This is an optimization exercise on Yosys and OpenROAD, whose aim is small area, a short achievable clock period and few clock cycles per item, not a production implementation. RTL that was checked went through simulation tests only; none was proved equivalent to the original. Some runs may be left out. An edit can pass the tests and still lose a function that they never use. The RTL of runs 2 to 5 was laid out without a check of its function.

**config.mk**
```make
export PLATFORM = sky130hd
export DESIGN_NAME = FFT
export DESIGN_NICKNAME = FFT
export VERILOG_FILES = /design/flow/design.v
export SDC_FILE = /design/flow/constraint.sdc
export NUM_CORES = 4
export LEC_CHECK = 0
export CAP_MARGIN = 20
export CORE_MARGIN = 2
export CORE_UTILIZATION = 40
export PLACE_DENSITY = 0.6
export SLEW_MARGIN = 20
```
**constraint.sdc**
```tcl
create_clock -name core_clock -period 12.0 [get_ports {clk}]
set_input_delay 2.4000 -clock core_clock [delete_from_list [all_inputs] [get_ports {clk}]]
set_output_delay 2.4000 -clock core_clock [all_outputs]
set_load 0.01 [all_outputs]
```
**design.v**
```verilog
module FFT(
    clk,
    rst_n,
    in_valid,
    din_r,
    din_i,
    out_valid,
    dout_r,
    dout_i
);
parameter n_points = 32;
parameter n_levels = $clog2(n_points);
parameter S_IDLE = 0;
parameter S_START = 1;
parameter S_BUFFER = 2;
parameter S_DONE = 3;
input clk;
input rst_n;
input in_valid;
input signed [11:0] din_r;
input signed [11:0] din_i;
output out_valid;
output signed [15:0] dout_r;
output signed [15:0] dout_i;
reg [n_levels:0] counter_r, counter_w;
reg signed [11:0] din_r_r;
reg signed [11:0] din_i_r;
reg [1:0] state_r, state_w;
wire signed [15:0] commut_in_top_r [0:n_levels-1];
wire signed [15:0] commut_in_top_i [0:n_levels-1];
wire signed [15:0] commut_out_top_r [0:n_levels-1];
wire signed [15:0] commut_out_top_i [0:n_levels-1];
wire signed [15:0] commut_in_bottom_r [0:n_levels-1];
wire signed [15:0] commut_in_bottom_i [0:n_levels-1];
wire signed [15:0] commut_out_bottom_r [0:n_levels-1];
wire signed [15:0] commut_out_bottom_i [0:n_levels-1];
wire signed [15:0] butterfly_in_top_r [0:n_levels-1];
wire signed [15:0] butterfly_in_top_i [0:n_levels-1];
wire signed [15:0] butterfly_out_bottom_r [0:n_levels-1];
wire signed [15:0] butterfly_out_bottom_i [0:n_levels-1];
wire signed [15:0] twiddle_mult_out_r [0:n_levels-2];
wire signed [15:0] twiddle_mult_out_i [0:n_levels-2];
wire signed [15:0] buff_out1_r, buff_out1_i, buff_out2_r, buff_out2_i;
wire swap [0:n_levels-1];
wire buffer_valid;
assign out_valid = (state_r == S_DONE) ? 1 : 0;
assign buffer_valid = (state_r == S_BUFFER) ? 1 : 0;
commutator commutator_level4({{4{din_r_r[11]}},din_r_r}, {{4{din_i_r[11]}},din_i_r}, 16'b0, 16'b0, 
    commut_out_top_r[4], commut_out_top_i[4], commut_out_bottom_r[4], commut_out_bottom_i[4], swap[4]);
commutator commutator_level3(commut_in_top_r[3], commut_in_top_i[3], commut_in_bottom_r[3], commut_in_bottom_i[3], 
    commut_out_top_r[3], commut_out_top_i[3], commut_out_bottom_r[3], commut_out_bottom_i[3], swap[3]);
commutator commutator_level2(commut_in_top_r[2], commut_in_top_i[2], commut_in_bottom_r[2], commut_in_bottom_i[2], 
    commut_out_top_r[2], commut_out_top_i[2], commut_out_bottom_r[2], commut_out_bottom_i[2], swap[2]);
commutator commutator_level1(commut_in_top_r[1], commut_in_top_i[1], commut_in_bottom_r[1], commut_in_bottom_i[1], 
    commut_out_top_r[1], commut_out_top_i[1], commut_out_bottom_r[1], commut_out_bottom_i[1], swap[1]);
commutator commutator_level0(commut_in_top_r[0], commut_in_top_i[0], commut_in_bottom_r[0], commut_in_bottom_i[0], 
    commut_out_top_r[0], commut_out_top_i[0], commut_out_bottom_r[0], commut_out_bottom_i[0], swap[0]);
delay_line #(.delay_nums(16)) delay_top_level4(clk, rst_n, commut_out_top_r[4], commut_out_top_i[4], butterfly_in_top_r[4], butterfly_in_top_i[4]);
delay_line #(.delay_nums(8)) delay_top_level3(clk, rst_n, commut_out_top_r[3], commut_out_top_i[3], butterfly_in_top_r[3], butterfly_in_top_i[3]);
delay_line #(.delay_nums(4)) delay_top_level2(clk, rst_n, commut_out_top_r[2], commut_out_top_i[2], butterfly_in_top_r[2], butterfly_in_top_i[2]);
delay_line #(.delay_nums(2)) delay_top_level1(clk, rst_n, commut_out_top_r[1], commut_out_top_i[1], butterfly_in_top_r[1], butterfly_in_top_i[1]);
delay_line #(.delay_nums(1)) delay_top_level0(clk, rst_n, commut_out_top_r[0], commut_out_top_i[0], butterfly_in_top_r[0], butterfly_in_top_i[0]);
delay_line #(.delay_nums(8)) delay_bottom_level3(clk, rst_n, twiddle_mult_out_r[3], twiddle_mult_out_i[3], commut_in_bottom_r[3], commut_in_bottom_i[3]);
delay_line #(.delay_nums(4)) delay_bottom_level2(clk, rst_n, twiddle_mult_out_r[2], twiddle_mult_out_i[2], commut_in_bottom_r[2], commut_in_bottom_i[2]);
delay_line #(.delay_nums(2)) delay_bottom_level1(clk, rst_n, twiddle_mult_out_r[1], twiddle_mult_out_i[1], commut_in_bottom_r[1], commut_in_bottom_i[1]);
delay_line #(.delay_nums(1)) delay_bottom_level0(clk, rst_n, twiddle_mult_out_r[0], twiddle_mult_out_i[0], commut_in_bottom_r[0], commut_in_bottom_i[0]);
butterfly butterfly_level4(butterfly_in_top_r[4], butterfly_in_top_i[4], commut_out_bottom_r[4], commut_out_bottom_i[4],
    commut_in_top_r[3], commut_in_top_i[3], butterfly_out_bottom_r[4], butterfly_out_bottom_i[4]);
butterfly butterfly_level3(butterfly_in_top_r[3], butterfly_in_top_i[3], commut_out_bottom_r[3], commut_out_bottom_i[3],
    commut_in_top_r[2], commut_in_top_i[2], butterfly_out_bottom_r[3], butterfly_out_bottom_i[3]);
butterfly butterfly_level2(butterfly_in_top_r[2], butterfly_in_top_i[2], commut_out_bottom_r[2], commut_out_bottom_i[2],
    commut_in_top_r[1], commut_in_top_i[1], butterfly_out_bottom_r[2], butterfly_out_bottom_i[2]);
butterfly butterfly_level1(butterfly_in_top_r[1], butterfly_in_top_i[1], commut_out_bottom_r[1], commut_out_bottom_i[1],
    commut_in_top_r[0], commut_in_top_i[0], butterfly_out_bottom_r[1], butterfly_out_bottom_i[1]);
butterfly butterfly_level0(butterfly_in_top_r[0], butterfly_in_top_i[0], commut_out_bottom_r[0], commut_out_bottom_i[0],
    buff_out1_r, buff_out1_i, buff_out2_r,buff_out2_i);
output_buffer output_buffer_0(clk, rst_n, buff_out1_r, buff_out1_i, buff_out2_r, buff_out2_i, buffer_valid, dout_r, dout_i);
twidle_mult3 twidle_mult3_0(counter_r[3:0], butterfly_out_bottom_r[4], butterfly_out_bottom_i[4], twiddle_mult_out_r[3], twiddle_mult_out_i[3]);
twidle_mult2 twidle_mult2_0(counter_r[2:0], butterfly_out_bottom_r[3], butterfly_out_bottom_i[3], twiddle_mult_out_r[2], twiddle_mult_out_i[2]);
twidle_mult1 twidle_mult1_0(counter_r[1:0], butterfly_out_bottom_r[2], butterfly_out_bottom_i[2], twiddle_mult_out_r[1], twiddle_mult_out_i[1]);
twidle_mult0 twidle_mult0_0(counter_r[0], butterfly_out_bottom_r[1], butterfly_out_bottom_i[1], twiddle_mult_out_r[0], twiddle_mult_out_i[0]);
assign swap[4] = counter_r[4]; 
assign swap[3] = counter_r[3]; 
assign swap[2] = counter_r[2]; 
assign swap[1] = counter_r[1]; 
assign swap[0] = counter_r[0]; 
always@(*) begin
    state_w = state_r;
    counter_w = counter_r;
    if(state_r != S_IDLE)
        counter_w = counter_r + 1;
    if(in_valid == 1)
        state_w = S_START;
    if(counter_r == 29)
        state_w = S_BUFFER;
    if(counter_r == 40)
        state_w = S_DONE;
end
always@(posedge clk or negedge rst_n) begin
    if(!rst_n) begin
        counter_r <= 0;
        state_r <= S_IDLE;
    end
    else begin
        counter_r <= counter_w;
        din_r_r <= din_r;
        din_i_r <= din_i;
        state_r <= state_w;
    end
end
endmodule
module delay_line(
    clk,
    rst_n,
    in_r,
    in_i,
    out_r,
    out_i
);
parameter data_bits = 16;
parameter delay_nums = 4;
input clk, rst_n;
input signed [data_bits-1:0] in_r, in_i;
output signed [data_bits-1:0] out_r, out_i;
reg signed [data_bits-1:0] buffers_r [0:delay_nums-1], buffers_i [0:delay_nums-1];
integer i;
assign out_r = buffers_r[delay_nums-1];
assign out_i = buffers_i[delay_nums-1];
always@(posedge clk or negedge rst_n) begin
    if(!rst_n) begin
        for(i=0;i<delay_nums;i=i+1)
            buffers_r[i] <= 0;
        for(i=0;i<delay_nums;i=i+1)
            buffers_i[i] <= 0;
    end
    else begin
        buffers_r[0] <= in_r;
        buffers_i[0] <= in_i;
        for(i=1;i<delay_nums;i=i+1)
            buffers_r[i] <= buffers_r[i-1];
        for(i=1;i<delay_nums;i=i+1)
            buffers_i[i] <= buffers_i[i-1];
    end
end
endmodule
module commutator(
    in1_r,
    in1_i,
    in2_r,
    in2_i,
    out1_r,
    out1_i,
    out2_r,
    out2_i,
    swap
);
parameter data_bits = 16;
input swap;
input signed [data_bits-1:0] in1_r, in1_i, in2_r, in2_i;
output signed [data_bits-1:0] out1_r, out1_i, out2_r, out2_i;
assign out1_r = (swap == 1) ? in2_r : in1_r;
assign out1_i = (swap == 1) ? in2_i : in1_i;
assign out2_r = (swap == 1) ? in1_r : in2_r;
assign out2_i = (swap == 1) ? in1_i : in2_i;
endmodule
module butterfly(
    in1_r,
    in1_i,
    in2_r,
    in2_i,
    out1_r,
    out1_i,
    out2_r,
    out2_i
);
parameter data_bits = 16;
input signed [data_bits-1:0] in1_r, in1_i, in2_r, in2_i;
output signed [data_bits-1:0] out1_r, out1_i, out2_r, out2_i;
assign out1_r = in1_r + in2_r;
assign out1_i = in1_i + in2_i;
assign out2_r = in1_r - in2_r;
assign out2_i = in1_i - in2_i;
endmodule
module twidle_mult0(
    in_point,
    in_r,
    in_i,
    out_r,
    out_i
);
parameter data_bits = 16;
input in_point;
input signed [data_bits-1:0] in_r, in_i;
output reg signed [data_bits-1:0] out_r, out_i;
always@(*) begin
    case(in_point)
        0:  
        begin
            out_r = in_r;
            out_i = in_i;
        end
        1:  
        begin
            out_r = in_i;
            out_i = -in_r;
        end
    endcase
end
endmodule
module twidle_mult1(
    in_point,
    in_r,
    in_i,
    out_r,
    out_i
);
parameter data_bits = 16;
input [1:0] in_point;
input signed [data_bits-1:0] in_r, in_i;
output reg signed [data_bits-1:0] out_r, out_i;
always@(*) begin
    case(in_point)
        0:  
        begin   
            out_r = in_r;
            out_i = in_i;
        end
        1:  
        begin
            out_r =  in_r - (in_r >>> 2) - (in_r >>> 4) + (in_r >>> 6) + (in_r >>> 8)
                + in_i - (in_i >>> 2) - (in_i >>> 4) + (in_i >>> 6) + (in_i >>> 8) ;
            out_i = - in_r + (in_r >>> 2) + (in_r >>> 4) - (in_r >>> 6) - (in_r >>> 8) 
                + in_i - (in_i >>> 2) - (in_i >>> 4) + (in_i >>> 6) + (in_i >>> 8);
        end
        2:  
        begin
            out_r = in_i;
            out_i = -in_r;
        end
        3:  
        begin
            out_r = - in_r + (in_r >>> 2) + (in_r >>> 4) - (in_r >>> 6) - (in_r >>> 8) 
                + in_i - (in_i >>> 2) - (in_i >>> 4) + (in_i >>> 6) + (in_i >>> 8);
            out_i = - (in_r >>> 1) - (in_r >>> 2) + (in_r >>> 4) - (in_r >>> 6) - (in_r >>> 8)
                - in_i + (in_i >>> 2) + (in_i >>> 4) - (in_i >>> 6) - (in_i >>> 8);
        end
    endcase
end
endmodule
module twidle_mult2(
    in_point,
    in_r,
    in_i,
    out_r,
    out_i
);
parameter data_bits = 16;
input [2:0] in_point;
input signed [data_bits-1:0] in_r, in_i;
output reg signed [data_bits-1:0] out_r, out_i;
always@(*) begin
    case(in_point)
        0:  
        begin
            out_r = in_r;
            out_i = in_i;
        end
        1:  
        begin
            out_r = in_r - (in_r >>> 4) - (in_r >>> 6) + (in_i >>> 1) - (in_i >>> 3);
            out_i = - (in_r >>> 1) + (in_r >>> 3) + in_i - (in_i >>> 4) - (in_i >>> 6);
        end
        2:  
        begin
            out_r =  in_r - (in_r >>> 2) - (in_r >>> 4) + (in_r >>> 6) 
                + in_i - (in_i >>> 2) - (in_i >>> 4) + (in_i >>> 6) ;
            out_i = - in_r + (in_r >>> 2) + (in_r >>> 4) - (in_r >>> 6) 
                + in_i - (in_i >>> 2) - (in_i >>> 4) + (in_i >>> 6) ;
        end
        3:  
        begin
            out_r = (in_r >>> 1) - (in_r >>> 3) + in_i - (in_i >>> 4) - (in_i >>> 6);
            out_i = -in_r + (in_r >>> 4) + (in_r >>> 6) + (in_i >>> 1) - (in_i >>> 3);
        end
        4:  
        begin
            out_r = in_i;
            out_i = -in_r;
        end
        5:  
        begin
            out_r = -(in_r >>> 1) + (in_r >>> 3) + in_i - (in_i >>> 4) - (in_i >>> 6);
            out_i = -in_r + (in_r >>> 4) + (in_r >>> 6) - (in_i >>> 1) + (in_i >>> 3);
        end
        6:  
        begin
            out_r = - in_r + (in_r >>> 2) + (in_r >>> 4) - (in_r >>> 6) 
                + in_i - (in_i >>> 2) - (in_i >>> 4) + (in_i >>> 6) ;
            out_i = - (in_r >>> 1) - (in_r >>> 2) + (in_r >>> 4) - (in_r >>> 6) 
                - in_i + (in_i >>> 2) + (in_i >>> 4) - (in_i >>> 6) ;
        end
        7:  
        begin
            out_r = -in_r + (in_r >>> 4) + (in_r >>> 6) + (in_i >>> 1) - (in_i >>> 3);
            out_i = - (in_r >>> 1) + (in_r >>> 3) - in_i +  (in_i >>> 4) + (in_i >>> 6);
        end
    endcase
end
endmodule
module twidle_mult3(
    in_point,
    in_r,
    in_i,
    out_r,
    out_i
);
parameter data_bits = 16;
input [3:0] in_point;
input signed [data_bits-1:0] in_r, in_i;
output reg signed [data_bits-1:0] out_r, out_i;
always@(*) begin
    case(in_point)
        0:  
        begin
            out_r = in_r;
            out_i = in_i;
        end
        1:  
        begin
            out_r = in_r - (in_r >>> 6) + (in_i >>> 2) - (in_i >>> 4);
            out_i = - (in_r >>> 2) + (in_r >>> 4) + in_i - (in_i >>> 6);
        end
        2:  
        begin
            out_r = in_r - (in_r >>> 4) - (in_r >>> 6) + (in_i >>> 1) - (in_i >>> 3);
            out_i = - (in_r >>> 1) + (in_r >>> 3) + in_i - (in_i >>> 4) - (in_i >>> 6);
        end
        3:  
        begin
            out_r = in_r - (in_r >>> 2) + (in_r >>> 4) + (in_r >>> 6) + (in_i >>> 1) + (in_i >>> 4) - (in_i >>> 6);
            out_i = - (in_r >>> 1) - (in_r >>> 4) + (in_r >>> 6) + in_i - (in_i >>> 2) + (in_i >>> 4) + (in_i >>> 6);
        end
        4:  
        begin
            out_r =  in_r - (in_r >>> 2) - (in_r >>> 4) + (in_r >>> 6) 
                + in_i - (in_i >>> 2) - (in_i >>> 4) + (in_i >>> 6) ;
            out_i = - in_r + (in_r >>> 2) + (in_r >>> 4) - (in_r >>> 6) 
                + in_i - (in_i >>> 2) - (in_i >>> 4) + (in_i >>> 6) ;
        end
        5:  
        begin
            out_r = (in_r >>> 1) + (in_r >>> 4) - (in_r >>> 6) + in_i - (in_i >>> 2) + (in_i >>> 4) ;
            out_i = - in_r + (in_r >>> 2) - (in_r >>> 4) - (in_r >>> 6) + (in_i >>> 1) + (in_i >>> 4) ;
        end
        6:  
        begin
            out_r = (in_r >>> 1) - (in_r >>> 3) + in_i - (in_i >>> 4) - (in_i >>> 6);
            out_i = -in_r + (in_r >>> 4) + (in_r >>> 6) + (in_i >>> 1) - (in_i >>> 3);
        end
        7:  
        begin
            out_r =   (in_r >>> 2) - (in_r >>> 4) + in_i - (in_i >>> 5);
            out_i = - in_r + (in_r >>> 5) + (in_i >>> 2) - (in_i >>> 4);
        end
        8:  
        begin
            out_r = in_i;
            out_i = -in_r;
        end
        9:  
        begin
            out_r = - (in_r >>> 2) + (in_r >>> 4) + in_i - (in_i >>> 5);
            out_i = - in_r + (in_r >>> 5) - (in_i >>> 2) + (in_i >>> 4);
        end
        10:  
        begin
            out_r = -(in_r >>> 1) + (in_r >>> 3) + in_i - (in_i >>> 4) - (in_i >>> 6);
            out_i = -in_r + (in_r >>> 4) + (in_r >>> 6) - (in_i >>> 1) + (in_i >>> 3);
        end
        11:  
        begin
            out_r = - (in_r >>> 1) - (in_r >>> 4) + (in_r >>> 6) + in_i - (in_i >>> 2) + (in_i >>> 4) + (in_i >>> 6);
            out_i = - in_r + (in_r >>> 2) - (in_r >>> 4) - (in_r >>> 6) - (in_i >>> 1) - (in_i >>> 4) + (in_i >>> 6);
        end
        12:  
        begin
            out_r = - in_r + (in_r >>> 2) + (in_r >>> 4) - (in_r >>> 6) 
                + in_i - (in_i >>> 2) - (in_i >>> 4) + (in_i >>> 6) ;
            out_i = - (in_r >>> 1) - (in_r >>> 2) + (in_r >>> 4) - (in_r >>> 6) 
                - in_i + (in_i >>> 2) + (in_i >>> 4) - (in_i >>> 6) ;
        end
        13:  
        begin
            out_r = - in_r + (in_r >>> 2) - (in_r >>> 4) - (in_r >>> 6) + (in_i >>> 1) + (in_i >>> 4) - (in_i >>> 6);
            out_i = - (in_r >>> 1) - (in_r >>> 4) + (in_r >>> 6) - in_i + (in_i >>> 2) - (in_i >>> 4) - (in_i >>> 6);
        end
        14:  
        begin
            out_r = -in_r + (in_r >>> 4) + (in_r >>> 6) + (in_i >>> 1) - (in_i >>> 3);
            out_i = - (in_r >>> 1) + (in_r >>> 3) - in_i +  (in_i >>> 4) + (in_i >>> 6);
        end
        15:  
        begin
            out_r = - in_r + (in_r >>> 5) + (in_i >>> 2) - (in_i >>> 4);
            out_i = - (in_r >>> 2) + (in_r >>> 4) - in_i + (in_i >>> 5);
        end
    endcase
end
endmodule
module output_buffer(
    clk,
    rst_n,
    in1_r,
    in1_i, 
    in2_r, 
    in2_i, 
    i_valid, 
    out_r, 
    out_i
);
parameter data_bits = 16;
parameter n_points = 32;
input clk, rst_n, i_valid;
input signed [data_bits-1:0] in1_r, in1_i, in2_r, in2_i;
output signed [data_bits-1:0] out_r, out_i;
parameter S_IDLE = 0;
parameter S_START = 1;
parameter S_DONE = 2;
integer i;
reg [data_bits-1:0] buffer_r_r [0:n_points-1], buffer_r_w [0:n_points-1];
reg [data_bits-1:0] buffer_i_r [0:n_points-1], buffer_i_w [0:n_points-1];
reg [$clog2(n_points)-1:0] counter_r, counter_w;
reg [$clog2(n_points)-1:0] counter2_r, counter2_w;
reg [$clog2(n_points)-1:0] counter3_r, counter3_w;
reg [$clog2(n_points)-1:0] reverse_w, reverse2_w;
reg [1:0] state_r, state_w;
assign out_r = buffer_r_r[counter3_r];
assign out_i = buffer_i_r[counter3_r];
always@(*) begin
    state_w = state_r;
    counter_w = counter_r;
    counter2_w = counter2_r;
    counter3_w = counter3_r;
    reverse_w = {counter_r[0],counter_r[1],counter_r[2],counter_r[3],counter_r[4]};
    reverse2_w = {counter2_r[0],counter2_r[1],counter2_r[2],counter2_r[3],counter2_r[4]};
    for(i=0;i<n_points;i=i+1) begin
        buffer_r_w[i] = buffer_r_r[i];
        buffer_i_w[i] = buffer_i_r[i];
    end
    if(i_valid == 1)
        state_w = S_START;
    if(state_r == S_START) begin
        counter_w = counter_r + 2;
        counter2_w = counter2_r + 2;
    end
    if(counter2_r == 31)
        state_w = S_DONE;
    if(state_r ==  S_START) begin
        buffer_r_w[reverse_w] = in1_r;
        buffer_i_w[reverse_w] = in1_i;
        buffer_r_w[reverse2_w] = in2_r;
        buffer_i_w[reverse2_w] = in2_i;
    end
    if(state_r != S_IDLE)
        counter3_w = counter3_r + 1;
end
always@(posedge clk or negedge rst_n) begin
    if(!rst_n) begin
        state_r <= S_IDLE;
        counter_r <= 0;
        counter2_r <= 1;
        counter3_r <= 0-10;
    end
    else begin
        state_r <= state_w;
        counter_r <= counter_w;
        counter2_r <= counter2_w;
        counter3_r <= counter3_w;
        for(i=0;i<n_points;i=i+1) begin
            buffer_r_r[i] <= buffer_r_w[i];
            buffer_i_r[i] <= buffer_i_w[i];
        end
    end
end
endmodule
```
**run.sh**
```bash
#!/bin/bash
# synth_recipe.tcl (not shown) runs the flow's synth.tcl, then flattens the netlist and writes it again
# the make line also repeats each setting of config.mk as NAME=value (left out here)
make -C /OpenROAD-flow-scripts/flow DESIGN_CONFIG=/design/flow/config.mk WORK_HOME=/design/flow/orfs CLKGATE_MAP_FILE= SYNTH_SCRIPT=/design/flow/synth_recipe.tcl finish
```
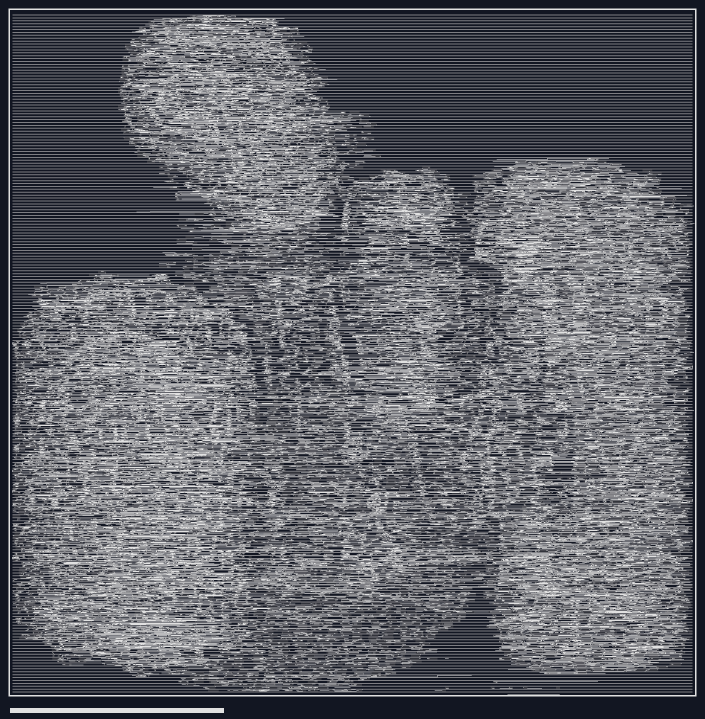
Figure 1: run 1, M1 wires.
The bar under the picture is 200 um long. Supply wires on this layer in gray. Cells faint in the background.
main direction: horizontal
share of all routed wire: 37%
routing usage on met1: 0.354
routed wire length: 590 mm
overall via count from detail_route: 117000

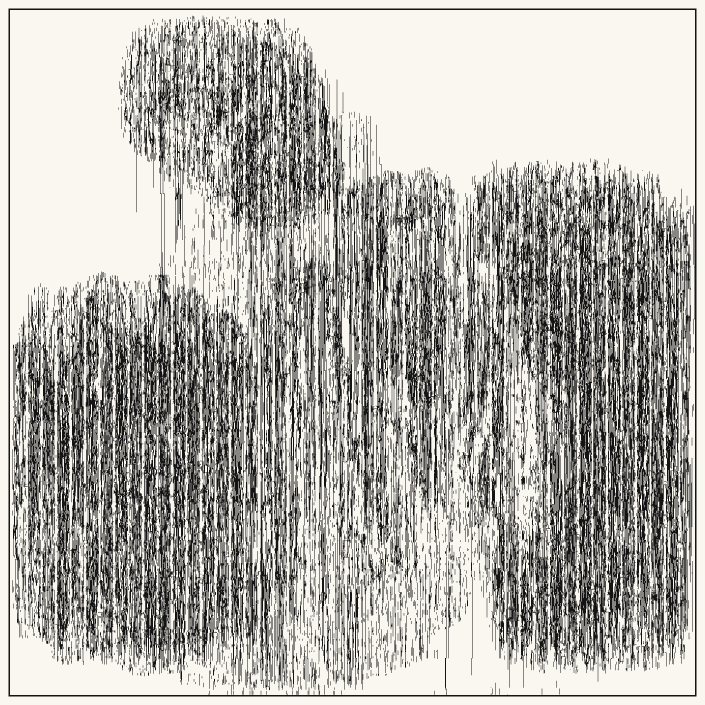
Figure 2: run 1, signal wires on met2.
share of all routed wire: 47%
longest straight run: 341 um
met2 Track Usage GR: 0.471

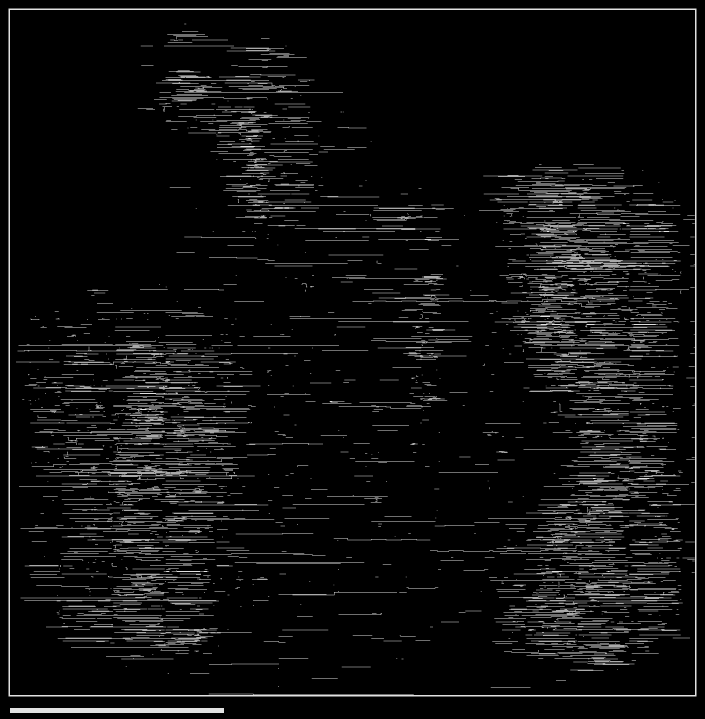
Figure 3: run 1, signal wires on met3.
The bar under the picture is 200 um long.
share of all routed wire: 8.8%
main direction: horizontal
nets with wire on the layer: 1298
longest straight run: 205 um
wire length on this layer: 52.1 mm
met3 routing resource usage after global routing: 0.0497

==> run 1: cell usage in the layout, fill, tap and decap left out, types with 468 or more instances in the layout <==
| master | Yosys | routed |
|---|---|---|
| sky130_fd_sc_hd__nand2_1 | 969 | 965 |
| sky130_fd_sc_hd__o21ai_0 | 670 | 651 |
| sky130_fd_sc_hd__fa_1 | 1389 | 1389 |
| sky130_fd_sc_hd__xnor2_1 | 738 | 696 |
| sky130_fd_sc_hd__edfxtp_1 | 1048 | 1048 |
| sky130_fd_sc_hd__inv_1 | 2095 | 2083 |
| sky130_fd_sc_hd__dfrtp_1 | 1364 | 1359 |
| sky130_fd_sc_hd__a21oi_1 | 878 | 839 |
| sky130_fd_sc_hd__ha_1 | 1176 | 1167 |
| sky130_fd_sc_hd__nor2_1 | 713 | 659 |
| sky130_fd_sc_hd__buf_4 | 2 | 468 |
==> run 1: kinds of logic (layout without fill, tap and decap cells) <==
| logic type | Yosys count | count (layout) | synth area share |
|---|---|---|---|
| compound gates | 3224 | 3224 | 0.131 |
| mux | 273 | 273 | 0.0182 |
| other cells | 0 | 15 | 0 |
| fa+ha+maj | 2565 | 2565 | 0.262 |
| flops | 2415 | 2415 | 0.404 |
| buf+inv | 2601 | 3096 | 0.0603 |
| xor+xnor | 1022 | 1022 | 0.0564 |
| simple gates | 2472 | 2472 | 0.0675 |
==> run 1: repair_timing <==
action | CTS | global route
setup endpoints to repair | 0 | 9
buffers inserted | 0 | 1
gates resized for setup | 0 | 34
==> run 1: state kept, by name (all words and copies together) (netlist names), 12 cells and up <==
signal and flops:
delay_bottom_level0.buffers_i 16, delay_bottom_level0.buffers_r 16, delay_bottom_level1.buffers_i 32, delay_bottom_level1.buffers_r 32, delay_bottom_level2.buffers_i 64, delay_bottom_level2.buffers_r 64
delay_bottom_level3.buffers_i 128, delay_bottom_level3.buffers_r 128, delay_top_level0.buffers_i 16, delay_top_level0.buffers_r 16, delay_top_level1.buffers_i 32, delay_top_level1.buffers_r 32
delay_top_level2.buffers_i 64, delay_top_level2.buffers_r 64, delay_top_level3.buffers_i 128, delay_top_level3.buffers_r 128, delay_top_level4.buffers_i 192, delay_top_level4.buffers_r 192
din_i_r 12, din_r_r 12, output_buffer_0.buffer_i_r 512, output_buffer_0.buffer_r_r 512
==> run 1: worst paths after layout <==
check	from	slack, ns	to
max in group asynchronous	rst_n	6.71	delay_top_level2.buffers_r[2][15]$_DFF_PN0_
min reg2reg	delay_bottom_level3.buffers_i[5][5]$_DFF_PN0_	0.30	delay_bottom_level3.buffers_i[6][5]$_DFF_PN0_
min in group asynchronous	rst_n	1.40	delay_bottom_level3.buffers_r[3][4]$_DFF_PN0_
max	counter_r[4]$_DFFE_PN0P_	0.83	delay_bottom_level1.buffers_i[0][15]$_DFF_PN0_
max reg2reg	counter_r[4]$_DFFE_PN0P_	0.83	delay_bottom_level1.buffers_i[0][15]$_DFF_PN0_
min	delay_bottom_level3.buffers_i[5][5]$_DFF_PN0_	0.30	delay_bottom_level3.buffers_i[6][5]$_DFF_PN0_
==> run 1: metrics by stage <==
stage / area, um^2 / setup TNS (ns) / utilization
after floorplan: 162000 / 0 / -
after global placement: 173000 / 0 / 0.428
after detailed placement: 173000 / 0 / 0.429
after CTS: 182000 / 0 / 0.450
after global routing: 182000 / -0.0977 / 0.451
final: 182000 / 0 / 0.451
==> run 1: area by class of cell <==
class,instances,area (um^2),area share
multi-input combinational,9556,88400,0.486
sequential,2415,65700,0.361
timing repair buffer,538,4320,0.0237
antenna,15,37.5,0.000206
tap,5405,6760,0.0372
inverter,2101,7890,0.0434
clock buffer,341,7310,0.0402
clock inverter,116,1350,0.00740
==> run 1: per-layer routing <==
metal	part of all wire	global-route usage	vias up	routed length, um
li1	-	-	50100	-
met5	0.000090	0	-	53
met1	0.37	0.354	58600	219000
met2	0.47	0.471	6103	277000
met4	0.070	0.164	8	41200
met3	0.088	0.0497	1738	52100
==> out/qor.yml, run 1 <==
synth.cell_area_um2: 162000
chipHeight_um: 641
maximum_capacitance_violations: 0
floorplan.initialDensity: 0.402
setup_slack_ns: 0.830
critical_path.slowest_cell: "sky130_fd_sc_hd__fa_1"
yosysUniqueCellTypes: 116
grt_pass1_vias: 119000
final-hold-violation-count: 0
crit_path_end_kind: "register"
fp-row-count: 233
hold_path_class: "register to register"
numCtsBuffers: 266
max_stage_delay_ns: 0.54
run_status: "timing/DRC/antenna clean"
most_frequent_cells_after_synthesis: "sky130_fd_sc_hd__inv_1 (2095), sky130_fd_sc_hd__fa_1 (1389), sky130_fd_sc_hd__dfrtp_1 (1364)"
die_area_um2: 411000
final.fill_count: 37600
critical_path.n_buffers_inverters: 6
cp_data_required_time_ns: 12.67
critPathTopFamily: "adder cells"
synth_nets: 17200
clock_skew_ns: 0.104
synth_top_area_cell: "sky130_fd_sc_hd__dfrtp_1"
placeable_core_region_um2: 403000
ctsLongestPathBuffers: 4
num-nets-final: 17500
synthFlopType: "sky130_fd_sc_hd__dfrtp_1"
netlist_top_cells_area: "sky130_fd_sc_hd__dfrtp_1 (21%), sky130_fd_sc_hd__edfxtp_1 (19%), sky130_fd_sc_hd__fa_1 (17%), sky130_fd_sc_hd__ha_1 (9.1%), sky130_fd_sc_hd__inv_1 (4.8%)"
grt_first_pass_wirelength_mm: 844
syn-mean-instance-area_um2: 11.1
worstPathMaxFanout: 9
syn-instance-count: 14600
fmaxAchievable_ghz: 0.0895
layout-drive-gt1-share: 0.0881
place_congestion: 1.00
pin_count_of_the_biggest_net_entering_global_routing: 174
fin_hold_ws_ns: 0.304
layoutNonFillerInstCount: 20500
min_period_ns: 11.17
finalSetupViolations: 0
yosysSeqAreaShare: 0.404
async_flop_share: 0.566
pins_over_their_slew_limit: 0
grt_overflow_total: 0
detailedRoute.firstIterationViolations: 13000
avgRoutedWirePerCell_um: 28.8
worstMarginPinSlew_ns: 1.20
antenna_found_initial: 18
die_x_um: 641
dpl.hpwl_mm: 419
ctsRootBufferMaster: "sky130_fd_sc_hd__clkbuf_16"
drt-pass1-iter-count: 9
ports: 60
rr_worst_depth: 49
synthDominantCellAreaShare: 0.210
grt_setup_unrepaired: "true"
worst_skew_pair.late_latency_ns: 0.90
cts_tree: "done"
place_inst: 20000
critical_setup_path_class: "register to register"
drc: 0
numPortBuffers: 59
cts-htree-levels: 5
cts.reportedPaths.clkPinSlew_ns: 0.06
start_kind: "register"
yosys_warns: 25
worstSetupPathDepth: 49
Testbench counts for the RTL of run 1, summed over its fixed seeds: cycles 28,416, frames 384.
## Run 2: files that changed since run 1, shown whole
==> design.v <==
module FFT(clk, rst_n, in_valid, din_r, din_i, out_valid, dout_r, dout_i);
input clk;
input rst_n;
input in_valid;
input signed [11:0] din_r;
input signed [11:0] din_i;
output out_valid;
output signed [15:0] dout_r;
output signed [15:0] dout_i;
integer k;
reg run;
reg [6:0] P;
reg ov;
assign out_valid = ov;
always @(posedge clk or negedge rst_n) begin
  if (!rst_n) begin
    run <= 1'b0; P <= 7'd0; ov <= 1'b0;
  end else begin
    if (in_valid) run <= 1'b1;
    if ((run || in_valid) && P != 7'd127) P <= P + 7'd1;
    if (P == 7'd37) ov <= 1'b1;
  end
end
function inr; input [6:0] p; input integer lo, hi; inr = (p >= lo) && (p <= hi); endfunction
wire [6:0] Pn = P + 7'd1;
reg f0_dl, f0_ld, f1_ld, f1_pre, f2_dl, f2_ld, f3_ld, f3_pre;
always @(posedge clk) begin
  f0_dl <= inr(Pn, 18, 25);
  f0_ld <= inr(Pn, 26, 33);
  f1_ld <= inr(Pn, 27, 34);
  f1_pre <= (Pn < 27);
  f2_dl <= inr(Pn, 19, 26);
  f2_ld <= inr(Pn, 27, 34);
  f3_ld <= inr(Pn, 28, 35);
  f3_pre <= (Pn < 28);
end
reg [3:0] idx4; reg [2:0] idx3t, idx3b;
always @(posedge clk) begin
  idx4 <= Pn - 7'd18;
  idx3t <= Pn - 7'd27;
  idx3b <= Pn - 7'd28;
end
reg signed [11:0] xr, xi;
always @(posedge clk) begin xr <= din_r; xi <= din_i; end
reg signed [13:0] r0r [0:7], r0i [0:7];
reg signed [15:0] r1r [0:7], r1i [0:7];
reg signed [15:0] r2r [0:7], r2i [0:7];
reg signed [15:0] r3r [0:7], r3i [0:7];
wire signed [11:0] a4r = r3r[7][11:0], a4i = r3i[7][11:0];
reg signed [12:0] S4r, S4i, D4r, D4i;
always @(posedge clk) begin
  S4r <= a4r + xr; S4i <= a4i + xi;
  D4r <= a4r - xr; D4i <= a4i - xi;
end
wire signed [14:0] t4r, t4i;
fft_tw4 u_tw4(.idx(idx4), .dr(D4r), .di(D4i), .yr(t4r), .yi(t4i));
reg signed [14:0] T4r, T4i;
always @(posedge clk) begin T4r <= t4r; T4i <= t4i; end
wire signed [13:0] s3t_r = r0r[7] + S4r, s3t_i = r0i[7] + S4i;
reg signed [13:0] D3tr, D3ti;
always @(posedge clk) begin D3tr <= r0r[7] - S4r; D3ti <= r0i[7] - S4i; end
wire signed [15:0] t3t_r, t3t_i;
fft_tw3 u_tw3t(.idx(idx3t), .dr({{2{D3tr[13]}},D3tr}), .di({{2{D3ti[13]}},D3ti}), .yr(t3t_r), .yi(t3t_i));
wire signed [15:0] b2r = r2r[7], b2i = r2i[7];
wire signed [15:0] s3b_r = b2r + T4r, s3b_i = b2i + T4i;
reg signed [15:0] D3br, D3bi;
always @(posedge clk) begin D3br <= b2r - T4r; D3bi <= b2i - T4i; end
wire signed [15:0] t3b_r, t3b_i;
fft_tw3 u_tw3b(.idx(idx3b), .dr(D3br), .di(D3bi), .yr(t3b_r), .yi(t3b_i));
always @(posedge clk) begin
  for (k = 1; k < 8; k = k + 1) begin
    r0r[k] <= r0r[k-1]; r0i[k] <= r0i[k-1];
    r1r[k] <= r1r[k-1]; r1i[k] <= r1i[k-1];
    r2r[k] <= r2r[k-1]; r2i[k] <= r2i[k-1];
    r3r[k] <= r3r[k-1]; r3i[k] <= r3i[k-1];
  end
  r0r[0] <= f0_ld ? s3t_r : f0_dl ? {S4r[12],S4r} : r0r[7];
  r0i[0] <= f0_ld ? s3t_i : f0_dl ? {S4i[12],S4i} : r0i[7];
  r1r[0] <= f1_ld ? t3t_r : f1_pre ? {{4{xr[11]}},xr} : r1r[7];
  r1i[0] <= f1_ld ? t3t_i : f1_pre ? {{4{xi[11]}},xi} : r1i[7];
  r2r[0] <= f2_ld ? s3b_r : f2_dl ? {T4r[14],T4r} : r2r[7];
  r2i[0] <= f2_ld ? s3b_i : f2_dl ? {T4i[14],T4i} : r2i[7];
  r3r[0] <= f3_ld ? t3b_r : f3_pre ? r1r[7] : r3r[7];
  r3i[0] <= f3_ld ? t3b_i : f3_pre ? r1i[7] : r3i[7];
end
reg [3:0] qsel; reg c2, c3, c4;   
wire [6:0] kn = Pn - 7'd34;
always @(posedge clk) begin
  case (kn[1:0]) 2'd0: qsel <= 4'b0001; 2'd1: qsel <= 4'b0100; 2'd2: qsel <= 4'b0010; default: qsel <= 4'b1000; endcase
  c2 <= kn[2]; c3 <= kn[3]; c4 <= kn[4];
end
wire signed [15:0] w0r = ({16{qsel[0]}} & {{2{r0r[3][13]}},r0r[3]}) | ({16{qsel[1]}} & r1r[4]) | ({16{qsel[2]}} & r2r[3]) | ({16{qsel[3]}} & r3r[4]);
wire signed [15:0] w0i = ({16{qsel[0]}} & {{2{r0i[3][13]}},r0i[3]}) | ({16{qsel[1]}} & r1i[4]) | ({16{qsel[2]}} & r2i[3]) | ({16{qsel[3]}} & r3i[4]);
wire signed [15:0] w1r = ({16{qsel[0]}} & {{2{r0r[2][13]}},r0r[2]}) | ({16{qsel[1]}} & r1r[3]) | ({16{qsel[2]}} & r2r[2]) | ({16{qsel[3]}} & r3r[3]);
wire signed [15:0] w1i = ({16{qsel[0]}} & {{2{r0i[2][13]}},r0i[2]}) | ({16{qsel[1]}} & r1i[3]) | ({16{qsel[2]}} & r2i[2]) | ({16{qsel[3]}} & r3i[3]);
wire signed [15:0] w2r = ({16{qsel[0]}} & {{2{r0r[1][13]}},r0r[1]}) | ({16{qsel[1]}} & r1r[2]) | ({16{qsel[2]}} & r2r[1]) | ({16{qsel[3]}} & r3r[2]);
wire signed [15:0] w2i = ({16{qsel[0]}} & {{2{r0i[1][13]}},r0i[1]}) | ({16{qsel[1]}} & r1i[2]) | ({16{qsel[2]}} & r2i[1]) | ({16{qsel[3]}} & r3i[2]);
wire signed [15:0] w3r = ({16{qsel[0]}} & {{2{r0r[0][13]}},r0r[0]}) | ({16{qsel[1]}} & r1r[1]) | ({16{qsel[2]}} & r2r[0]) | ({16{qsel[3]}} & r3r[1]);
wire signed [15:0] w3i = ({16{qsel[0]}} & {{2{r0i[0][13]}},r0i[0]}) | ({16{qsel[1]}} & r1i[1]) | ({16{qsel[2]}} & r2i[0]) | ({16{qsel[3]}} & r3i[1]);
wire signed [15:0] w4r = ({16{qsel[0]}} & {{2{r0r[7][13]}},r0r[7]}) | ({16{qsel[1]}} & r1r[0]) | ({16{qsel[2]}} & r2r[7]) | ({16{qsel[3]}} & r3r[0]);
wire signed [15:0] w4i = ({16{qsel[0]}} & {{2{r0i[7][13]}},r0i[7]}) | ({16{qsel[1]}} & r1i[0]) | ({16{qsel[2]}} & r2i[7]) | ({16{qsel[3]}} & r3i[0]);
wire signed [15:0] w5r = ({16{qsel[0]}} & {{2{r0r[6][13]}},r0r[6]}) | ({16{qsel[1]}} & r1r[7]) | ({16{qsel[2]}} & r2r[6]) | ({16{qsel[3]}} & r3r[7]);
wire signed [15:0] w5i = ({16{qsel[0]}} & {{2{r0i[6][13]}},r0i[6]}) | ({16{qsel[1]}} & r1i[7]) | ({16{qsel[2]}} & r2i[6]) | ({16{qsel[3]}} & r3i[7]);
wire signed [15:0] w6r = ({16{qsel[0]}} & {{2{r0r[5][13]}},r0r[5]}) | ({16{qsel[1]}} & r1r[6]) | ({16{qsel[2]}} & r2r[5]) | ({16{qsel[3]}} & r3r[6]);
wire signed [15:0] w6i = ({16{qsel[0]}} & {{2{r0i[5][13]}},r0i[5]}) | ({16{qsel[1]}} & r1i[6]) | ({16{qsel[2]}} & r2i[5]) | ({16{qsel[3]}} & r3i[6]);
wire signed [15:0] w7r = ({16{qsel[0]}} & {{2{r0r[4][13]}},r0r[4]}) | ({16{qsel[1]}} & r1r[5]) | ({16{qsel[2]}} & r2r[4]) | ({16{qsel[3]}} & r3r[5]);
wire signed [15:0] w7i = ({16{qsel[0]}} & {{2{r0i[4][13]}},r0i[4]}) | ({16{qsel[1]}} & r1i[5]) | ({16{qsel[2]}} & r2i[4]) | ({16{qsel[3]}} & r3i[5]);
function signed [15:0] addsub; input signed [15:0] a, b; input sub;
  addsub = a + (sub ? ~b : b) + {15'd0, sub};
endfunction
reg signed [15:0] U0r, U0i, U2r, U2i, E1r, E1i, E3r, E3i;
reg d2, d3, d4;
always @(posedge clk) begin
  U0r <= addsub(w0r, w4r, c2); U0i <= addsub(w0i, w4i, c2);
  U2r <= c2 ? w2i - w6i : w2r + w6r;
  U2i <= c2 ? w6r - w2r : w2i + w6i;
  E1r <= addsub(w1r, w5r, c2); E1i <= addsub(w1i, w5i, c2);
  E3r <= addsub(w3r, w7r, c2); E3i <= addsub(w3i, w7i, c2);
  d2 <= c2; d3 <= c3; d4 <= c4;
end
function signed [15:0] f2; input signed [15:0] x;
  f2 = x - (x >>> 2) - (x >>> 4) + (x >>> 6) + (x >>> 8);
endfunction
function signed [15:0] g2; input signed [15:0] x;
  g2 = - (x >>> 1) - (x >>> 2) + (x >>> 4) - (x >>> 6) - (x >>> 8);
endfunction
wire signed [15:0] f1r = f2(E1r), f1i = f2(E1i), f3r = f2(E3r), f3i = f2(E3i), g3r = g2(E3r);
reg signed [15:0] V0r, V0i, V2r, V2i, U1r, U1i, U3r, U3i;
reg e3, e4;
always @(posedge clk) begin
  V0r <= U0r; V0i <= U0i; V2r <= U2r; V2i <= U2i;
  U1r <= d2 ? f1r + f1i : E1r;
  U1i <= d2 ? f1i - f1r : E1i;
  U3r <= d2 ? f3i - f3r : E3r;
  U3i <= d2 ? g3r - f3i : E3i;
  e3 <= d3; e4 <= d4;
end
reg signed [15:0] Y0r, Y0i, Y1r, Y1i;
reg g4;
always @(posedge clk) begin
  Y0r <= addsub(V0r, V2r, e3); Y0i <= addsub(V0i, V2i, e3);
  Y1r <= e3 ? U1i - U3i : U1r + U3r;
  Y1i <= e3 ? U3r - U1r : U1i + U3i;
  g4 <= e4;
end
reg signed [15:0] Xr, Xi;
always @(posedge clk) begin
  Xr <= addsub(Y0r, Y1r, g4); Xi <= addsub(Y0i, Y1i, g4);
end
assign dout_r = Xr;
assign dout_i = Xi;
endmodule
module fft_tw4(input [3:0] idx, input signed [12:0] dr, input signed [12:0] di, output signed [14:0] yr, output signed [14:0] yi);
  wire signed [14:0] xr = dr; wire signed [14:0] xi = di;
  wire en_yr_i0 = (idx==4||idx==5||idx==6||idx==7||idx==8||idx==9||idx==10||idx==11||idx==12); wire ng_yr_i0 = 1'b0;
  wire signed [14:0] sh_yr_i0 = xi >>> 0;
  wire [14:0] t_yr_i0 = (sh_yr_i0 & {15{en_yr_i0}}) ^ {15{ng_yr_i0}};
  wire en_yr_i1 = (idx==2||idx==3||idx==13||idx==14); wire ng_yr_i1 = 1'b0;
  wire signed [14:0] sh_yr_i1 = xi >>> 1;
  wire [14:0] t_yr_i1 = (sh_yr_i1 & {15{en_yr_i1}}) ^ {15{ng_yr_i1}};
  wire en_yr_i2 = (idx==1||idx==4||idx==5||idx==11||idx==12||idx==15); wire ng_yr_i2 = (idx==4||idx==5||idx==11||idx==12);
  wire signed [14:0] sh_yr_i2 = xi >>> 2;
  wire [14:0] t_yr_i2 = (sh_yr_i2 & {15{en_yr_i2}}) ^ {15{ng_yr_i2}};
  wire en_yr_i3 = (idx==2||idx==14); wire ng_yr_i3 = (idx==2||idx==14);
  wire signed [14:0] sh_yr_i3 = xi >>> 3;
  wire [14:0] t_yr_i3 = (sh_yr_i3 & {15{en_yr_i3}}) ^ {15{ng_yr_i3}};
  wire en_yr_i4 = (idx==1||idx==3||idx==4||idx==5||idx==6||idx==10||idx==11||idx==12||idx==13||idx==15); wire ng_yr_i4 = (idx==1||idx==4||idx==6||idx==10||idx==12||idx==15);
  wire signed [14:0] sh_yr_i4 = xi >>> 4;
  wire [14:0] t_yr_i4 = (sh_yr_i4 & {15{en_yr_i4}}) ^ {15{ng_yr_i4}};
  wire en_yr_i5 = (idx==7||idx==9); wire ng_yr_i5 = (idx==7||idx==9);
  wire signed [14:0] sh_yr_i5 = xi >>> 5;
  wire [14:0] t_yr_i5 = (sh_yr_i5 & {15{en_yr_i5}}) ^ {15{ng_yr_i5}};
  wire en_yr_i6 = (idx==3||idx==4||idx==6||idx==10||idx==11||idx==12||idx==13); wire ng_yr_i6 = (idx==3||idx==6||idx==10||idx==13);
  wire signed [14:0] sh_yr_i6 = xi >>> 6;
  wire [14:0] t_yr_i6 = (sh_yr_i6 & {15{en_yr_i6}}) ^ {15{ng_yr_i6}};
  wire en_yr_r0 = (idx==0||idx==1||idx==2||idx==3||idx==4||idx==12||idx==13||idx==14||idx==15); wire ng_yr_r0 = (idx==12||idx==13||idx==14||idx==15);
  wire signed [14:0] sh_yr_r0 = xr >>> 0;
  wire [14:0] t_yr_r0 = (sh_yr_r0 & {15{en_yr_r0}}) ^ {15{ng_yr_r0}};
  wire en_yr_r1 = (idx==5||idx==6||idx==10||idx==11); wire ng_yr_r1 = (idx==10||idx==11);
  wire signed [14:0] sh_yr_r1 = xr >>> 1;
  wire [14:0] t_yr_r1 = (sh_yr_r1 & {15{en_yr_r1}}) ^ {15{ng_yr_r1}};
  wire en_yr_r2 = (idx==3||idx==4||idx==7||idx==9||idx==12||idx==13); wire ng_yr_r2 = (idx==3||idx==4||idx==9);
  wire signed [14:0] sh_yr_r2 = xr >>> 2;
  wire [14:0] t_yr_r2 = (sh_yr_r2 & {15{en_yr_r2}}) ^ {15{ng_yr_r2}};
  wire en_yr_r3 = (idx==6||idx==10); wire ng_yr_r3 = (idx==6);
  wire signed [14:0] sh_yr_r3 = xr >>> 3;
  wire [14:0] t_yr_r3 = (sh_yr_r3 & {15{en_yr_r3}}) ^ {15{ng_yr_r3}};
  wire en_yr_r4 = (idx==2||idx==3||idx==4||idx==5||idx==7||idx==9||idx==11||idx==12||idx==13||idx==14); wire ng_yr_r4 = (idx==2||idx==4||idx==7||idx==11||idx==13);
  wire signed [14:0] sh_yr_r4 = xr >>> 4;
  wire [14:0] t_yr_r4 = (sh_yr_r4 & {15{en_yr_r4}}) ^ {15{ng_yr_r4}};
  wire en_yr_r5 = (idx==15); wire ng_yr_r5 = 1'b0;
  wire signed [14:0] sh_yr_r5 = xr >>> 5;
  wire [14:0] t_yr_r5 = (sh_yr_r5 & {15{en_yr_r5}}) ^ {15{ng_yr_r5}};
  wire en_yr_r6 = (idx==1||idx==2||idx==3||idx==4||idx==5||idx==11||idx==12||idx==13||idx==14); wire ng_yr_r6 = (idx==1||idx==2||idx==5||idx==12||idx==13);
  wire signed [14:0] sh_yr_r6 = xr >>> 6;
  wire [14:0] t_yr_r6 = (sh_yr_r6 & {15{en_yr_r6}}) ^ {15{ng_yr_r6}};
  reg [2:0] k_yr;
  always @(*) case(idx)
    0: k_yr = 0;
    1: k_yr = 2;
    2: k_yr = 3;
    3: k_yr = 2;
    4: k_yr = 4;
    5: k_yr = 2;
    6: k_yr = 3;
    7: k_yr = 2;
    8: k_yr = 0;
    9: k_yr = 2;
    10: k_yr = 3;
    11: k_yr = 3;
    12: k_yr = 4;
    13: k_yr = 4;
    14: k_yr = 2;
    15: k_yr = 2;
    default: k_yr = 0;
  endcase
  assign yr = t_yr_i0 + t_yr_i1 + t_yr_i2 + t_yr_i3 + t_yr_i4 + t_yr_i5 + t_yr_i6 + t_yr_r0 + t_yr_r1 + t_yr_r2 + t_yr_r3 + t_yr_r4 + t_yr_r5 + t_yr_r6 + k_yr;
  wire en_yi_i0 = (idx==0||idx==1||idx==2||idx==3||idx==4||idx==12||idx==13||idx==14||idx==15); wire ng_yi_i0 = (idx==12||idx==13||idx==14||idx==15);
  wire signed [14:0] sh_yi_i0 = xi >>> 0;
  wire [14:0] t_yi_i0 = (sh_yi_i0 & {15{en_yi_i0}}) ^ {15{ng_yi_i0}};
  wire en_yi_i1 = (idx==5||idx==6||idx==10||idx==11); wire ng_yi_i1 = (idx==10||idx==11);
  wire signed [14:0] sh_yi_i1 = xi >>> 1;
  wire [14:0] t_yi_i1 = (sh_yi_i1 & {15{en_yi_i1}}) ^ {15{ng_yi_i1}};
  wire en_yi_i2 = (idx==3||idx==4||idx==7||idx==9||idx==12||idx==13); wire ng_yi_i2 = (idx==3||idx==4||idx==9);
  wire signed [14:0] sh_yi_i2 = xi >>> 2;
  wire [14:0] t_yi_i2 = (sh_yi_i2 & {15{en_yi_i2}}) ^ {15{ng_yi_i2}};
  wire en_yi_i3 = (idx==6||idx==10); wire ng_yi_i3 = (idx==6);
  wire signed [14:0] sh_yi_i3 = xi >>> 3;
  wire [14:0] t_yi_i3 = (sh_yi_i3 & {15{en_yi_i3}}) ^ {15{ng_yi_i3}};
  wire en_yi_i4 = (idx==2||idx==3||idx==4||idx==5||idx==7||idx==9||idx==11||idx==12||idx==13||idx==14); wire ng_yi_i4 = (idx==2||idx==4||idx==7||idx==11||idx==13);
  wire signed [14:0] sh_yi_i4 = xi >>> 4;
  wire [14:0] t_yi_i4 = (sh_yi_i4 & {15{en_yi_i4}}) ^ {15{ng_yi_i4}};
  wire en_yi_i5 = (idx==15); wire ng_yi_i5 = 1'b0;
  wire signed [14:0] sh_yi_i5 = xi >>> 5;
  wire [14:0] t_yi_i5 = (sh_yi_i5 & {15{en_yi_i5}}) ^ {15{ng_yi_i5}};
  wire en_yi_i6 = (idx==1||idx==2||idx==3||idx==4||idx==11||idx==12||idx==13||idx==14); wire ng_yi_i6 = (idx==1||idx==2||idx==12||idx==13);
  wire signed [14:0] sh_yi_i6 = xi >>> 6;
  wire [14:0] t_yi_i6 = (sh_yi_i6 & {15{en_yi_i6}}) ^ {15{ng_yi_i6}};
  wire en_yi_r0 = (idx==4||idx==5||idx==6||idx==7||idx==8||idx==9||idx==10||idx==11); wire ng_yi_r0 = (idx==4||idx==5||idx==6||idx==7||idx==8||idx==9||idx==10||idx==11);
  wire signed [14:0] sh_yi_r0 = xr >>> 0;
  wire [14:0] t_yi_r0 = (sh_yi_r0 & {15{en_yi_r0}}) ^ {15{ng_yi_r0}};
  wire en_yi_r1 = (idx==2||idx==3||idx==12||idx==13||idx==14); wire ng_yi_r1 = (idx==2||idx==3||idx==12||idx==13||idx==14);
  wire signed [14:0] sh_yi_r1 = xr >>> 1;
  wire [14:0] t_yi_r1 = (sh_yi_r1 & {15{en_yi_r1}}) ^ {15{ng_yi_r1}};
  wire en_yi_r2 = (idx==1||idx==4||idx==5||idx==11||idx==12||idx==15); wire ng_yi_r2 = (idx==1||idx==12||idx==15);
  wire signed [14:0] sh_yi_r2 = xr >>> 2;
  wire [14:0] t_yi_r2 = (sh_yi_r2 & {15{en_yi_r2}}) ^ {15{ng_yi_r2}};
  wire en_yi_r3 = (idx==2||idx==14); wire ng_yi_r3 = 1'b0;
  wire signed [14:0] sh_yi_r3 = xr >>> 3;
  wire [14:0] t_yi_r3 = (sh_yi_r3 & {15{en_yi_r3}}) ^ {15{ng_yi_r3}};
  wire en_yi_r4 = (idx==1||idx==3||idx==4||idx==5||idx==6||idx==10||idx==11||idx==12||idx==13||idx==15); wire ng_yi_r4 = (idx==3||idx==5||idx==11||idx==13);
  wire signed [14:0] sh_yi_r4 = xr >>> 4;
  wire [14:0] t_yi_r4 = (sh_yi_r4 & {15{en_yi_r4}}) ^ {15{ng_yi_r4}};
  wire en_yi_r5 = (idx==7||idx==9); wire ng_yi_r5 = 1'b0;
  wire signed [14:0] sh_yi_r5 = xr >>> 5;
  wire [14:0] t_yi_r5 = (sh_yi_r5 & {15{en_yi_r5}}) ^ {15{ng_yi_r5}};
  wire en_yi_r6 = (idx==3||idx==4||idx==5||idx==6||idx==10||idx==11||idx==12||idx==13); wire ng_yi_r6 = (idx==4||idx==5||idx==11||idx==12);
  wire signed [14:0] sh_yi_r6 = xr >>> 6;
  wire [14:0] t_yi_r6 = (sh_yi_r6 & {15{en_yi_r6}}) ^ {15{ng_yi_r6}};
  reg [2:0] k_yi;
  always @(*) case(idx)
    0: k_yi = 0;
    1: k_yi = 2;
    2: k_yi = 3;
    3: k_yi = 3;
    4: k_yi = 4;
    5: k_yi = 3;
    6: k_yi = 2;
    7: k_yi = 2;
    8: k_yi = 1;
    9: k_yi = 2;
    10: k_yi = 2;
    11: k_yi = 5;
    12: k_yi = 5;
    13: k_yi = 5;
    14: k_yi = 2;
    15: k_yi = 2;
    default: k_yi = 0;
  endcase
  assign yi = t_yi_i0 + t_yi_i1 + t_yi_i2 + t_yi_i3 + t_yi_i4 + t_yi_i5 + t_yi_i6 + t_yi_r0 + t_yi_r1 + t_yi_r2 + t_yi_r3 + t_yi_r4 + t_yi_r5 + t_yi_r6 + k_yi;
endmodule
module fft_tw3(input [2:0] idx, input signed [15:0] dr, input signed [15:0] di, output signed [15:0] yr, output signed [15:0] yi);
  wire signed [15:0] xr = dr; wire signed [15:0] xi = di;
  wire en_yr_i0 = (idx==2||idx==3||idx==4||idx==5||idx==6); wire ng_yr_i0 = 1'b0;
  wire signed [15:0] sh_yr_i0 = xi >>> 0;
  wire [15:0] t_yr_i0 = (sh_yr_i0 & {16{en_yr_i0}}) ^ {16{ng_yr_i0}};
  wire en_yr_i1 = (idx==1||idx==7); wire ng_yr_i1 = 1'b0;
  wire signed [15:0] sh_yr_i1 = xi >>> 1;
  wire [15:0] t_yr_i1 = (sh_yr_i1 & {16{en_yr_i1}}) ^ {16{ng_yr_i1}};
  wire en_yr_i2 = (idx==2||idx==6); wire ng_yr_i2 = (idx==2||idx==6);
  wire signed [15:0] sh_yr_i2 = xi >>> 2;
  wire [15:0] t_yr_i2 = (sh_yr_i2 & {16{en_yr_i2}}) ^ {16{ng_yr_i2}};
  wire en_yr_i3 = (idx==1||idx==7); wire ng_yr_i3 = (idx==1||idx==7);
  wire signed [15:0] sh_yr_i3 = xi >>> 3;
  wire [15:0] t_yr_i3 = (sh_yr_i3 & {16{en_yr_i3}}) ^ {16{ng_yr_i3}};
  wire en_yr_i4 = (idx==2||idx==3||idx==5||idx==6); wire ng_yr_i4 = (idx==2||idx==3||idx==5||idx==6);
  wire signed [15:0] sh_yr_i4 = xi >>> 4;
  wire [15:0] t_yr_i4 = (sh_yr_i4 & {16{en_yr_i4}}) ^ {16{ng_yr_i4}};
  wire en_yr_i6 = (idx==2||idx==3||idx==5||idx==6); wire ng_yr_i6 = (idx==3||idx==5);
  wire signed [15:0] sh_yr_i6 = xi >>> 6;
  wire [15:0] t_yr_i6 = (sh_yr_i6 & {16{en_yr_i6}}) ^ {16{ng_yr_i6}};
  wire en_yr_r0 = (idx==0||idx==1||idx==2||idx==6||idx==7); wire ng_yr_r0 = (idx==6||idx==7);
  wire signed [15:0] sh_yr_r0 = xr >>> 0;
  wire [15:0] t_yr_r0 = (sh_yr_r0 & {16{en_yr_r0}}) ^ {16{ng_yr_r0}};
  wire en_yr_r1 = (idx==3||idx==5); wire ng_yr_r1 = (idx==5);
  wire signed [15:0] sh_yr_r1 = xr >>> 1;
  wire [15:0] t_yr_r1 = (sh_yr_r1 & {16{en_yr_r1}}) ^ {16{ng_yr_r1}};
  wire en_yr_r2 = (idx==2||idx==6); wire ng_yr_r2 = (idx==2);
  wire signed [15:0] sh_yr_r2 = xr >>> 2;
  wire [15:0] t_yr_r2 = (sh_yr_r2 & {16{en_yr_r2}}) ^ {16{ng_yr_r2}};
  wire en_yr_r3 = (idx==3||idx==5); wire ng_yr_r3 = (idx==3);
  wire signed [15:0] sh_yr_r3 = xr >>> 3;
  wire [15:0] t_yr_r3 = (sh_yr_r3 & {16{en_yr_r3}}) ^ {16{ng_yr_r3}};
  wire en_yr_r4 = (idx==1||idx==2||idx==6||idx==7); wire ng_yr_r4 = (idx==1||idx==2);
  wire signed [15:0] sh_yr_r4 = xr >>> 4;
  wire [15:0] t_yr_r4 = (sh_yr_r4 & {16{en_yr_r4}}) ^ {16{ng_yr_r4}};
  wire en_yr_r6 = (idx==1||idx==2||idx==6||idx==7); wire ng_yr_r6 = (idx==1||idx==6);
  wire signed [15:0] sh_yr_r6 = xr >>> 6;
  wire [15:0] t_yr_r6 = (sh_yr_r6 & {16{en_yr_r6}}) ^ {16{ng_yr_r6}};
  reg [2:0] k_yr;
  always @(*) case(idx)
    0: k_yr = 0;
    1: k_yr = 3;
    2: k_yr = 4;
    3: k_yr = 3;
    4: k_yr = 0;
    5: k_yr = 3;
    6: k_yr = 4;
    7: k_yr = 2;
    default: k_yr = 0;
  endcase
  assign yr = t_yr_i0 + t_yr_i1 + t_yr_i2 + t_yr_i3 + t_yr_i4 + t_yr_i6 + t_yr_r0 + t_yr_r1 + t_yr_r2 + t_yr_r3 + t_yr_r4 + t_yr_r6 + k_yr;
  wire en_yi_i0 = (idx==0||idx==1||idx==2||idx==6||idx==7); wire ng_yi_i0 = (idx==6||idx==7);
  wire signed [15:0] sh_yi_i0 = xi >>> 0;
  wire [15:0] t_yi_i0 = (sh_yi_i0 & {16{en_yi_i0}}) ^ {16{ng_yi_i0}};
  wire en_yi_i1 = (idx==3||idx==5); wire ng_yi_i1 = (idx==5);
  wire signed [15:0] sh_yi_i1 = xi >>> 1;
  wire [15:0] t_yi_i1 = (sh_yi_i1 & {16{en_yi_i1}}) ^ {16{ng_yi_i1}};
  wire en_yi_i2 = (idx==2||idx==6); wire ng_yi_i2 = (idx==2);
  wire signed [15:0] sh_yi_i2 = xi >>> 2;
  wire [15:0] t_yi_i2 = (sh_yi_i2 & {16{en_yi_i2}}) ^ {16{ng_yi_i2}};
  wire en_yi_i3 = (idx==3||idx==5); wire ng_yi_i3 = (idx==3);
  wire signed [15:0] sh_yi_i3 = xi >>> 3;
  wire [15:0] t_yi_i3 = (sh_yi_i3 & {16{en_yi_i3}}) ^ {16{ng_yi_i3}};
  wire en_yi_i4 = (idx==1||idx==2||idx==6||idx==7); wire ng_yi_i4 = (idx==1||idx==2);
  wire signed [15:0] sh_yi_i4 = xi >>> 4;
  wire [15:0] t_yi_i4 = (sh_yi_i4 & {16{en_yi_i4}}) ^ {16{ng_yi_i4}};
  wire en_yi_i6 = (idx==1||idx==2||idx==6||idx==7); wire ng_yi_i6 = (idx==1||idx==6);
  wire signed [15:0] sh_yi_i6 = xi >>> 6;
  wire [15:0] t_yi_i6 = (sh_yi_i6 & {16{en_yi_i6}}) ^ {16{ng_yi_i6}};
  wire en_yi_r0 = (idx==2||idx==3||idx==4||idx==5); wire ng_yi_r0 = (idx==2||idx==3||idx==4||idx==5);
  wire signed [15:0] sh_yi_r0 = xr >>> 0;
  wire [15:0] t_yi_r0 = (sh_yi_r0 & {16{en_yi_r0}}) ^ {16{ng_yi_r0}};
  wire en_yi_r1 = (idx==1||idx==6||idx==7); wire ng_yi_r1 = (idx==1||idx==6||idx==7);
  wire signed [15:0] sh_yi_r1 = xr >>> 1;
  wire [15:0] t_yi_r1 = (sh_yi_r1 & {16{en_yi_r1}}) ^ {16{ng_yi_r1}};
  wire en_yi_r2 = (idx==2||idx==6); wire ng_yi_r2 = (idx==6);
  wire signed [15:0] sh_yi_r2 = xr >>> 2;
  wire [15:0] t_yi_r2 = (sh_yi_r2 & {16{en_yi_r2}}) ^ {16{ng_yi_r2}};
  wire en_yi_r3 = (idx==1||idx==7); wire ng_yi_r3 = 1'b0;
  wire signed [15:0] sh_yi_r3 = xr >>> 3;
  wire [15:0] t_yi_r3 = (sh_yi_r3 & {16{en_yi_r3}}) ^ {16{ng_yi_r3}};
  wire en_yi_r4 = (idx==2||idx==3||idx==5||idx==6); wire ng_yi_r4 = 1'b0;
  wire signed [15:0] sh_yi_r4 = xr >>> 4;
  wire [15:0] t_yi_r4 = (sh_yi_r4 & {16{en_yi_r4}}) ^ {16{ng_yi_r4}};
  wire en_yi_r6 = (idx==2||idx==3||idx==5||idx==6); wire ng_yi_r6 = (idx==2||idx==6);
  wire signed [15:0] sh_yi_r6 = xr >>> 6;
  wire [15:0] t_yi_r6 = (sh_yi_r6 & {16{en_yi_r6}}) ^ {16{ng_yi_r6}};
  reg [2:0] k_yi;
  always @(*) case(idx)
    0: k_yi = 0;
    1: k_yi = 3;
    2: k_yi = 4;
    3: k_yi = 2;
    4: k_yi = 1;
    5: k_yi = 2;
    6: k_yi = 5;
    7: k_yi = 2;
    default: k_yi = 0;
  endcase
  assign yi = t_yi_i0 + t_yi_i1 + t_yi_i2 + t_yi_i3 + t_yi_i4 + t_yi_i6 + t_yi_r0 + t_yi_r1 + t_yi_r2 + t_yi_r3 + t_yi_r4 + t_yi_r6 + k_yi;
endmodule
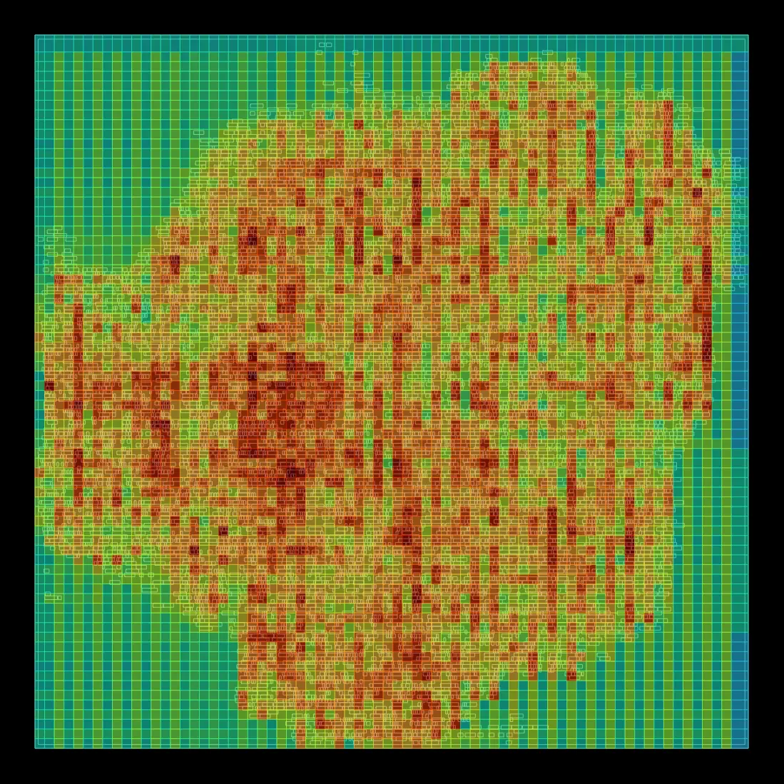
Figure 4: run 2, routing congestion map.
GR peak layer: met2
routing usage on met1: 0.324
core occupancy in the finished layout: 0.440

==> run 2 against run 1 <==
Cell area is 39% lower. Count of clock-buffer cells in the layout is 117 lower. Setup slack better by 2.3 ns. Non-clock buffer count is 398 lower. Cell count is 31% lower. Area after synthesis is 37% lower. Critical path depth is 23 lower. Worst hold slack worse by 0.024 ns. Highest routed layer unchanged.
==> out/qor.yml, run 2 <==
hold_path_class: "register to register"
fmaxAchievable_ghz: 0.113
numCtsBuffers: 168
final.setup.tns_ns: 0
rr_worst_depth: 26
cts_resized: 0
place_congestion: 0.946
avgRoutedWirePerCell_um: 22.2
chipHeight_um: 509
run_status: "timing/DRC/antenna clean"
areaGrowthSynthToFinish_pct: 9.44
worstHoldEndpoint: "r2r[5][12]$_DFF_P_"
layout-drive-gt1-share: 0.0497
cts.reportedPaths.clkPinSlew_ns: 0.07
yosysUniqueCellTypes: 87
synthDominantCellAreaShare: 0.303
die_x_um: 509
dpl.hpwl_mm: 247
yosysSeqAreaShare: 0.306
cp_data_required_time_ns: 12.74
min_period_ns: 8.85
clock_skew_ns: 0.0931
r2r_start: "c3$_DFF_P_"
die_area_um2: 259000
place_inst: 13800
most-common-layout-cells: "sky130_fd_sc_hd__dfxtp_1 (1527), sky130_fd_sc_hd__inv_1 (1316), sky130_fd_sc_hd__fa_1 (1076)"
final-hold-violation-count: 0
layoutNonFillerInstCount: 14100
async_flop_share: 0.00579
antenna_found_initial: 32
netlist_top_cells_area: "sky130_fd_sc_hd__dfxtp_1 (30%), sky130_fd_sc_hd__fa_1 (21%), sky130_fd_sc_hd__ha_1 (8.3%), sky130_fd_sc_hd__xnor2_1 (5.1%), sky130_fd_sc_hd__inv_1 (4.8%)"
timing.reg2reg.setup_slack_ns: 3.15
holdCritStartpoint: "r2r[4][12]$_DFF_P_"
syn-instance-count: 10800
cts_tree: "done"
most_frequent_cells_after_synthesis: "sky130_fd_sc_hd__dfxtp_1 (1545), sky130_fd_sc_hd__inv_1 (1317), sky130_fd_sc_hd__fa_1 (1076)"
finalSetupViolations: 0
postCtsSetupBuffers: 0
floorplan.initialDensity: 0.402
worst_slew_margin_rel: 0.168
pins_over_their_slew_limit: 0
numPortBuffers: 59
final.fill_count: 24300
worstMarginPinSlew_ns: 1.24
crit_path_start: "c3$_DFF_P_"
synth_nets: 12500
worstPathMaxFanout: 59
synth_enable_flop_cells: 0
grt_first_pass_wirelength_mm: 472
start_kind: "register"
cts.sinks: 1554
synth.cell_area_um2: 102000
ctsLongestPathBuffers: 3
yosys_warns: 11
timing.rr.end: "T4i[14]$_DFF_P_"
min_path_cells: 0
critical_setup_path_class: "register to register"
drt-pass1-iter-count: 6
syn-mean-instance-area_um2: 9.48
detailedRoute.firstIterationViolations: 6561
cts-htree-levels: 4
ports: 60
placeable_core_region_um2: 254000
grt_setup_unrepaired: "false"
layout.cells.most_common: "sky130_fd_sc_hd__dfxtp_1"
drc: 0
ys_ff_latch: 1554
pin_count_of_the_biggest_net_entering_global_routing: 134
worst_skew_pair.late_latency_ns: 0.87
grt_overflow_total: 0
grt_pass1_vias: 76100
ctsRootBufferMaster: "sky130_fd_sc_hd__clkbuf_16"
maximum_capacitance_violations: 0
fp-row-count: 185
crit_path_end_kind: "register"
synth_top_area_cell: "sky130_fd_sc_hd__dfxtp_1"
num-nets-final: 12300
synthFlopType: "sky130_fd_sc_hd__dfxtp_1"
cts_hold_buf: 0
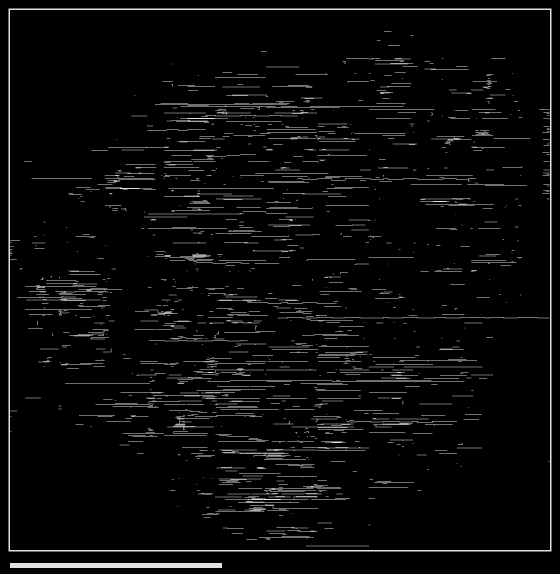
Figure 5: run 2, signal wires on met3.
The bar under the picture is 200 um long.
share of all routed wire: 5.9%
longest straight run: 125 um
main direction: horizontal
nets with wire on the layer: 868
wire length on this layer: 18400 um
met3 routing resource usage after global routing: 0.0286
routed wire length: 312 mm
overall via count from detail_route: 75100

-- run 2: changes by cell type in the layout (fill, tap and decap cells not counted), moves of 138 or more --
cell                       before   now
sky130_fd_sc_hd__a21oi_1      839   591
sky130_fd_sc_hd__a221oi_1     219    80
sky130_fd_sc_hd__buf_4        468    76
sky130_fd_sc_hd__dfrtp_1     1359     9
sky130_fd_sc_hd__dfxtp_1        0  1527
sky130_fd_sc_hd__edfxtp_1    1048     0
sky130_fd_sc_hd__fa_1        1389  1076
sky130_fd_sc_hd__ha_1        1167   676
sky130_fd_sc_hd__inv_1       2083  1316
sky130_fd_sc_hd__o21bai_1     241   103
-- run 2: how the worst max path moves through the flow --
| stage | end |
|---|---|
| floorplan | T4r[14]$_DFF_P_ |
| global placement | T4i[14]$_DFF_P_ |
| detailed placement | T4i[14]$_DFF_P_ |
| CTS | T4i[14]$_DFF_P_ |
| global route | T4i[14]$_DFF_P_ |
| finish | T4i[14]$_DFF_P_ |
-- run 2: kinds of logic (layout without fill, tap and decap cells) --
family	Yosys count	in the layout	share of synthesized area
compound gates	2165	2165	0.136
flops	1554	1554	0.306
other cells	0	25	0
simple gates	2455	2455	0.108
mux	123	123	0.0123
xor+xnor	889	889	0.0765
fa+ha+maj	1752	1752	0.294
buf+inv	1822	1766	0.0676
-- run 2: metal layers --
metal / wire length, um / share of wire / track usage
met3: 18400 / 0.059 / 0.0286
met5: 112 / 0.00036 / 0
met4: 17300 / 0.055 / 0.122
met2: 141000 / 0.45 / 0.381
met1: 135000 / 0.43 / 0.324
-- run 2: stage by stage --
step	setup slack [ns]	hold WS (ns)	cell area (um^2)	utilization
floorplan	4.85	0.310	102000	-
global placement	3.22	0.311	106000	0.416
detailed placement	2.96	0.312	106000	0.416
CTS	2.92	0.282	112000	0.440
global route	2.61	0.294	112000	0.440
finish	3.15	0.280	112000	0.440
-- run 2: cell type report --
| cell class | count | area (um^2) | area share |
|---|---|---|---|
| diodes | 25 | 62.6 | 0.000561 |
| well taps | 3366 | 4210 | 0.0377 |
| repair buffers | 140 | 1250 | 0.0112 |
| clock inverters | 84 | 1170 | 0.0105 |
| multi-input cells | 7384 | 64000 | 0.573 |
| clock buffers | 224 | 4770 | 0.0428 |
| flip-flops and latches | 1554 | 31200 | 0.280 |
| inverters | 1318 | 4950 | 0.0443 |
-- run 2: worst max-delay path: stages, from the launching register on --
cell and delay, ns:
sky130_fd_sc_hd__dfxtp_2 0.99, sky130_fd_sc_hd__nand2b_1 0.35, sky130_fd_sc_hd__nor2_1 0.09, sky130_fd_sc_hd__a21oi_2 0.56, sky130_fd_sc_hd__nor2b_1 0.10, sky130_fd_sc_hd__buf_4 0.22
sky130_fd_sc_hd__or3_1 0.68, sky130_fd_sc_hd__nand2_1 0.23, sky130_fd_sc_hd__xor2_1 0.21, sky130_fd_sc_hd__fa_1 0.46, sky130_fd_sc_hd__fa_1 0.50, sky130_fd_sc_hd__inv_1 0.05
sky130_fd_sc_hd__fa_1 0.48, sky130_fd_sc_hd__fa_1 0.57, sky130_fd_sc_hd__fa_1 0.44, sky130_fd_sc_hd__fa_1 0.50, sky130_fd_sc_hd__ha_1 0.31, sky130_fd_sc_hd__a21o_1 0.19
sky130_fd_sc_hd__a21oi_1 0.22, sky130_fd_sc_hd__o21bai_1 0.09, sky130_fd_sc_hd__a21oi_1 0.22, sky130_fd_sc_hd__o21bai_1 0.12, sky130_fd_sc_hd__a211o_1 0.33, sky130_fd_sc_hd__a2111oi_2 0.37
sky130_fd_sc_hd__o31ai_1 0.13, sky130_fd_sc_hd__a21oi_1 0.21, sky130_fd_sc_hd__xor2_1 0.15
--- run 3: outline of the changes from run 2 ---
design.v: 382 -> 505 lines; modules unchanged: 0
  FFT: edited, 152 -> 239 lines
  fft_tw4: edited, 129 -> 143 lines
  fft_tw3: edited, 101 -> 123 lines
==> module fft_tw3 as of run 3 <==
module fft_tw3(input [7:0] oh, input signed [15:0] dr, input signed [15:0] di, output [15:0] yr_s, yr_c, yi_s, yi_c);
  wire signed [15:0] xr = dr; wire signed [15:0] xi = di;
  wire en_yr_i0 = (oh[2]|oh[3]|oh[4]|oh[5]|oh[6]); wire ng_yr_i0 = 1'b0;
  wire signed [15:0] sh_yr_i0 = xi >>> 0;
  wire [15:0] t_yr_i0 = (sh_yr_i0 & {16{en_yr_i0}}) ^ {16{ng_yr_i0}};
  wire en_yr_i1 = (oh[1]|oh[7]); wire ng_yr_i1 = 1'b0;
  wire signed [15:0] sh_yr_i1 = xi >>> 1;
  wire [15:0] t_yr_i1 = (sh_yr_i1 & {16{en_yr_i1}}) ^ {16{ng_yr_i1}};
  wire en_yr_i2 = (oh[2]|oh[6]); wire ng_yr_i2 = (oh[2]|oh[6]);
  wire signed [15:0] sh_yr_i2 = xi >>> 2;
  wire [15:0] t_yr_i2 = (sh_yr_i2 & {16{en_yr_i2}}) ^ {16{ng_yr_i2}};
  wire en_yr_i3 = (oh[1]|oh[7]); wire ng_yr_i3 = (oh[1]|oh[7]);
  wire signed [15:0] sh_yr_i3 = xi >>> 3;
  wire [15:0] t_yr_i3 = (sh_yr_i3 & {16{en_yr_i3}}) ^ {16{ng_yr_i3}};
  wire en_yr_i4 = (oh[2]|oh[3]|oh[5]|oh[6]); wire ng_yr_i4 = (oh[2]|oh[3]|oh[5]|oh[6]);
  wire signed [15:0] sh_yr_i4 = xi >>> 4;
  wire [15:0] t_yr_i4 = (sh_yr_i4 & {16{en_yr_i4}}) ^ {16{ng_yr_i4}};
  wire en_yr_i6 = (oh[2]|oh[3]|oh[5]|oh[6]); wire ng_yr_i6 = (oh[3]|oh[5]);
  wire signed [15:0] sh_yr_i6 = xi >>> 6;
  wire [15:0] t_yr_i6 = (sh_yr_i6 & {16{en_yr_i6}}) ^ {16{ng_yr_i6}};
  wire en_yr_r0 = (oh[0]|oh[1]|oh[2]|oh[6]|oh[7]); wire ng_yr_r0 = (oh[6]|oh[7]);
  wire signed [15:0] sh_yr_r0 = xr >>> 0;
  wire [15:0] t_yr_r0 = (sh_yr_r0 & {16{en_yr_r0}}) ^ {16{ng_yr_r0}};
  wire en_yr_r1 = (oh[3]|oh[5]); wire ng_yr_r1 = (oh[5]);
  wire signed [15:0] sh_yr_r1 = xr >>> 1;
  wire [15:0] t_yr_r1 = (sh_yr_r1 & {16{en_yr_r1}}) ^ {16{ng_yr_r1}};
  wire en_yr_r2 = (oh[2]|oh[6]); wire ng_yr_r2 = (oh[2]);
  wire signed [15:0] sh_yr_r2 = xr >>> 2;
  wire [15:0] t_yr_r2 = (sh_yr_r2 & {16{en_yr_r2}}) ^ {16{ng_yr_r2}};
  wire en_yr_r3 = (oh[3]|oh[5]); wire ng_yr_r3 = (oh[3]);
  wire signed [15:0] sh_yr_r3 = xr >>> 3;
  wire [15:0] t_yr_r3 = (sh_yr_r3 & {16{en_yr_r3}}) ^ {16{ng_yr_r3}};
  wire en_yr_r4 = (oh[1]|oh[2]|oh[6]|oh[7]); wire ng_yr_r4 = (oh[1]|oh[2]);
  wire signed [15:0] sh_yr_r4 = xr >>> 4;
  wire [15:0] t_yr_r4 = (sh_yr_r4 & {16{en_yr_r4}}) ^ {16{ng_yr_r4}};
  wire en_yr_r6 = (oh[1]|oh[2]|oh[6]|oh[7]); wire ng_yr_r6 = (oh[1]|oh[6]);
  wire signed [15:0] sh_yr_r6 = xr >>> 6;
  wire [15:0] t_yr_r6 = (sh_yr_r6 & {16{en_yr_r6}}) ^ {16{ng_yr_r6}};
  wire [15:0] k_yr = {13'd0, (oh[2]|oh[6]), (oh[1]|oh[3]|oh[5]|oh[7]), (oh[1]|oh[3]|oh[5])};
  wire [15:0] yrs115 = t_yr_i0 ^ t_yr_i1 ^ t_yr_i2;
  wire [15:0] yrc116 = {((t_yr_i0) & (t_yr_i1) | (t_yr_i0) & (t_yr_i2) | (t_yr_i1) & (t_yr_i2)), 1'b0} ;
  wire [15:0] yrs117 = t_yr_i3 ^ t_yr_i4 ^ t_yr_i6;
  wire [15:0] yrc118 = {((t_yr_i3) & (t_yr_i4) | (t_yr_i3) & (t_yr_i6) | (t_yr_i4) & (t_yr_i6)), 1'b0} ;
  wire [15:0] yrs119 = t_yr_r0 ^ t_yr_r1 ^ t_yr_r2;
  wire [15:0] yrc120 = {((t_yr_r0) & (t_yr_r1) | (t_yr_r0) & (t_yr_r2) | (t_yr_r1) & (t_yr_r2)), 1'b0} ;
  wire [15:0] yrs121 = t_yr_r3 ^ t_yr_r4 ^ t_yr_r6;
  wire [15:0] yrc122 = {((t_yr_r3) & (t_yr_r4) | (t_yr_r3) & (t_yr_r6) | (t_yr_r4) & (t_yr_r6)), 1'b0} ;
  wire [15:0] yrs123 = yrs115 ^ yrc116 ^ yrs117;
  wire [15:0] yrc124 = {((yrs115) & (yrc116) | (yrs115) & (yrs117) | (yrc116) & (yrs117)), 1'b0} ;
  wire [15:0] yrs125 = yrc118 ^ yrs119 ^ yrc120;
  wire [15:0] yrc126 = {((yrc118) & (yrs119) | (yrc118) & (yrc120) | (yrs119) & (yrc120)), 1'b0} ;
  wire [15:0] yrs127 = yrs121 ^ yrc122 ^ k_yr;
  wire [15:0] yrc128 = {((yrs121) & (yrc122) | (yrs121) & (k_yr) | (yrc122) & (k_yr)), 1'b0} ;
  wire [15:0] yrs129 = yrs123 ^ yrc124 ^ yrs125;
  wire [15:0] yrc130 = {((yrs123) & (yrc124) | (yrs123) & (yrs125) | (yrc124) & (yrs125)), 1'b0} ;
  wire [15:0] yrs131 = yrc126 ^ yrs127 ^ yrc128;
  wire [15:0] yrc132 = {((yrc126) & (yrs127) | (yrc126) & (yrc128) | (yrs127) & (yrc128)), 1'b0} ;
  wire [15:0] yrs133 = yrs129 ^ yrc130 ^ yrs131;
  wire [15:0] yrc134 = {((yrs129) & (yrc130) | (yrs129) & (yrs131) | (yrc130) & (yrs131)), 1'b0} ;
  wire [15:0] yrs135 = yrs133 ^ yrc134 ^ yrc132;
  wire [15:0] yrc136 = {((yrs133) & (yrc134) | (yrs133) & (yrc132) | (yrc134) & (yrc132)), 1'b0} ;
  assign yr_s = yrs135; assign yr_c = yrc136;
  wire en_yi_i0 = (oh[0]|oh[1]|oh[2]|oh[6]|oh[7]); wire ng_yi_i0 = (oh[6]|oh[7]);
  wire signed [15:0] sh_yi_i0 = xi >>> 0;
  wire [15:0] t_yi_i0 = (sh_yi_i0 & {16{en_yi_i0}}) ^ {16{ng_yi_i0}};
  wire en_yi_i1 = (oh[3]|oh[5]); wire ng_yi_i1 = (oh[5]);
  wire signed [15:0] sh_yi_i1 = xi >>> 1;
  wire [15:0] t_yi_i1 = (sh_yi_i1 & {16{en_yi_i1}}) ^ {16{ng_yi_i1}};
  wire en_yi_i2 = (oh[2]|oh[6]); wire ng_yi_i2 = (oh[2]);
  wire signed [15:0] sh_yi_i2 = xi >>> 2;
  wire [15:0] t_yi_i2 = (sh_yi_i2 & {16{en_yi_i2}}) ^ {16{ng_yi_i2}};
  wire en_yi_i3 = (oh[3]|oh[5]); wire ng_yi_i3 = (oh[3]);
  wire signed [15:0] sh_yi_i3 = xi >>> 3;
  wire [15:0] t_yi_i3 = (sh_yi_i3 & {16{en_yi_i3}}) ^ {16{ng_yi_i3}};
  wire en_yi_i4 = (oh[1]|oh[2]|oh[6]|oh[7]); wire ng_yi_i4 = (oh[1]|oh[2]);
  wire signed [15:0] sh_yi_i4 = xi >>> 4;
  wire [15:0] t_yi_i4 = (sh_yi_i4 & {16{en_yi_i4}}) ^ {16{ng_yi_i4}};
  wire en_yi_i6 = (oh[1]|oh[2]|oh[6]|oh[7]); wire ng_yi_i6 = (oh[1]|oh[6]);
  wire signed [15:0] sh_yi_i6 = xi >>> 6;
  wire [15:0] t_yi_i6 = (sh_yi_i6 & {16{en_yi_i6}}) ^ {16{ng_yi_i6}};
  wire en_yi_r0 = (oh[2]|oh[3]|oh[4]|oh[5]); wire ng_yi_r0 = (oh[2]|oh[3]|oh[4]|oh[5]);
  wire signed [15:0] sh_yi_r0 = xr >>> 0;
  wire [15:0] t_yi_r0 = (sh_yi_r0 & {16{en_yi_r0}}) ^ {16{ng_yi_r0}};
  wire en_yi_r1 = (oh[1]|oh[6]|oh[7]); wire ng_yi_r1 = (oh[1]|oh[6]|oh[7]);
  wire signed [15:0] sh_yi_r1 = xr >>> 1;
  wire [15:0] t_yi_r1 = (sh_yi_r1 & {16{en_yi_r1}}) ^ {16{ng_yi_r1}};
  wire en_yi_r2 = (oh[2]|oh[6]); wire ng_yi_r2 = (oh[6]);
  wire signed [15:0] sh_yi_r2 = xr >>> 2;
  wire [15:0] t_yi_r2 = (sh_yi_r2 & {16{en_yi_r2}}) ^ {16{ng_yi_r2}};
  wire en_yi_r3 = (oh[1]|oh[7]); wire ng_yi_r3 = 1'b0;
  wire signed [15:0] sh_yi_r3 = xr >>> 3;
  wire [15:0] t_yi_r3 = (sh_yi_r3 & {16{en_yi_r3}}) ^ {16{ng_yi_r3}};
  wire en_yi_r4 = (oh[2]|oh[3]|oh[5]|oh[6]); wire ng_yi_r4 = 1'b0;
  wire signed [15:0] sh_yi_r4 = xr >>> 4;
  wire [15:0] t_yi_r4 = (sh_yi_r4 & {16{en_yi_r4}}) ^ {16{ng_yi_r4}};
  wire en_yi_r6 = (oh[2]|oh[3]|oh[5]|oh[6]); wire ng_yi_r6 = (oh[2]|oh[6]);
  wire signed [15:0] sh_yi_r6 = xr >>> 6;
  wire [15:0] t_yi_r6 = (sh_yi_r6 & {16{en_yi_r6}}) ^ {16{ng_yi_r6}};
  wire [15:0] k_yi = {13'd0, (oh[2]|oh[6]), (oh[1]|oh[3]|oh[5]|oh[7]), (oh[1]|oh[4]|oh[6])};
  wire [15:0] yis137 = t_yi_i0 ^ t_yi_i1 ^ t_yi_i2;
  wire [15:0] yic138 = {((t_yi_i0) & (t_yi_i1) | (t_yi_i0) & (t_yi_i2) | (t_yi_i1) & (t_yi_i2)), 1'b0} ;
  wire [15:0] yis139 = t_yi_i3 ^ t_yi_i4 ^ t_yi_i6;
  wire [15:0] yic140 = {((t_yi_i3) & (t_yi_i4) | (t_yi_i3) & (t_yi_i6) | (t_yi_i4) & (t_yi_i6)), 1'b0} ;
  wire [15:0] yis141 = t_yi_r0 ^ t_yi_r1 ^ t_yi_r2;
  wire [15:0] yic142 = {((t_yi_r0) & (t_yi_r1) | (t_yi_r0) & (t_yi_r2) | (t_yi_r1) & (t_yi_r2)), 1'b0} ;
  wire [15:0] yis143 = t_yi_r3 ^ t_yi_r4 ^ t_yi_r6;
  wire [15:0] yic144 = {((t_yi_r3) & (t_yi_r4) | (t_yi_r3) & (t_yi_r6) | (t_yi_r4) & (t_yi_r6)), 1'b0} ;
  wire [15:0] yis145 = yis137 ^ yic138 ^ yis139;
  wire [15:0] yic146 = {((yis137) & (yic138) | (yis137) & (yis139) | (yic138) & (yis139)), 1'b0} ;
  wire [15:0] yis147 = yic140 ^ yis141 ^ yic142;
  wire [15:0] yic148 = {((yic140) & (yis141) | (yic140) & (yic142) | (yis141) & (yic142)), 1'b0} ;
  wire [15:0] yis149 = yis143 ^ yic144 ^ k_yi;
  wire [15:0] yic150 = {((yis143) & (yic144) | (yis143) & (k_yi) | (yic144) & (k_yi)), 1'b0} ;
  wire [15:0] yis151 = yis145 ^ yic146 ^ yis147;
  wire [15:0] yic152 = {((yis145) & (yic146) | (yis145) & (yis147) | (yic146) & (yis147)), 1'b0} ;
  wire [15:0] yis153 = yic148 ^ yis149 ^ yic150;
  wire [15:0] yic154 = {((yic148) & (yis149) | (yic148) & (yic150) | (yis149) & (yic150)), 1'b0} ;
  wire [15:0] yis155 = yis151 ^ yic152 ^ yis153;
  wire [15:0] yic156 = {((yis151) & (yic152) | (yis151) & (yis153) | (yic152) & (yis153)), 1'b0} ;
  wire [15:0] yis157 = yis155 ^ yic156 ^ yic154;
  wire [15:0] yic158 = {((yis155) & (yic156) | (yis155) & (yic154) | (yic156) & (yic154)), 1'b0} ;
  assign yi_s = yis157; assign yi_c = yic158;
endmodule
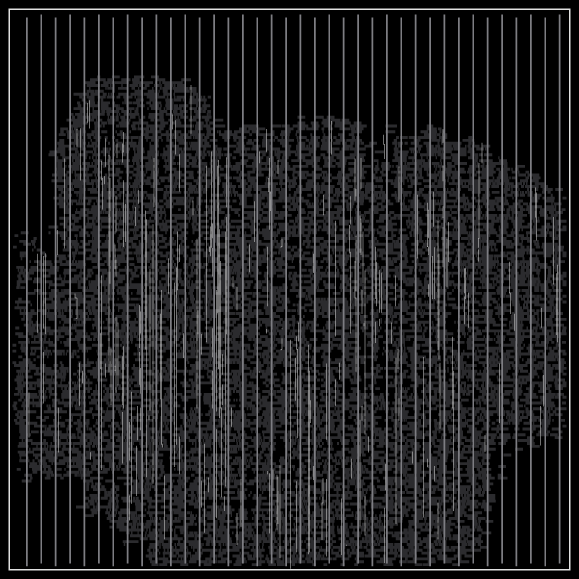
Figure 6: run 3, signal wires on met4.
Supply wires on this layer in gray. Cells faint in the background.
share of all routed wire: 3.6%
longest straight run: 244 um
overall via count from detail_route: 74400
routed wire length: 311 mm

==> run 3 against run 2 <==
Via count fell by 0.94%. Wire length is 0.28% lower. Sequential share of layout area rose by 2.1 points. Fmax increased by 28%. Global-route usage down 1.7 points. Count of clock-buffer cells in the layout grew 13. Highest routed layer unchanged.
==> out/qor.yml, run 3 <==
drt-pass1-iter-count: 6
finalSetupViolations: 0
fin_hold_ws_ns: 0.261
synthDominantCellAreaShare: 0.328
maximum_capacitance_violations: 0
grt_setup_unrepaired: "false"
synth_top_area_cell: "sky130_fd_sc_hd__dfxtp_1"
grt_pass1_vias: 77800
layout_worst_path_cycle_share: 0.574
pin_count_of_the_biggest_net_entering_global_routing: 97
die_x_um: 527
netlist_top_cells_area: "sky130_fd_sc_hd__dfxtp_1 (33%), sky130_fd_sc_hd__fa_1 (22%), sky130_fd_sc_hd__ha_1 (8.4%), sky130_fd_sc_hd__inv_1 (5.5%), sky130_fd_sc_hd__xnor2_1 (4.9%)"
most_frequent_cell_after_synthesis: "sky130_fd_sc_hd__dfxtp_1"
chipHeight_um: 527
async_flop_share: 0.00500
floorplan.initialDensity: 0.403
numCtsBuffers: 188
drtAntennaViolNets: 0
clock_skew_ns: 0.0981
numPortBuffers: 59
fp-row-count: 191
worstMarginPinSlew_ns: 1.14
final.setup.tns_ns: 0
drc: 0
yosysUniqueCellTypes: 86
preCtsSetupSlack_ns: 5.23
dpl.hpwl_mm: 249
start_kind: "register"
fmaxAchievable_ghz: 0.145
most-common-layout-cells: "sky130_fd_sc_hd__dfxtp_1 (1777), sky130_fd_sc_hd__inv_1 (1587), sky130_fd_sc_hd__fa_1 (1196)"
grt_first_pass_wirelength_mm: 472
worstPathMaxFanout: 13
synth_enable_flop_cells: 0
critical_setup_path_class: "register to register"
areaGrowthSynthToFinish_pct: 10.0
cts_tree: "done"
setup_slack_ns: 5.11
syn-instance-count: 10900
place_congestion: 0.926
min_period_ns: 6.89
ports: 60
num-nets-final: 12700
detailedRoute.firstIterationViolations: 5008
most_frequent_cells_after_synthesis: "sky130_fd_sc_hd__dfxtp_1 (1792), sky130_fd_sc_hd__inv_1 (1588), sky130_fd_sc_hd__fa_1 (1196)"
ctsLongestPathBuffers: 3
cp_data_required_time_ns: 12.71
pins_over_their_slew_limit: 0
cts_hold_buf: 0
run_status: "timing/DRC/antenna clean"
antenna_found_initial: 32
yosys_warns: 9
crit_path_end_kind: "register"
syn-mean-instance-area_um2: 10.1
synth.cell_area_um2: 109000
met2_track_usage_gr: 0.372
ys_ff_latch: 1801
grt_busiest_layer: "met2"
layout-drive-gt1-share: 0.0620
vias_per_cell: 5.14
worst_skew_pair.late_latency_ns: 0.88
worst_slew_margin_rel: 0.243
synthFlopType: "sky130_fd_sc_hd__dfxtp_1"
cts.reportedPaths.clkPinSlew_ns: 0.06
cts.sinks: 1801
placeable_core_region_um2: 271000
die_area_um2: 277000
grtUsageMet3: 0.0357
postCtsSetupBuffers: 0
yosysSeqAreaShare: 0.330
cts_resized: 0
grt_use_total: 0.223
avgRoutedWirePerCell_um: 21.5
final-hold-violation-count: 0
synth_nets: 12800
cts-htree-levels: 4
critical_path_arrival_ns: 7.60
grt_overflow_total: 0
ctsRootBufferMaster: "sky130_fd_sc_hd__clkbuf_16"
hold_path_class: "register to register"
layout.cells.most_common: "sky130_fd_sc_hd__dfxtp_1"
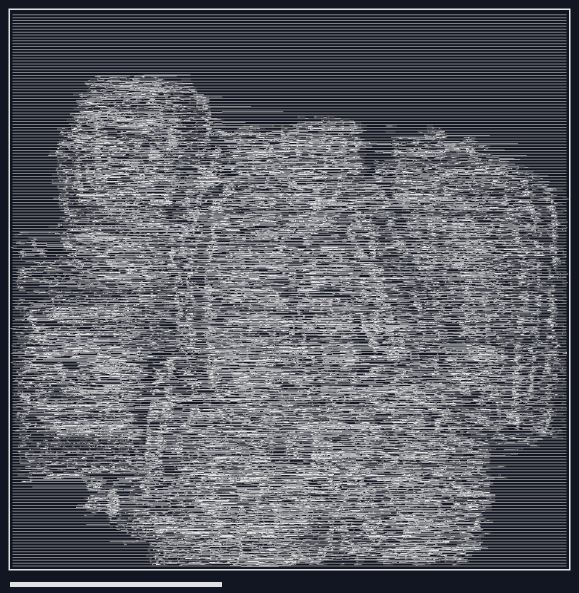
Figure 7: run 3, M1 wires.
The bar under the picture is 200 um long. Supply wires on this layer in gray. Cells faint in the background.
main direction: horizontal
nets with wire on the layer: 12006
longest straight run: 133 um
wire length on this layer: 137 mm
routing usage on met1: 0.293

run 3: changes by cell type after synthesis, sizes merged, moves of 58 or more:
cell / delta
inv: +272
dfxtp: +247
nand2: -213
o21ai: -213
mux2i: +160
fa: +120
a21oi: -107
ha: +60
nor2: -59
mux2: +58
run 3: cells by family (layout without fill, tap and decap cells):
family | after synthesis | after routing | synth area share
xor gates and xnor gates | 907 | 907 | 0.0727
AOI/OAI and AO/OA | 1688 | 1688 | 0.102
DFF | 1801 | 1801 | 0.330
and+or+nand+nor | 2129 | 2129 | 0.0887
adders and majority gates | 1932 | 1932 | 0.303
other | 0 | 21 | 0
muxes | 341 | 341 | 0.0321
buffers and inverters | 2068 | 2095 | 0.0713
run 3: final timing paths:
| kind | startpoint | to | slack (ns) | depth (start not counted) |
|---|---|---|---|---|
| hold / removal | r1i[3][1]$_DFF_P_ | r1i[4][1]$_DFF_P_ | 0.26 | 0 |
| hold reg to reg | r1i[3][1]$_DFF_P_ | r1i[4][1]$_DFF_P_ | 0.26 | 0 |
| setup reg to reg | oh4[2]$_SDFF_PP0_ | C4rs[14]$_DFF_P_ | 5.11 | 21 |
| setup / recovery | oh4[2]$_SDFF_PP0_ | C4rs[14]$_DFF_P_ | 5.11 | 21 |
| min in group asynchronous | rst_n | run$_DFFE_PN0P_ | 1.88 | 1 |
| max in group asynchronous | rst_n | P[5]$_DFFE_PN0P_ | 9.80 | 1 |
run 3: area by class of cell:
cell class	instances	area (um^2)
flip-flops and latches	1801	36100
clock buffers	237	5180
diodes	21	52.6
fillers	25500	151000
clock inverters	114	1640
multi-input cells	6997	65500
well taps	3570	4470
repair buffers	154	1330
inverters	1590	5970
run 3: critical path, stage by stage (launching register included):
cell                      delay (ns)
sky130_fd_sc_hd__dfxtp_1        0.37
sky130_fd_sc_hd__or2_2          0.43
sky130_fd_sc_hd__or3_1          0.60
sky130_fd_sc_hd__nor2_1         0.68
sky130_fd_sc_hd__nand3_1        0.59
sky130_fd_sc_hd__buf_4          0.38
sky130_fd_sc_hd__nand2_1        0.09
sky130_fd_sc_hd__xnor2_1        0.13
sky130_fd_sc_hd__fa_1           0.55
sky130_fd_sc_hd__inv_1          0.07
sky130_fd_sc_hd__fa_1           0.49
sky130_fd_sc_hd__inv_1          0.11
sky130_fd_sc_hd__fa_1           0.53
sky130_fd_sc_hd__inv_1          0.06
sky130_fd_sc_hd__fa_1           0.54
sky130_fd_sc_hd__inv_1          0.05
sky130_fd_sc_hd__fa_1           0.37
sky130_fd_sc_hd__xnor2_1        0.14
sky130_fd_sc_hd__xnor2_1        0.19
sky130_fd_sc_hd__xnor2_1        0.15
sky130_fd_sc_hd__xnor2_1        0.15
sky130_fd_sc_hd__xnor2_1        0.09
run 3: metal layers:
| layer | vias up | part of all wire |
|---|---|---|
| li1 | 34700 | - |
| met1 | 37300 | 0.44 |
| met2 | 1950 | 0.47 |
| met3 | 493 | 0.054 |
| met4 | 10 | 0.036 |
| met5 | - | 0.00024 |
run 3: through the flow:
stage	instance area, um^2	instances	utilization
finish	120000	14500	0.444
global route	120000	14500	0.443
CTS	120000	14500	0.443
detailed placement	113000	14100	0.418
global placement	113000	14100	0.418
floorplan	109000	10900	-
==> run 4: changes to the inputs <==
--- a/config.mk
+++ b/config.mk
@@ -11,2 +11,3 @@
 export PLACE_DENSITY = 0.6
+export SETUP_SLACK_MARGIN = 5
 export SLEW_MARGIN = 20
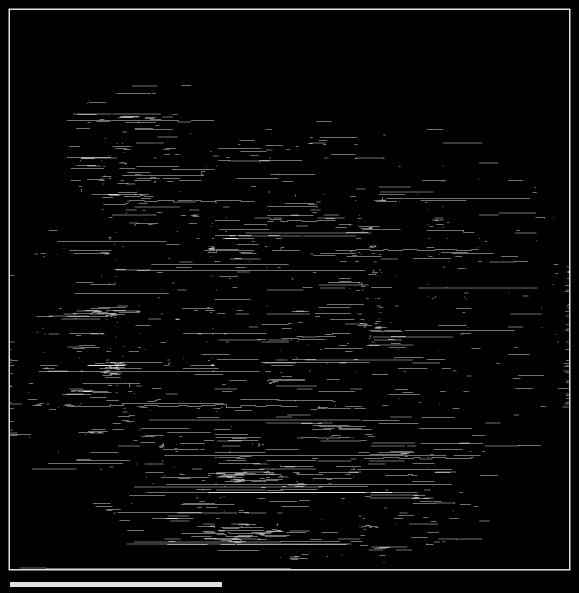
Figure 8: run 4, signal wires on met3.
The bar under the picture is 200 um long.
wire length on this layer: 17200 um
main direction: horizontal
longest straight run: 269 um
overall via count from detail_route: 74400
met3 routing resource usage after global routing: 0.0357
routed wire length: 311 mm

==> run 4 against run 3 <==
Area after synthesis unchanged. Worst hold slack about the same. Register-to-register slack better by 0.29 ns. Critical path type unchanged. Critical endpoint unchanged.
==> out/qor.yml, run 4 <==
grt_pass1_vias: 77800
postCtsSetupBuffers: 0
grt_use_total: 0.223
most-common-layout-cells: "sky130_fd_sc_hd__dfxtp_1 (1777), sky130_fd_sc_hd__inv_1 (1587), sky130_fd_sc_hd__fa_1 (1196)"
num-nets-final: 12700
worstMarginPinSlew_ns: 1.13
vias_per_cell: 5.13
finalSetupViolations: 0
synth_enable_flop_cells: 0
ys_ff_latch: 1801
yosys_warns: 9
most_frequent_cell_after_synthesis: "sky130_fd_sc_hd__dfxtp_1"
synthFlopType: "sky130_fd_sc_hd__dfxtp_1"
async_flop_share: 0.00500
cp_data_required_time_ns: 12.71
met2_track_usage_gr: 0.372
worst_skew_pair.late_latency_ns: 0.88
synth_nets: 12800
die_area_um2: 277000
die_x_um: 527
hold_path_class: "register to register"
numCtsBuffers: 188
run_status: "timing/DRC/antenna clean"
worst_path_most_repeated_cell: "sky130_fd_sc_hd__xnor2_1"
min_period_ns: 6.60
grt_overflow_total: 0
critical_path.n_buffers_inverters: 5
fmaxAchievable_ghz: 0.151
ctsLongestPathBuffers: 3
critical_path.slowest_cell: "sky130_fd_sc_hd__or3_1"
critical_path_arrival_ns: 7.31
fin_hold_ws_ns: 0.261
cp_cell_sequence: "or2_2, or3_1, nor2_2, nand3_1, buf_4, nand2_1, xnor2_1, fa_1, inv_1, fa_1, inv_1, fa_1, inv_1, fa_1, inv_1, fa_1, xnor2_1, xnor2_1, xnor2_1, xnor2_1, xnor2_1"
grt_use_met1: 0.293
syn-mean-instance-area_um2: 10.1
grt_setup_unrepaired: "false"
clock_skew_ns: 0.0984
fp-row-count: 191
start_kind: "register"
most_frequent_cells_after_synthesis: "sky130_fd_sc_hd__dfxtp_1 (1792), sky130_fd_sc_hd__inv_1 (1588), sky130_fd_sc_hd__fa_1 (1196)"
place_congestion: 0.926
maximum_capacitance_violations: 0
layout.cells.most_common: "sky130_fd_sc_hd__dfxtp_1"
cts_resized: 0
layout_worst_path_cycle_share: 0.550
worst_slew_margin_rel: 0.246
antenna_found_initial: 32
ctsRootBufferMaster: "sky130_fd_sc_hd__clkbuf_16"
final-hold-violation-count: 0
grt_busiest_layer: "met2"
cts_hold_buf: 0
yosysUniqueCellTypes: 86
cts-htree-levels: 4
crit_path_end_kind: "register"
syn-instance-count: 10900
pin_count_of_the_biggest_net_entering_global_routing: 97
detailedRoute.firstIterationViolations: 5004
synth_top_area_cell: "sky130_fd_sc_hd__dfxtp_1"
final.fill_count: 25500
cts_tree: "done"
final.setup.tns_ns: 0
synth.cell_area_um2: 109000
dpl.hpwl_mm: 249
synthDominantCellAreaShare: 0.328
grt_first_pass_wirelength_mm: 472
worstSetupPathDepth: 21
ports: 60
critPathTopFamily: "adder cells"
avgRoutedWirePerCell_um: 21.5
floorplan.initialDensity: 0.403
cts.sinks: 1801
drc: 0
min_path_cells: 0
areaGrowthSynthToFinish_pct: 10.0
critical_setup_path_class: "register to register"
netlist_top_cells_area: "sky130_fd_sc_hd__dfxtp_1 (33%), sky130_fd_sc_hd__fa_1 (22%), sky130_fd_sc_hd__ha_1 (8.4%), sky130_fd_sc_hd__inv_1 (5.5%), sky130_fd_sc_hd__xnor2_1 (4.9%)"
numPortBuffers: 59
pins_over_their_slew_limit: 0
chipHeight_um: 527
yosysSeqAreaShare: 0.330
placeable_core_region_um2: 271000
cts.reportedPaths.clkPinSlew_ns: 0.06
rr_worst_depth: 21
drtAntennaViolNets: 0
max_stage_delay_ns: 0.60
worstPathMaxFanout: 13
drt-pass1-iter-count: 6
layout-drive-gt1-share: 0.0621
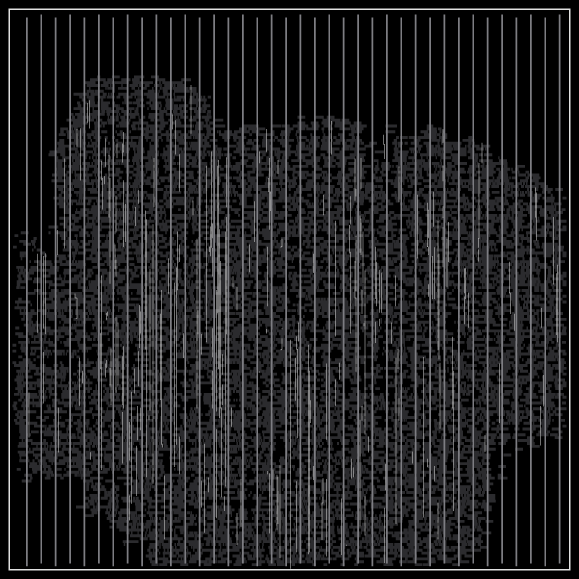
Figure 9: run 4, signal wires on met4.
Supply wires on this layer in gray. Cells faint in the background.
main direction: vertical
nets with wire on the layer: 148
longest straight run: 244 um
share of all routed wire: 3.6%
wire length on this layer: 11200 um

## run 4: cell counts after synthesis
Identical to the previous run, type by type.
## run 4: final timing paths
| path | slack (ns) | startpoint | end |
|---|---|---|---|
| max in group asynchronous | 9.80 | rst_n | P[5]$_DFFE_PN0P_ |
| hold / removal | 0.26 | r1i[3][1]$_DFF_P_ | r1i[4][1]$_DFF_P_ |
| setup reg to reg | 5.40 | oh4[14]$_SDFF_PN0_ | C4rs[14]$_DFF_P_ |
| min in group asynchronous | 1.88 | rst_n | run$_DFFE_PN0P_ |
| setup / recovery | 5.40 | oh4[14]$_SDFF_PN0_ | C4rs[14]$_DFF_P_ |
| hold reg to reg | 0.26 | r1i[3][1]$_DFF_P_ | r1i[4][1]$_DFF_P_ |
## run 4: layout make-up
type                       instances  area (um^2)  area share
antenna                           22         55.1    0.000458
clock buffer                     237         5180      0.0431
clock inverter                   114         1640      0.0136
inverter                        1590         5970      0.0496
multi-input combinational       6997        65500       0.545
sequential                      1801        36100       0.300
tap                             3570         4470      0.0371
timing repair buffer             154         1330      0.0110
## run 4: per-layer routing
layer,vias up,share of wire
li1,34700,-
met1,37200,0.44
met2,1965,0.47
met3,499,0.055
met4,10,0.036
met5,-,0.00024
## run 4: kinds of logic after synthesis
family          synth area share
xor+xnor                  0.0727
fa+ha+maj                  0.303
compound gates             0.102
flops                      0.330
simple gates              0.0887
buf+inv                   0.0713
mux                       0.0321
## run 4: stage by stage
stage | utilization | std cells | worst slack [ns] | cell area (um^2)
global route | 0.443 | 14500 | 5.02 | 120000
CTS | 0.443 | 14500 | 5.19 | 120000
finish | 0.444 | 14500 | 5.40 | 120000
detailed placement | 0.418 | 14100 | 5.23 | 113000
global placement | 0.418 | 14100 | 5.24 | 113000
floorplan | - | 10900 | 6.50 | 109000
==> run 5: too many edits to list; what changed since run 4 <==
design.v: 505 -> 744 lines; modules unchanged: 0
  FFT: edited, 239 -> 744 lines
  removed: fft_tw4, fft_tw3
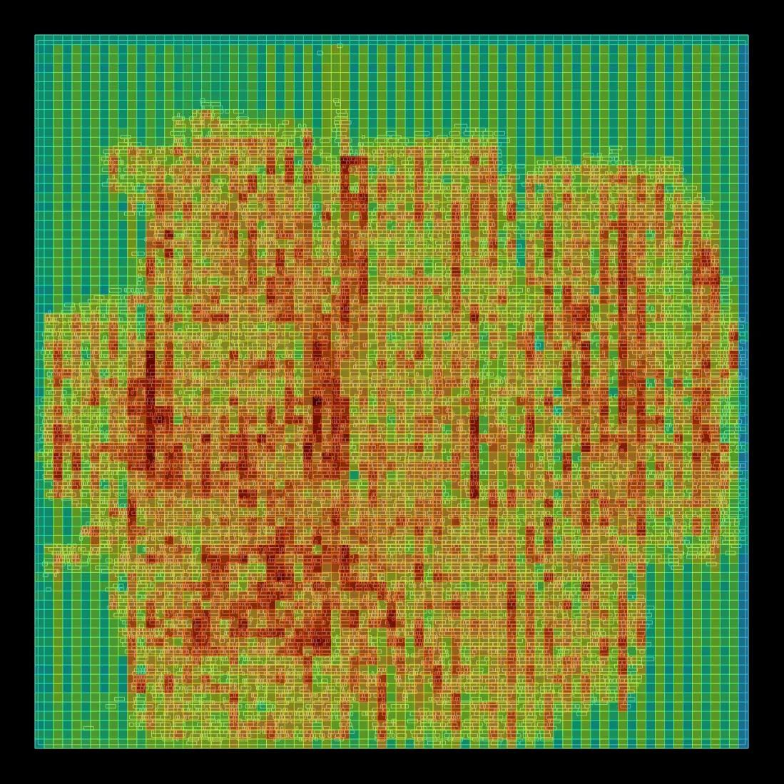
Figure 10: run 5, routing congestion map.
core occupancy in the finished layout: 0.443
final routed wire length divided by cell count: 22.3 um
met3 routing resource usage after global routing: 0.0309
met2 Track Usage GR: 0.378
routing usage on met1: 0.312

==> run 5 against run 4 <==
Largest cell class unchanged. Critical endpoint is now C3tis[14]$_DFF_P_. Count of clock-buffer cells in the layout rose by 30. Synthesized cell count rose by 1.1%. Still clean. Die area rose by 1.9%.
==> out/qor.yml, run 5 <==
run_status: "timing/DRC/antenna clean"
finalSetupViolations: 0
num-nets-final: 13000
fp-row-count: 193
cts-htree-levels: 4
drtAntennaViolNets: 0
cts.sinks: 1784
layout.cells.most_common: "sky130_fd_sc_hd__dfxtp_1"
maximum_capacitance_violations: 0
place_congestion: 0.928
areaGrowthSynthToFinish_pct: 10.1
chipHeight_um: 532
cts_tree: "done"
ctsLongestPathBuffers: 4
worstMarginPinSlew_ns: 1.20
cts_resized: 0
die_area_um2: 283000
ys_ff_latch: 1784
most_frequent_cells_after_synthesis: "sky130_fd_sc_hd__dfxtp_1 (1775), sky130_fd_sc_hd__inv_1 (1674), sky130_fd_sc_hd__fa_1 (1250)"
setup_slack_ns: 6.21
pins_over_their_slew_limit: 0
drt-pass1-iter-count: 6
yosysSeqAreaShare: 0.321
pin_count_of_the_biggest_net_entering_global_routing: 142
drc: 0
critical_setup_path_class: "register to register"
netlist_top_cells_area: "sky130_fd_sc_hd__dfxtp_1 (32%), sky130_fd_sc_hd__fa_1 (22%), sky130_fd_sc_hd__ha_1 (8.7%), sky130_fd_sc_hd__inv_1 (5.6%), sky130_fd_sc_hd__xnor2_1 (5.6%)"
preCtsSetupSlack_ns: 6.39
fmaxAchievable_ghz: 0.173
synth_nets: 13000
start_kind: "register"
finish.instance_area_um2: 123000
ctsRootBufferMaster: "sky130_fd_sc_hd__clkbuf_16"
placement.cell_area_um2: 116000
yosys_warns: 9
critical_path_arrival_ns: 6.49
detailedRoute.firstIterationViolations: 5421
layout-drive-gt1-share: 0.0501
cts.reportedPaths.clkPinSlew_ns: 0.06
yosysUniqueCellTypes: 82
hold_path_class: "register to register"
async_flop_share: 0.00504
final-hold-violation-count: 0
syn-mean-instance-area_um2: 10.1
worstPathMaxFanout: 97
die_x_um: 532
synth_enable_flop_cells: 0
cp_data_required_time_ns: 12.70
vias_per_cell: 5.12
syn-instance-count: 11000
synthDominantCellAreaShare: 0.319
worst_slew_margin_rel: 0.198
layout_worst_path_cycle_share: 0.482
final.setup.tns_ns: 0
floorplan.initialDensity: 0.402
dpl.hpwl_mm: 263
grt_overflow_total: 0
synthFlopType: "sky130_fd_sc_hd__dfxtp_1"
clock_skew_ns: 0.110
antenna_found_initial: 30
grt_pass1_vias: 78800
synth_top_area_cell: "sky130_fd_sc_hd__dfxtp_1"
min_period_ns: 5.79
grt_setup_unrepaired: "false"
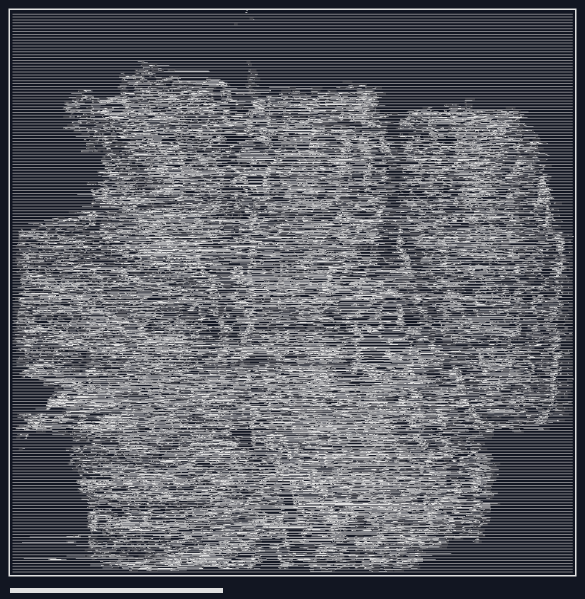
Figure 11: run 5, M1 wires.
The bar under the picture is 200 um long. Supply wires on this layer in gray. Cells faint in the background.
share of all routed wire: 44%
nets with wire on the layer: 12174
routed wire length: 330 mm
overall via count from detail_route: 75700

==> run 5: cell count changes after synthesis, moves of 73 or more <==
| cell | delta |
|---|---|
| sky130_fd_sc_hd__mux2_2 | -73 |
| sky130_fd_sc_hd__nor2_1 | -301 |
| sky130_fd_sc_hd__mux2i_1 | -157 |
| sky130_fd_sc_hd__nand2_1 | +270 |
| sky130_fd_sc_hd__inv_1 | +86 |
| sky130_fd_sc_hd__a21oi_1 | -122 |
| sky130_fd_sc_hd__xor2_1 | +174 |
| sky130_fd_sc_hd__xnor2_1 | +108 |
| sky130_fd_sc_hd__or2_2 | -74 |
==> run 5: cell type report <==
type / count / area (um^2) / area share
sequential: 1784 / 35800 / 0.292
antenna: 20 / 50.0 / 0.000408
clock inverter: 85 / 1060 / 0.00868
timing repair buffer: 160 / 1390 / 0.0114
tap: 3705 / 4640 / 0.0378
multi-input combinational: 7086 / 67700 / 0.552
clock buffer: 267 / 5690 / 0.0464
inverter: 1681 / 6310 / 0.0515
==> run 5: worst paths after layout <==
| path | from | end | slack, ns | depth (start not counted) |
|---|---|---|---|---|
| worst max-delay path | tw3t_r_k[2]$_DFF_P_ | C3tis[14]$_DFF_P_ | 6.21 | 11 |
| worst min-delay path | r3r[0][1]$_DFF_P_ | r3r[1][1]$_DFF_P_ | 0.25 | 0 |
| worst max register to register | tw3t_r_k[2]$_DFF_P_ | C3tis[14]$_DFF_P_ | 6.21 | 11 |
| worst min register to register | r3r[0][1]$_DFF_P_ | r3r[1][1]$_DFF_P_ | 0.25 | 0 |
| max in group asynchronous | rst_n | P[2]$_DFFE_PN0P_ | 9.86 | 1 |
| min in group asynchronous | rst_n | P[0]$_DFFE_PN0P_ | 1.84 | 1 |
==> run 5: logic make-up (layout without fill, tap and decap cells) <==
group                    count (synthesis)  in the layout  share of synthesized area
AO/OA/AOI/OAI                         1608           1608                     0.0969
XOR/XNOR                              1189           1189                     0.0935
adder cells (fa/ha/maj)               2025           2025                      0.312
buffers and inverters                 2111           2193                     0.0714
flip-flops                            1784           1784                      0.321
multiplexers                           155            155                     0.0189
other                                    0             20                          0
AND/OR/NAND/NOR                       2109           2109                     0.0864
==> run 5: worst max-delay path, stage by stage (launching register included) <==
cell                      delay, ns
sky130_fd_sc_hd__dfxtp_4       0.82
sky130_fd_sc_hd__buf_4         0.62
sky130_fd_sc_hd__buf_12        0.44
sky130_fd_sc_hd__nand2_1       0.22
sky130_fd_sc_hd__xnor2_1       0.53
sky130_fd_sc_hd__fa_1          0.56
sky130_fd_sc_hd__inv_1         0.11
sky130_fd_sc_hd__fa_1          0.47
sky130_fd_sc_hd__fa_1          0.56
sky130_fd_sc_hd__inv_1         0.05
sky130_fd_sc_hd__fa_1          0.52
sky130_fd_sc_hd__fa_1          0.42
==> run 5: metal layers <==
layer	track usage	vias up	routed length, um
met5	0	-	92
met2	0.378	2117	153000
met1	0.312	38300	144000
li1	-	34800	-
met4	0.0944	14	15000
met3	0.0309	493	18100
==> run 5: through the flow <==
| stage | instances | hold WS [ns] |
|---|---|---|
| after floorplan | 11000 | 0.310 |
| after global placement | 14400 | 0.313 |
| after detailed placement | 14400 | 0.312 |
| after CTS | 14800 | 0.247 |
| after global routing | 14800 | 0.263 |
| final | 14800 | 0.249 |

what the ideal ports hide:
No port has a modelled driver above. Below, the same layouts with a new extraction and two added sets of constraints. Step 1: set_driving_cell puts a clkbuf_16 on clk and a buf_2 on each other input, an assumption about the parent block. Step 2, shift: input delay + t, output delay - t, t = (earliest + latest rising clock arrival at the registers) / 2. This alone moves slack from input paths to output paths. Three values: ideal ports, drivers, drivers and shift; two values: the first two.
run | t, ns | setup slack, ns | worst setup path after step 2 | slew at the worst register clock pin (ns) | pins driven straight from the clock port
run 1 | 0.931 | 0.830 / 0.830 / 0.830 | register to register | 0.07 / 0.07 | 1
run 2 | 0.906 | 3.150 / 3.150 / 3.150 | register to register | 0.07 / 0.07 | 1
run 3 | 0.922 | 5.113 / 5.113 / 5.113 | register to register | 0.07 / 0.07 | 1
run 4 | 0.922 | 5.399 / 5.399 / 5.399 | register to register | 0.07 / 0.07 | 1
run 5 | 0.909 | 6.215 / 6.215 / 6.215 | register to register | 0.08 / 0.08 | 1
After both steps every run listed still meets setup and hold.
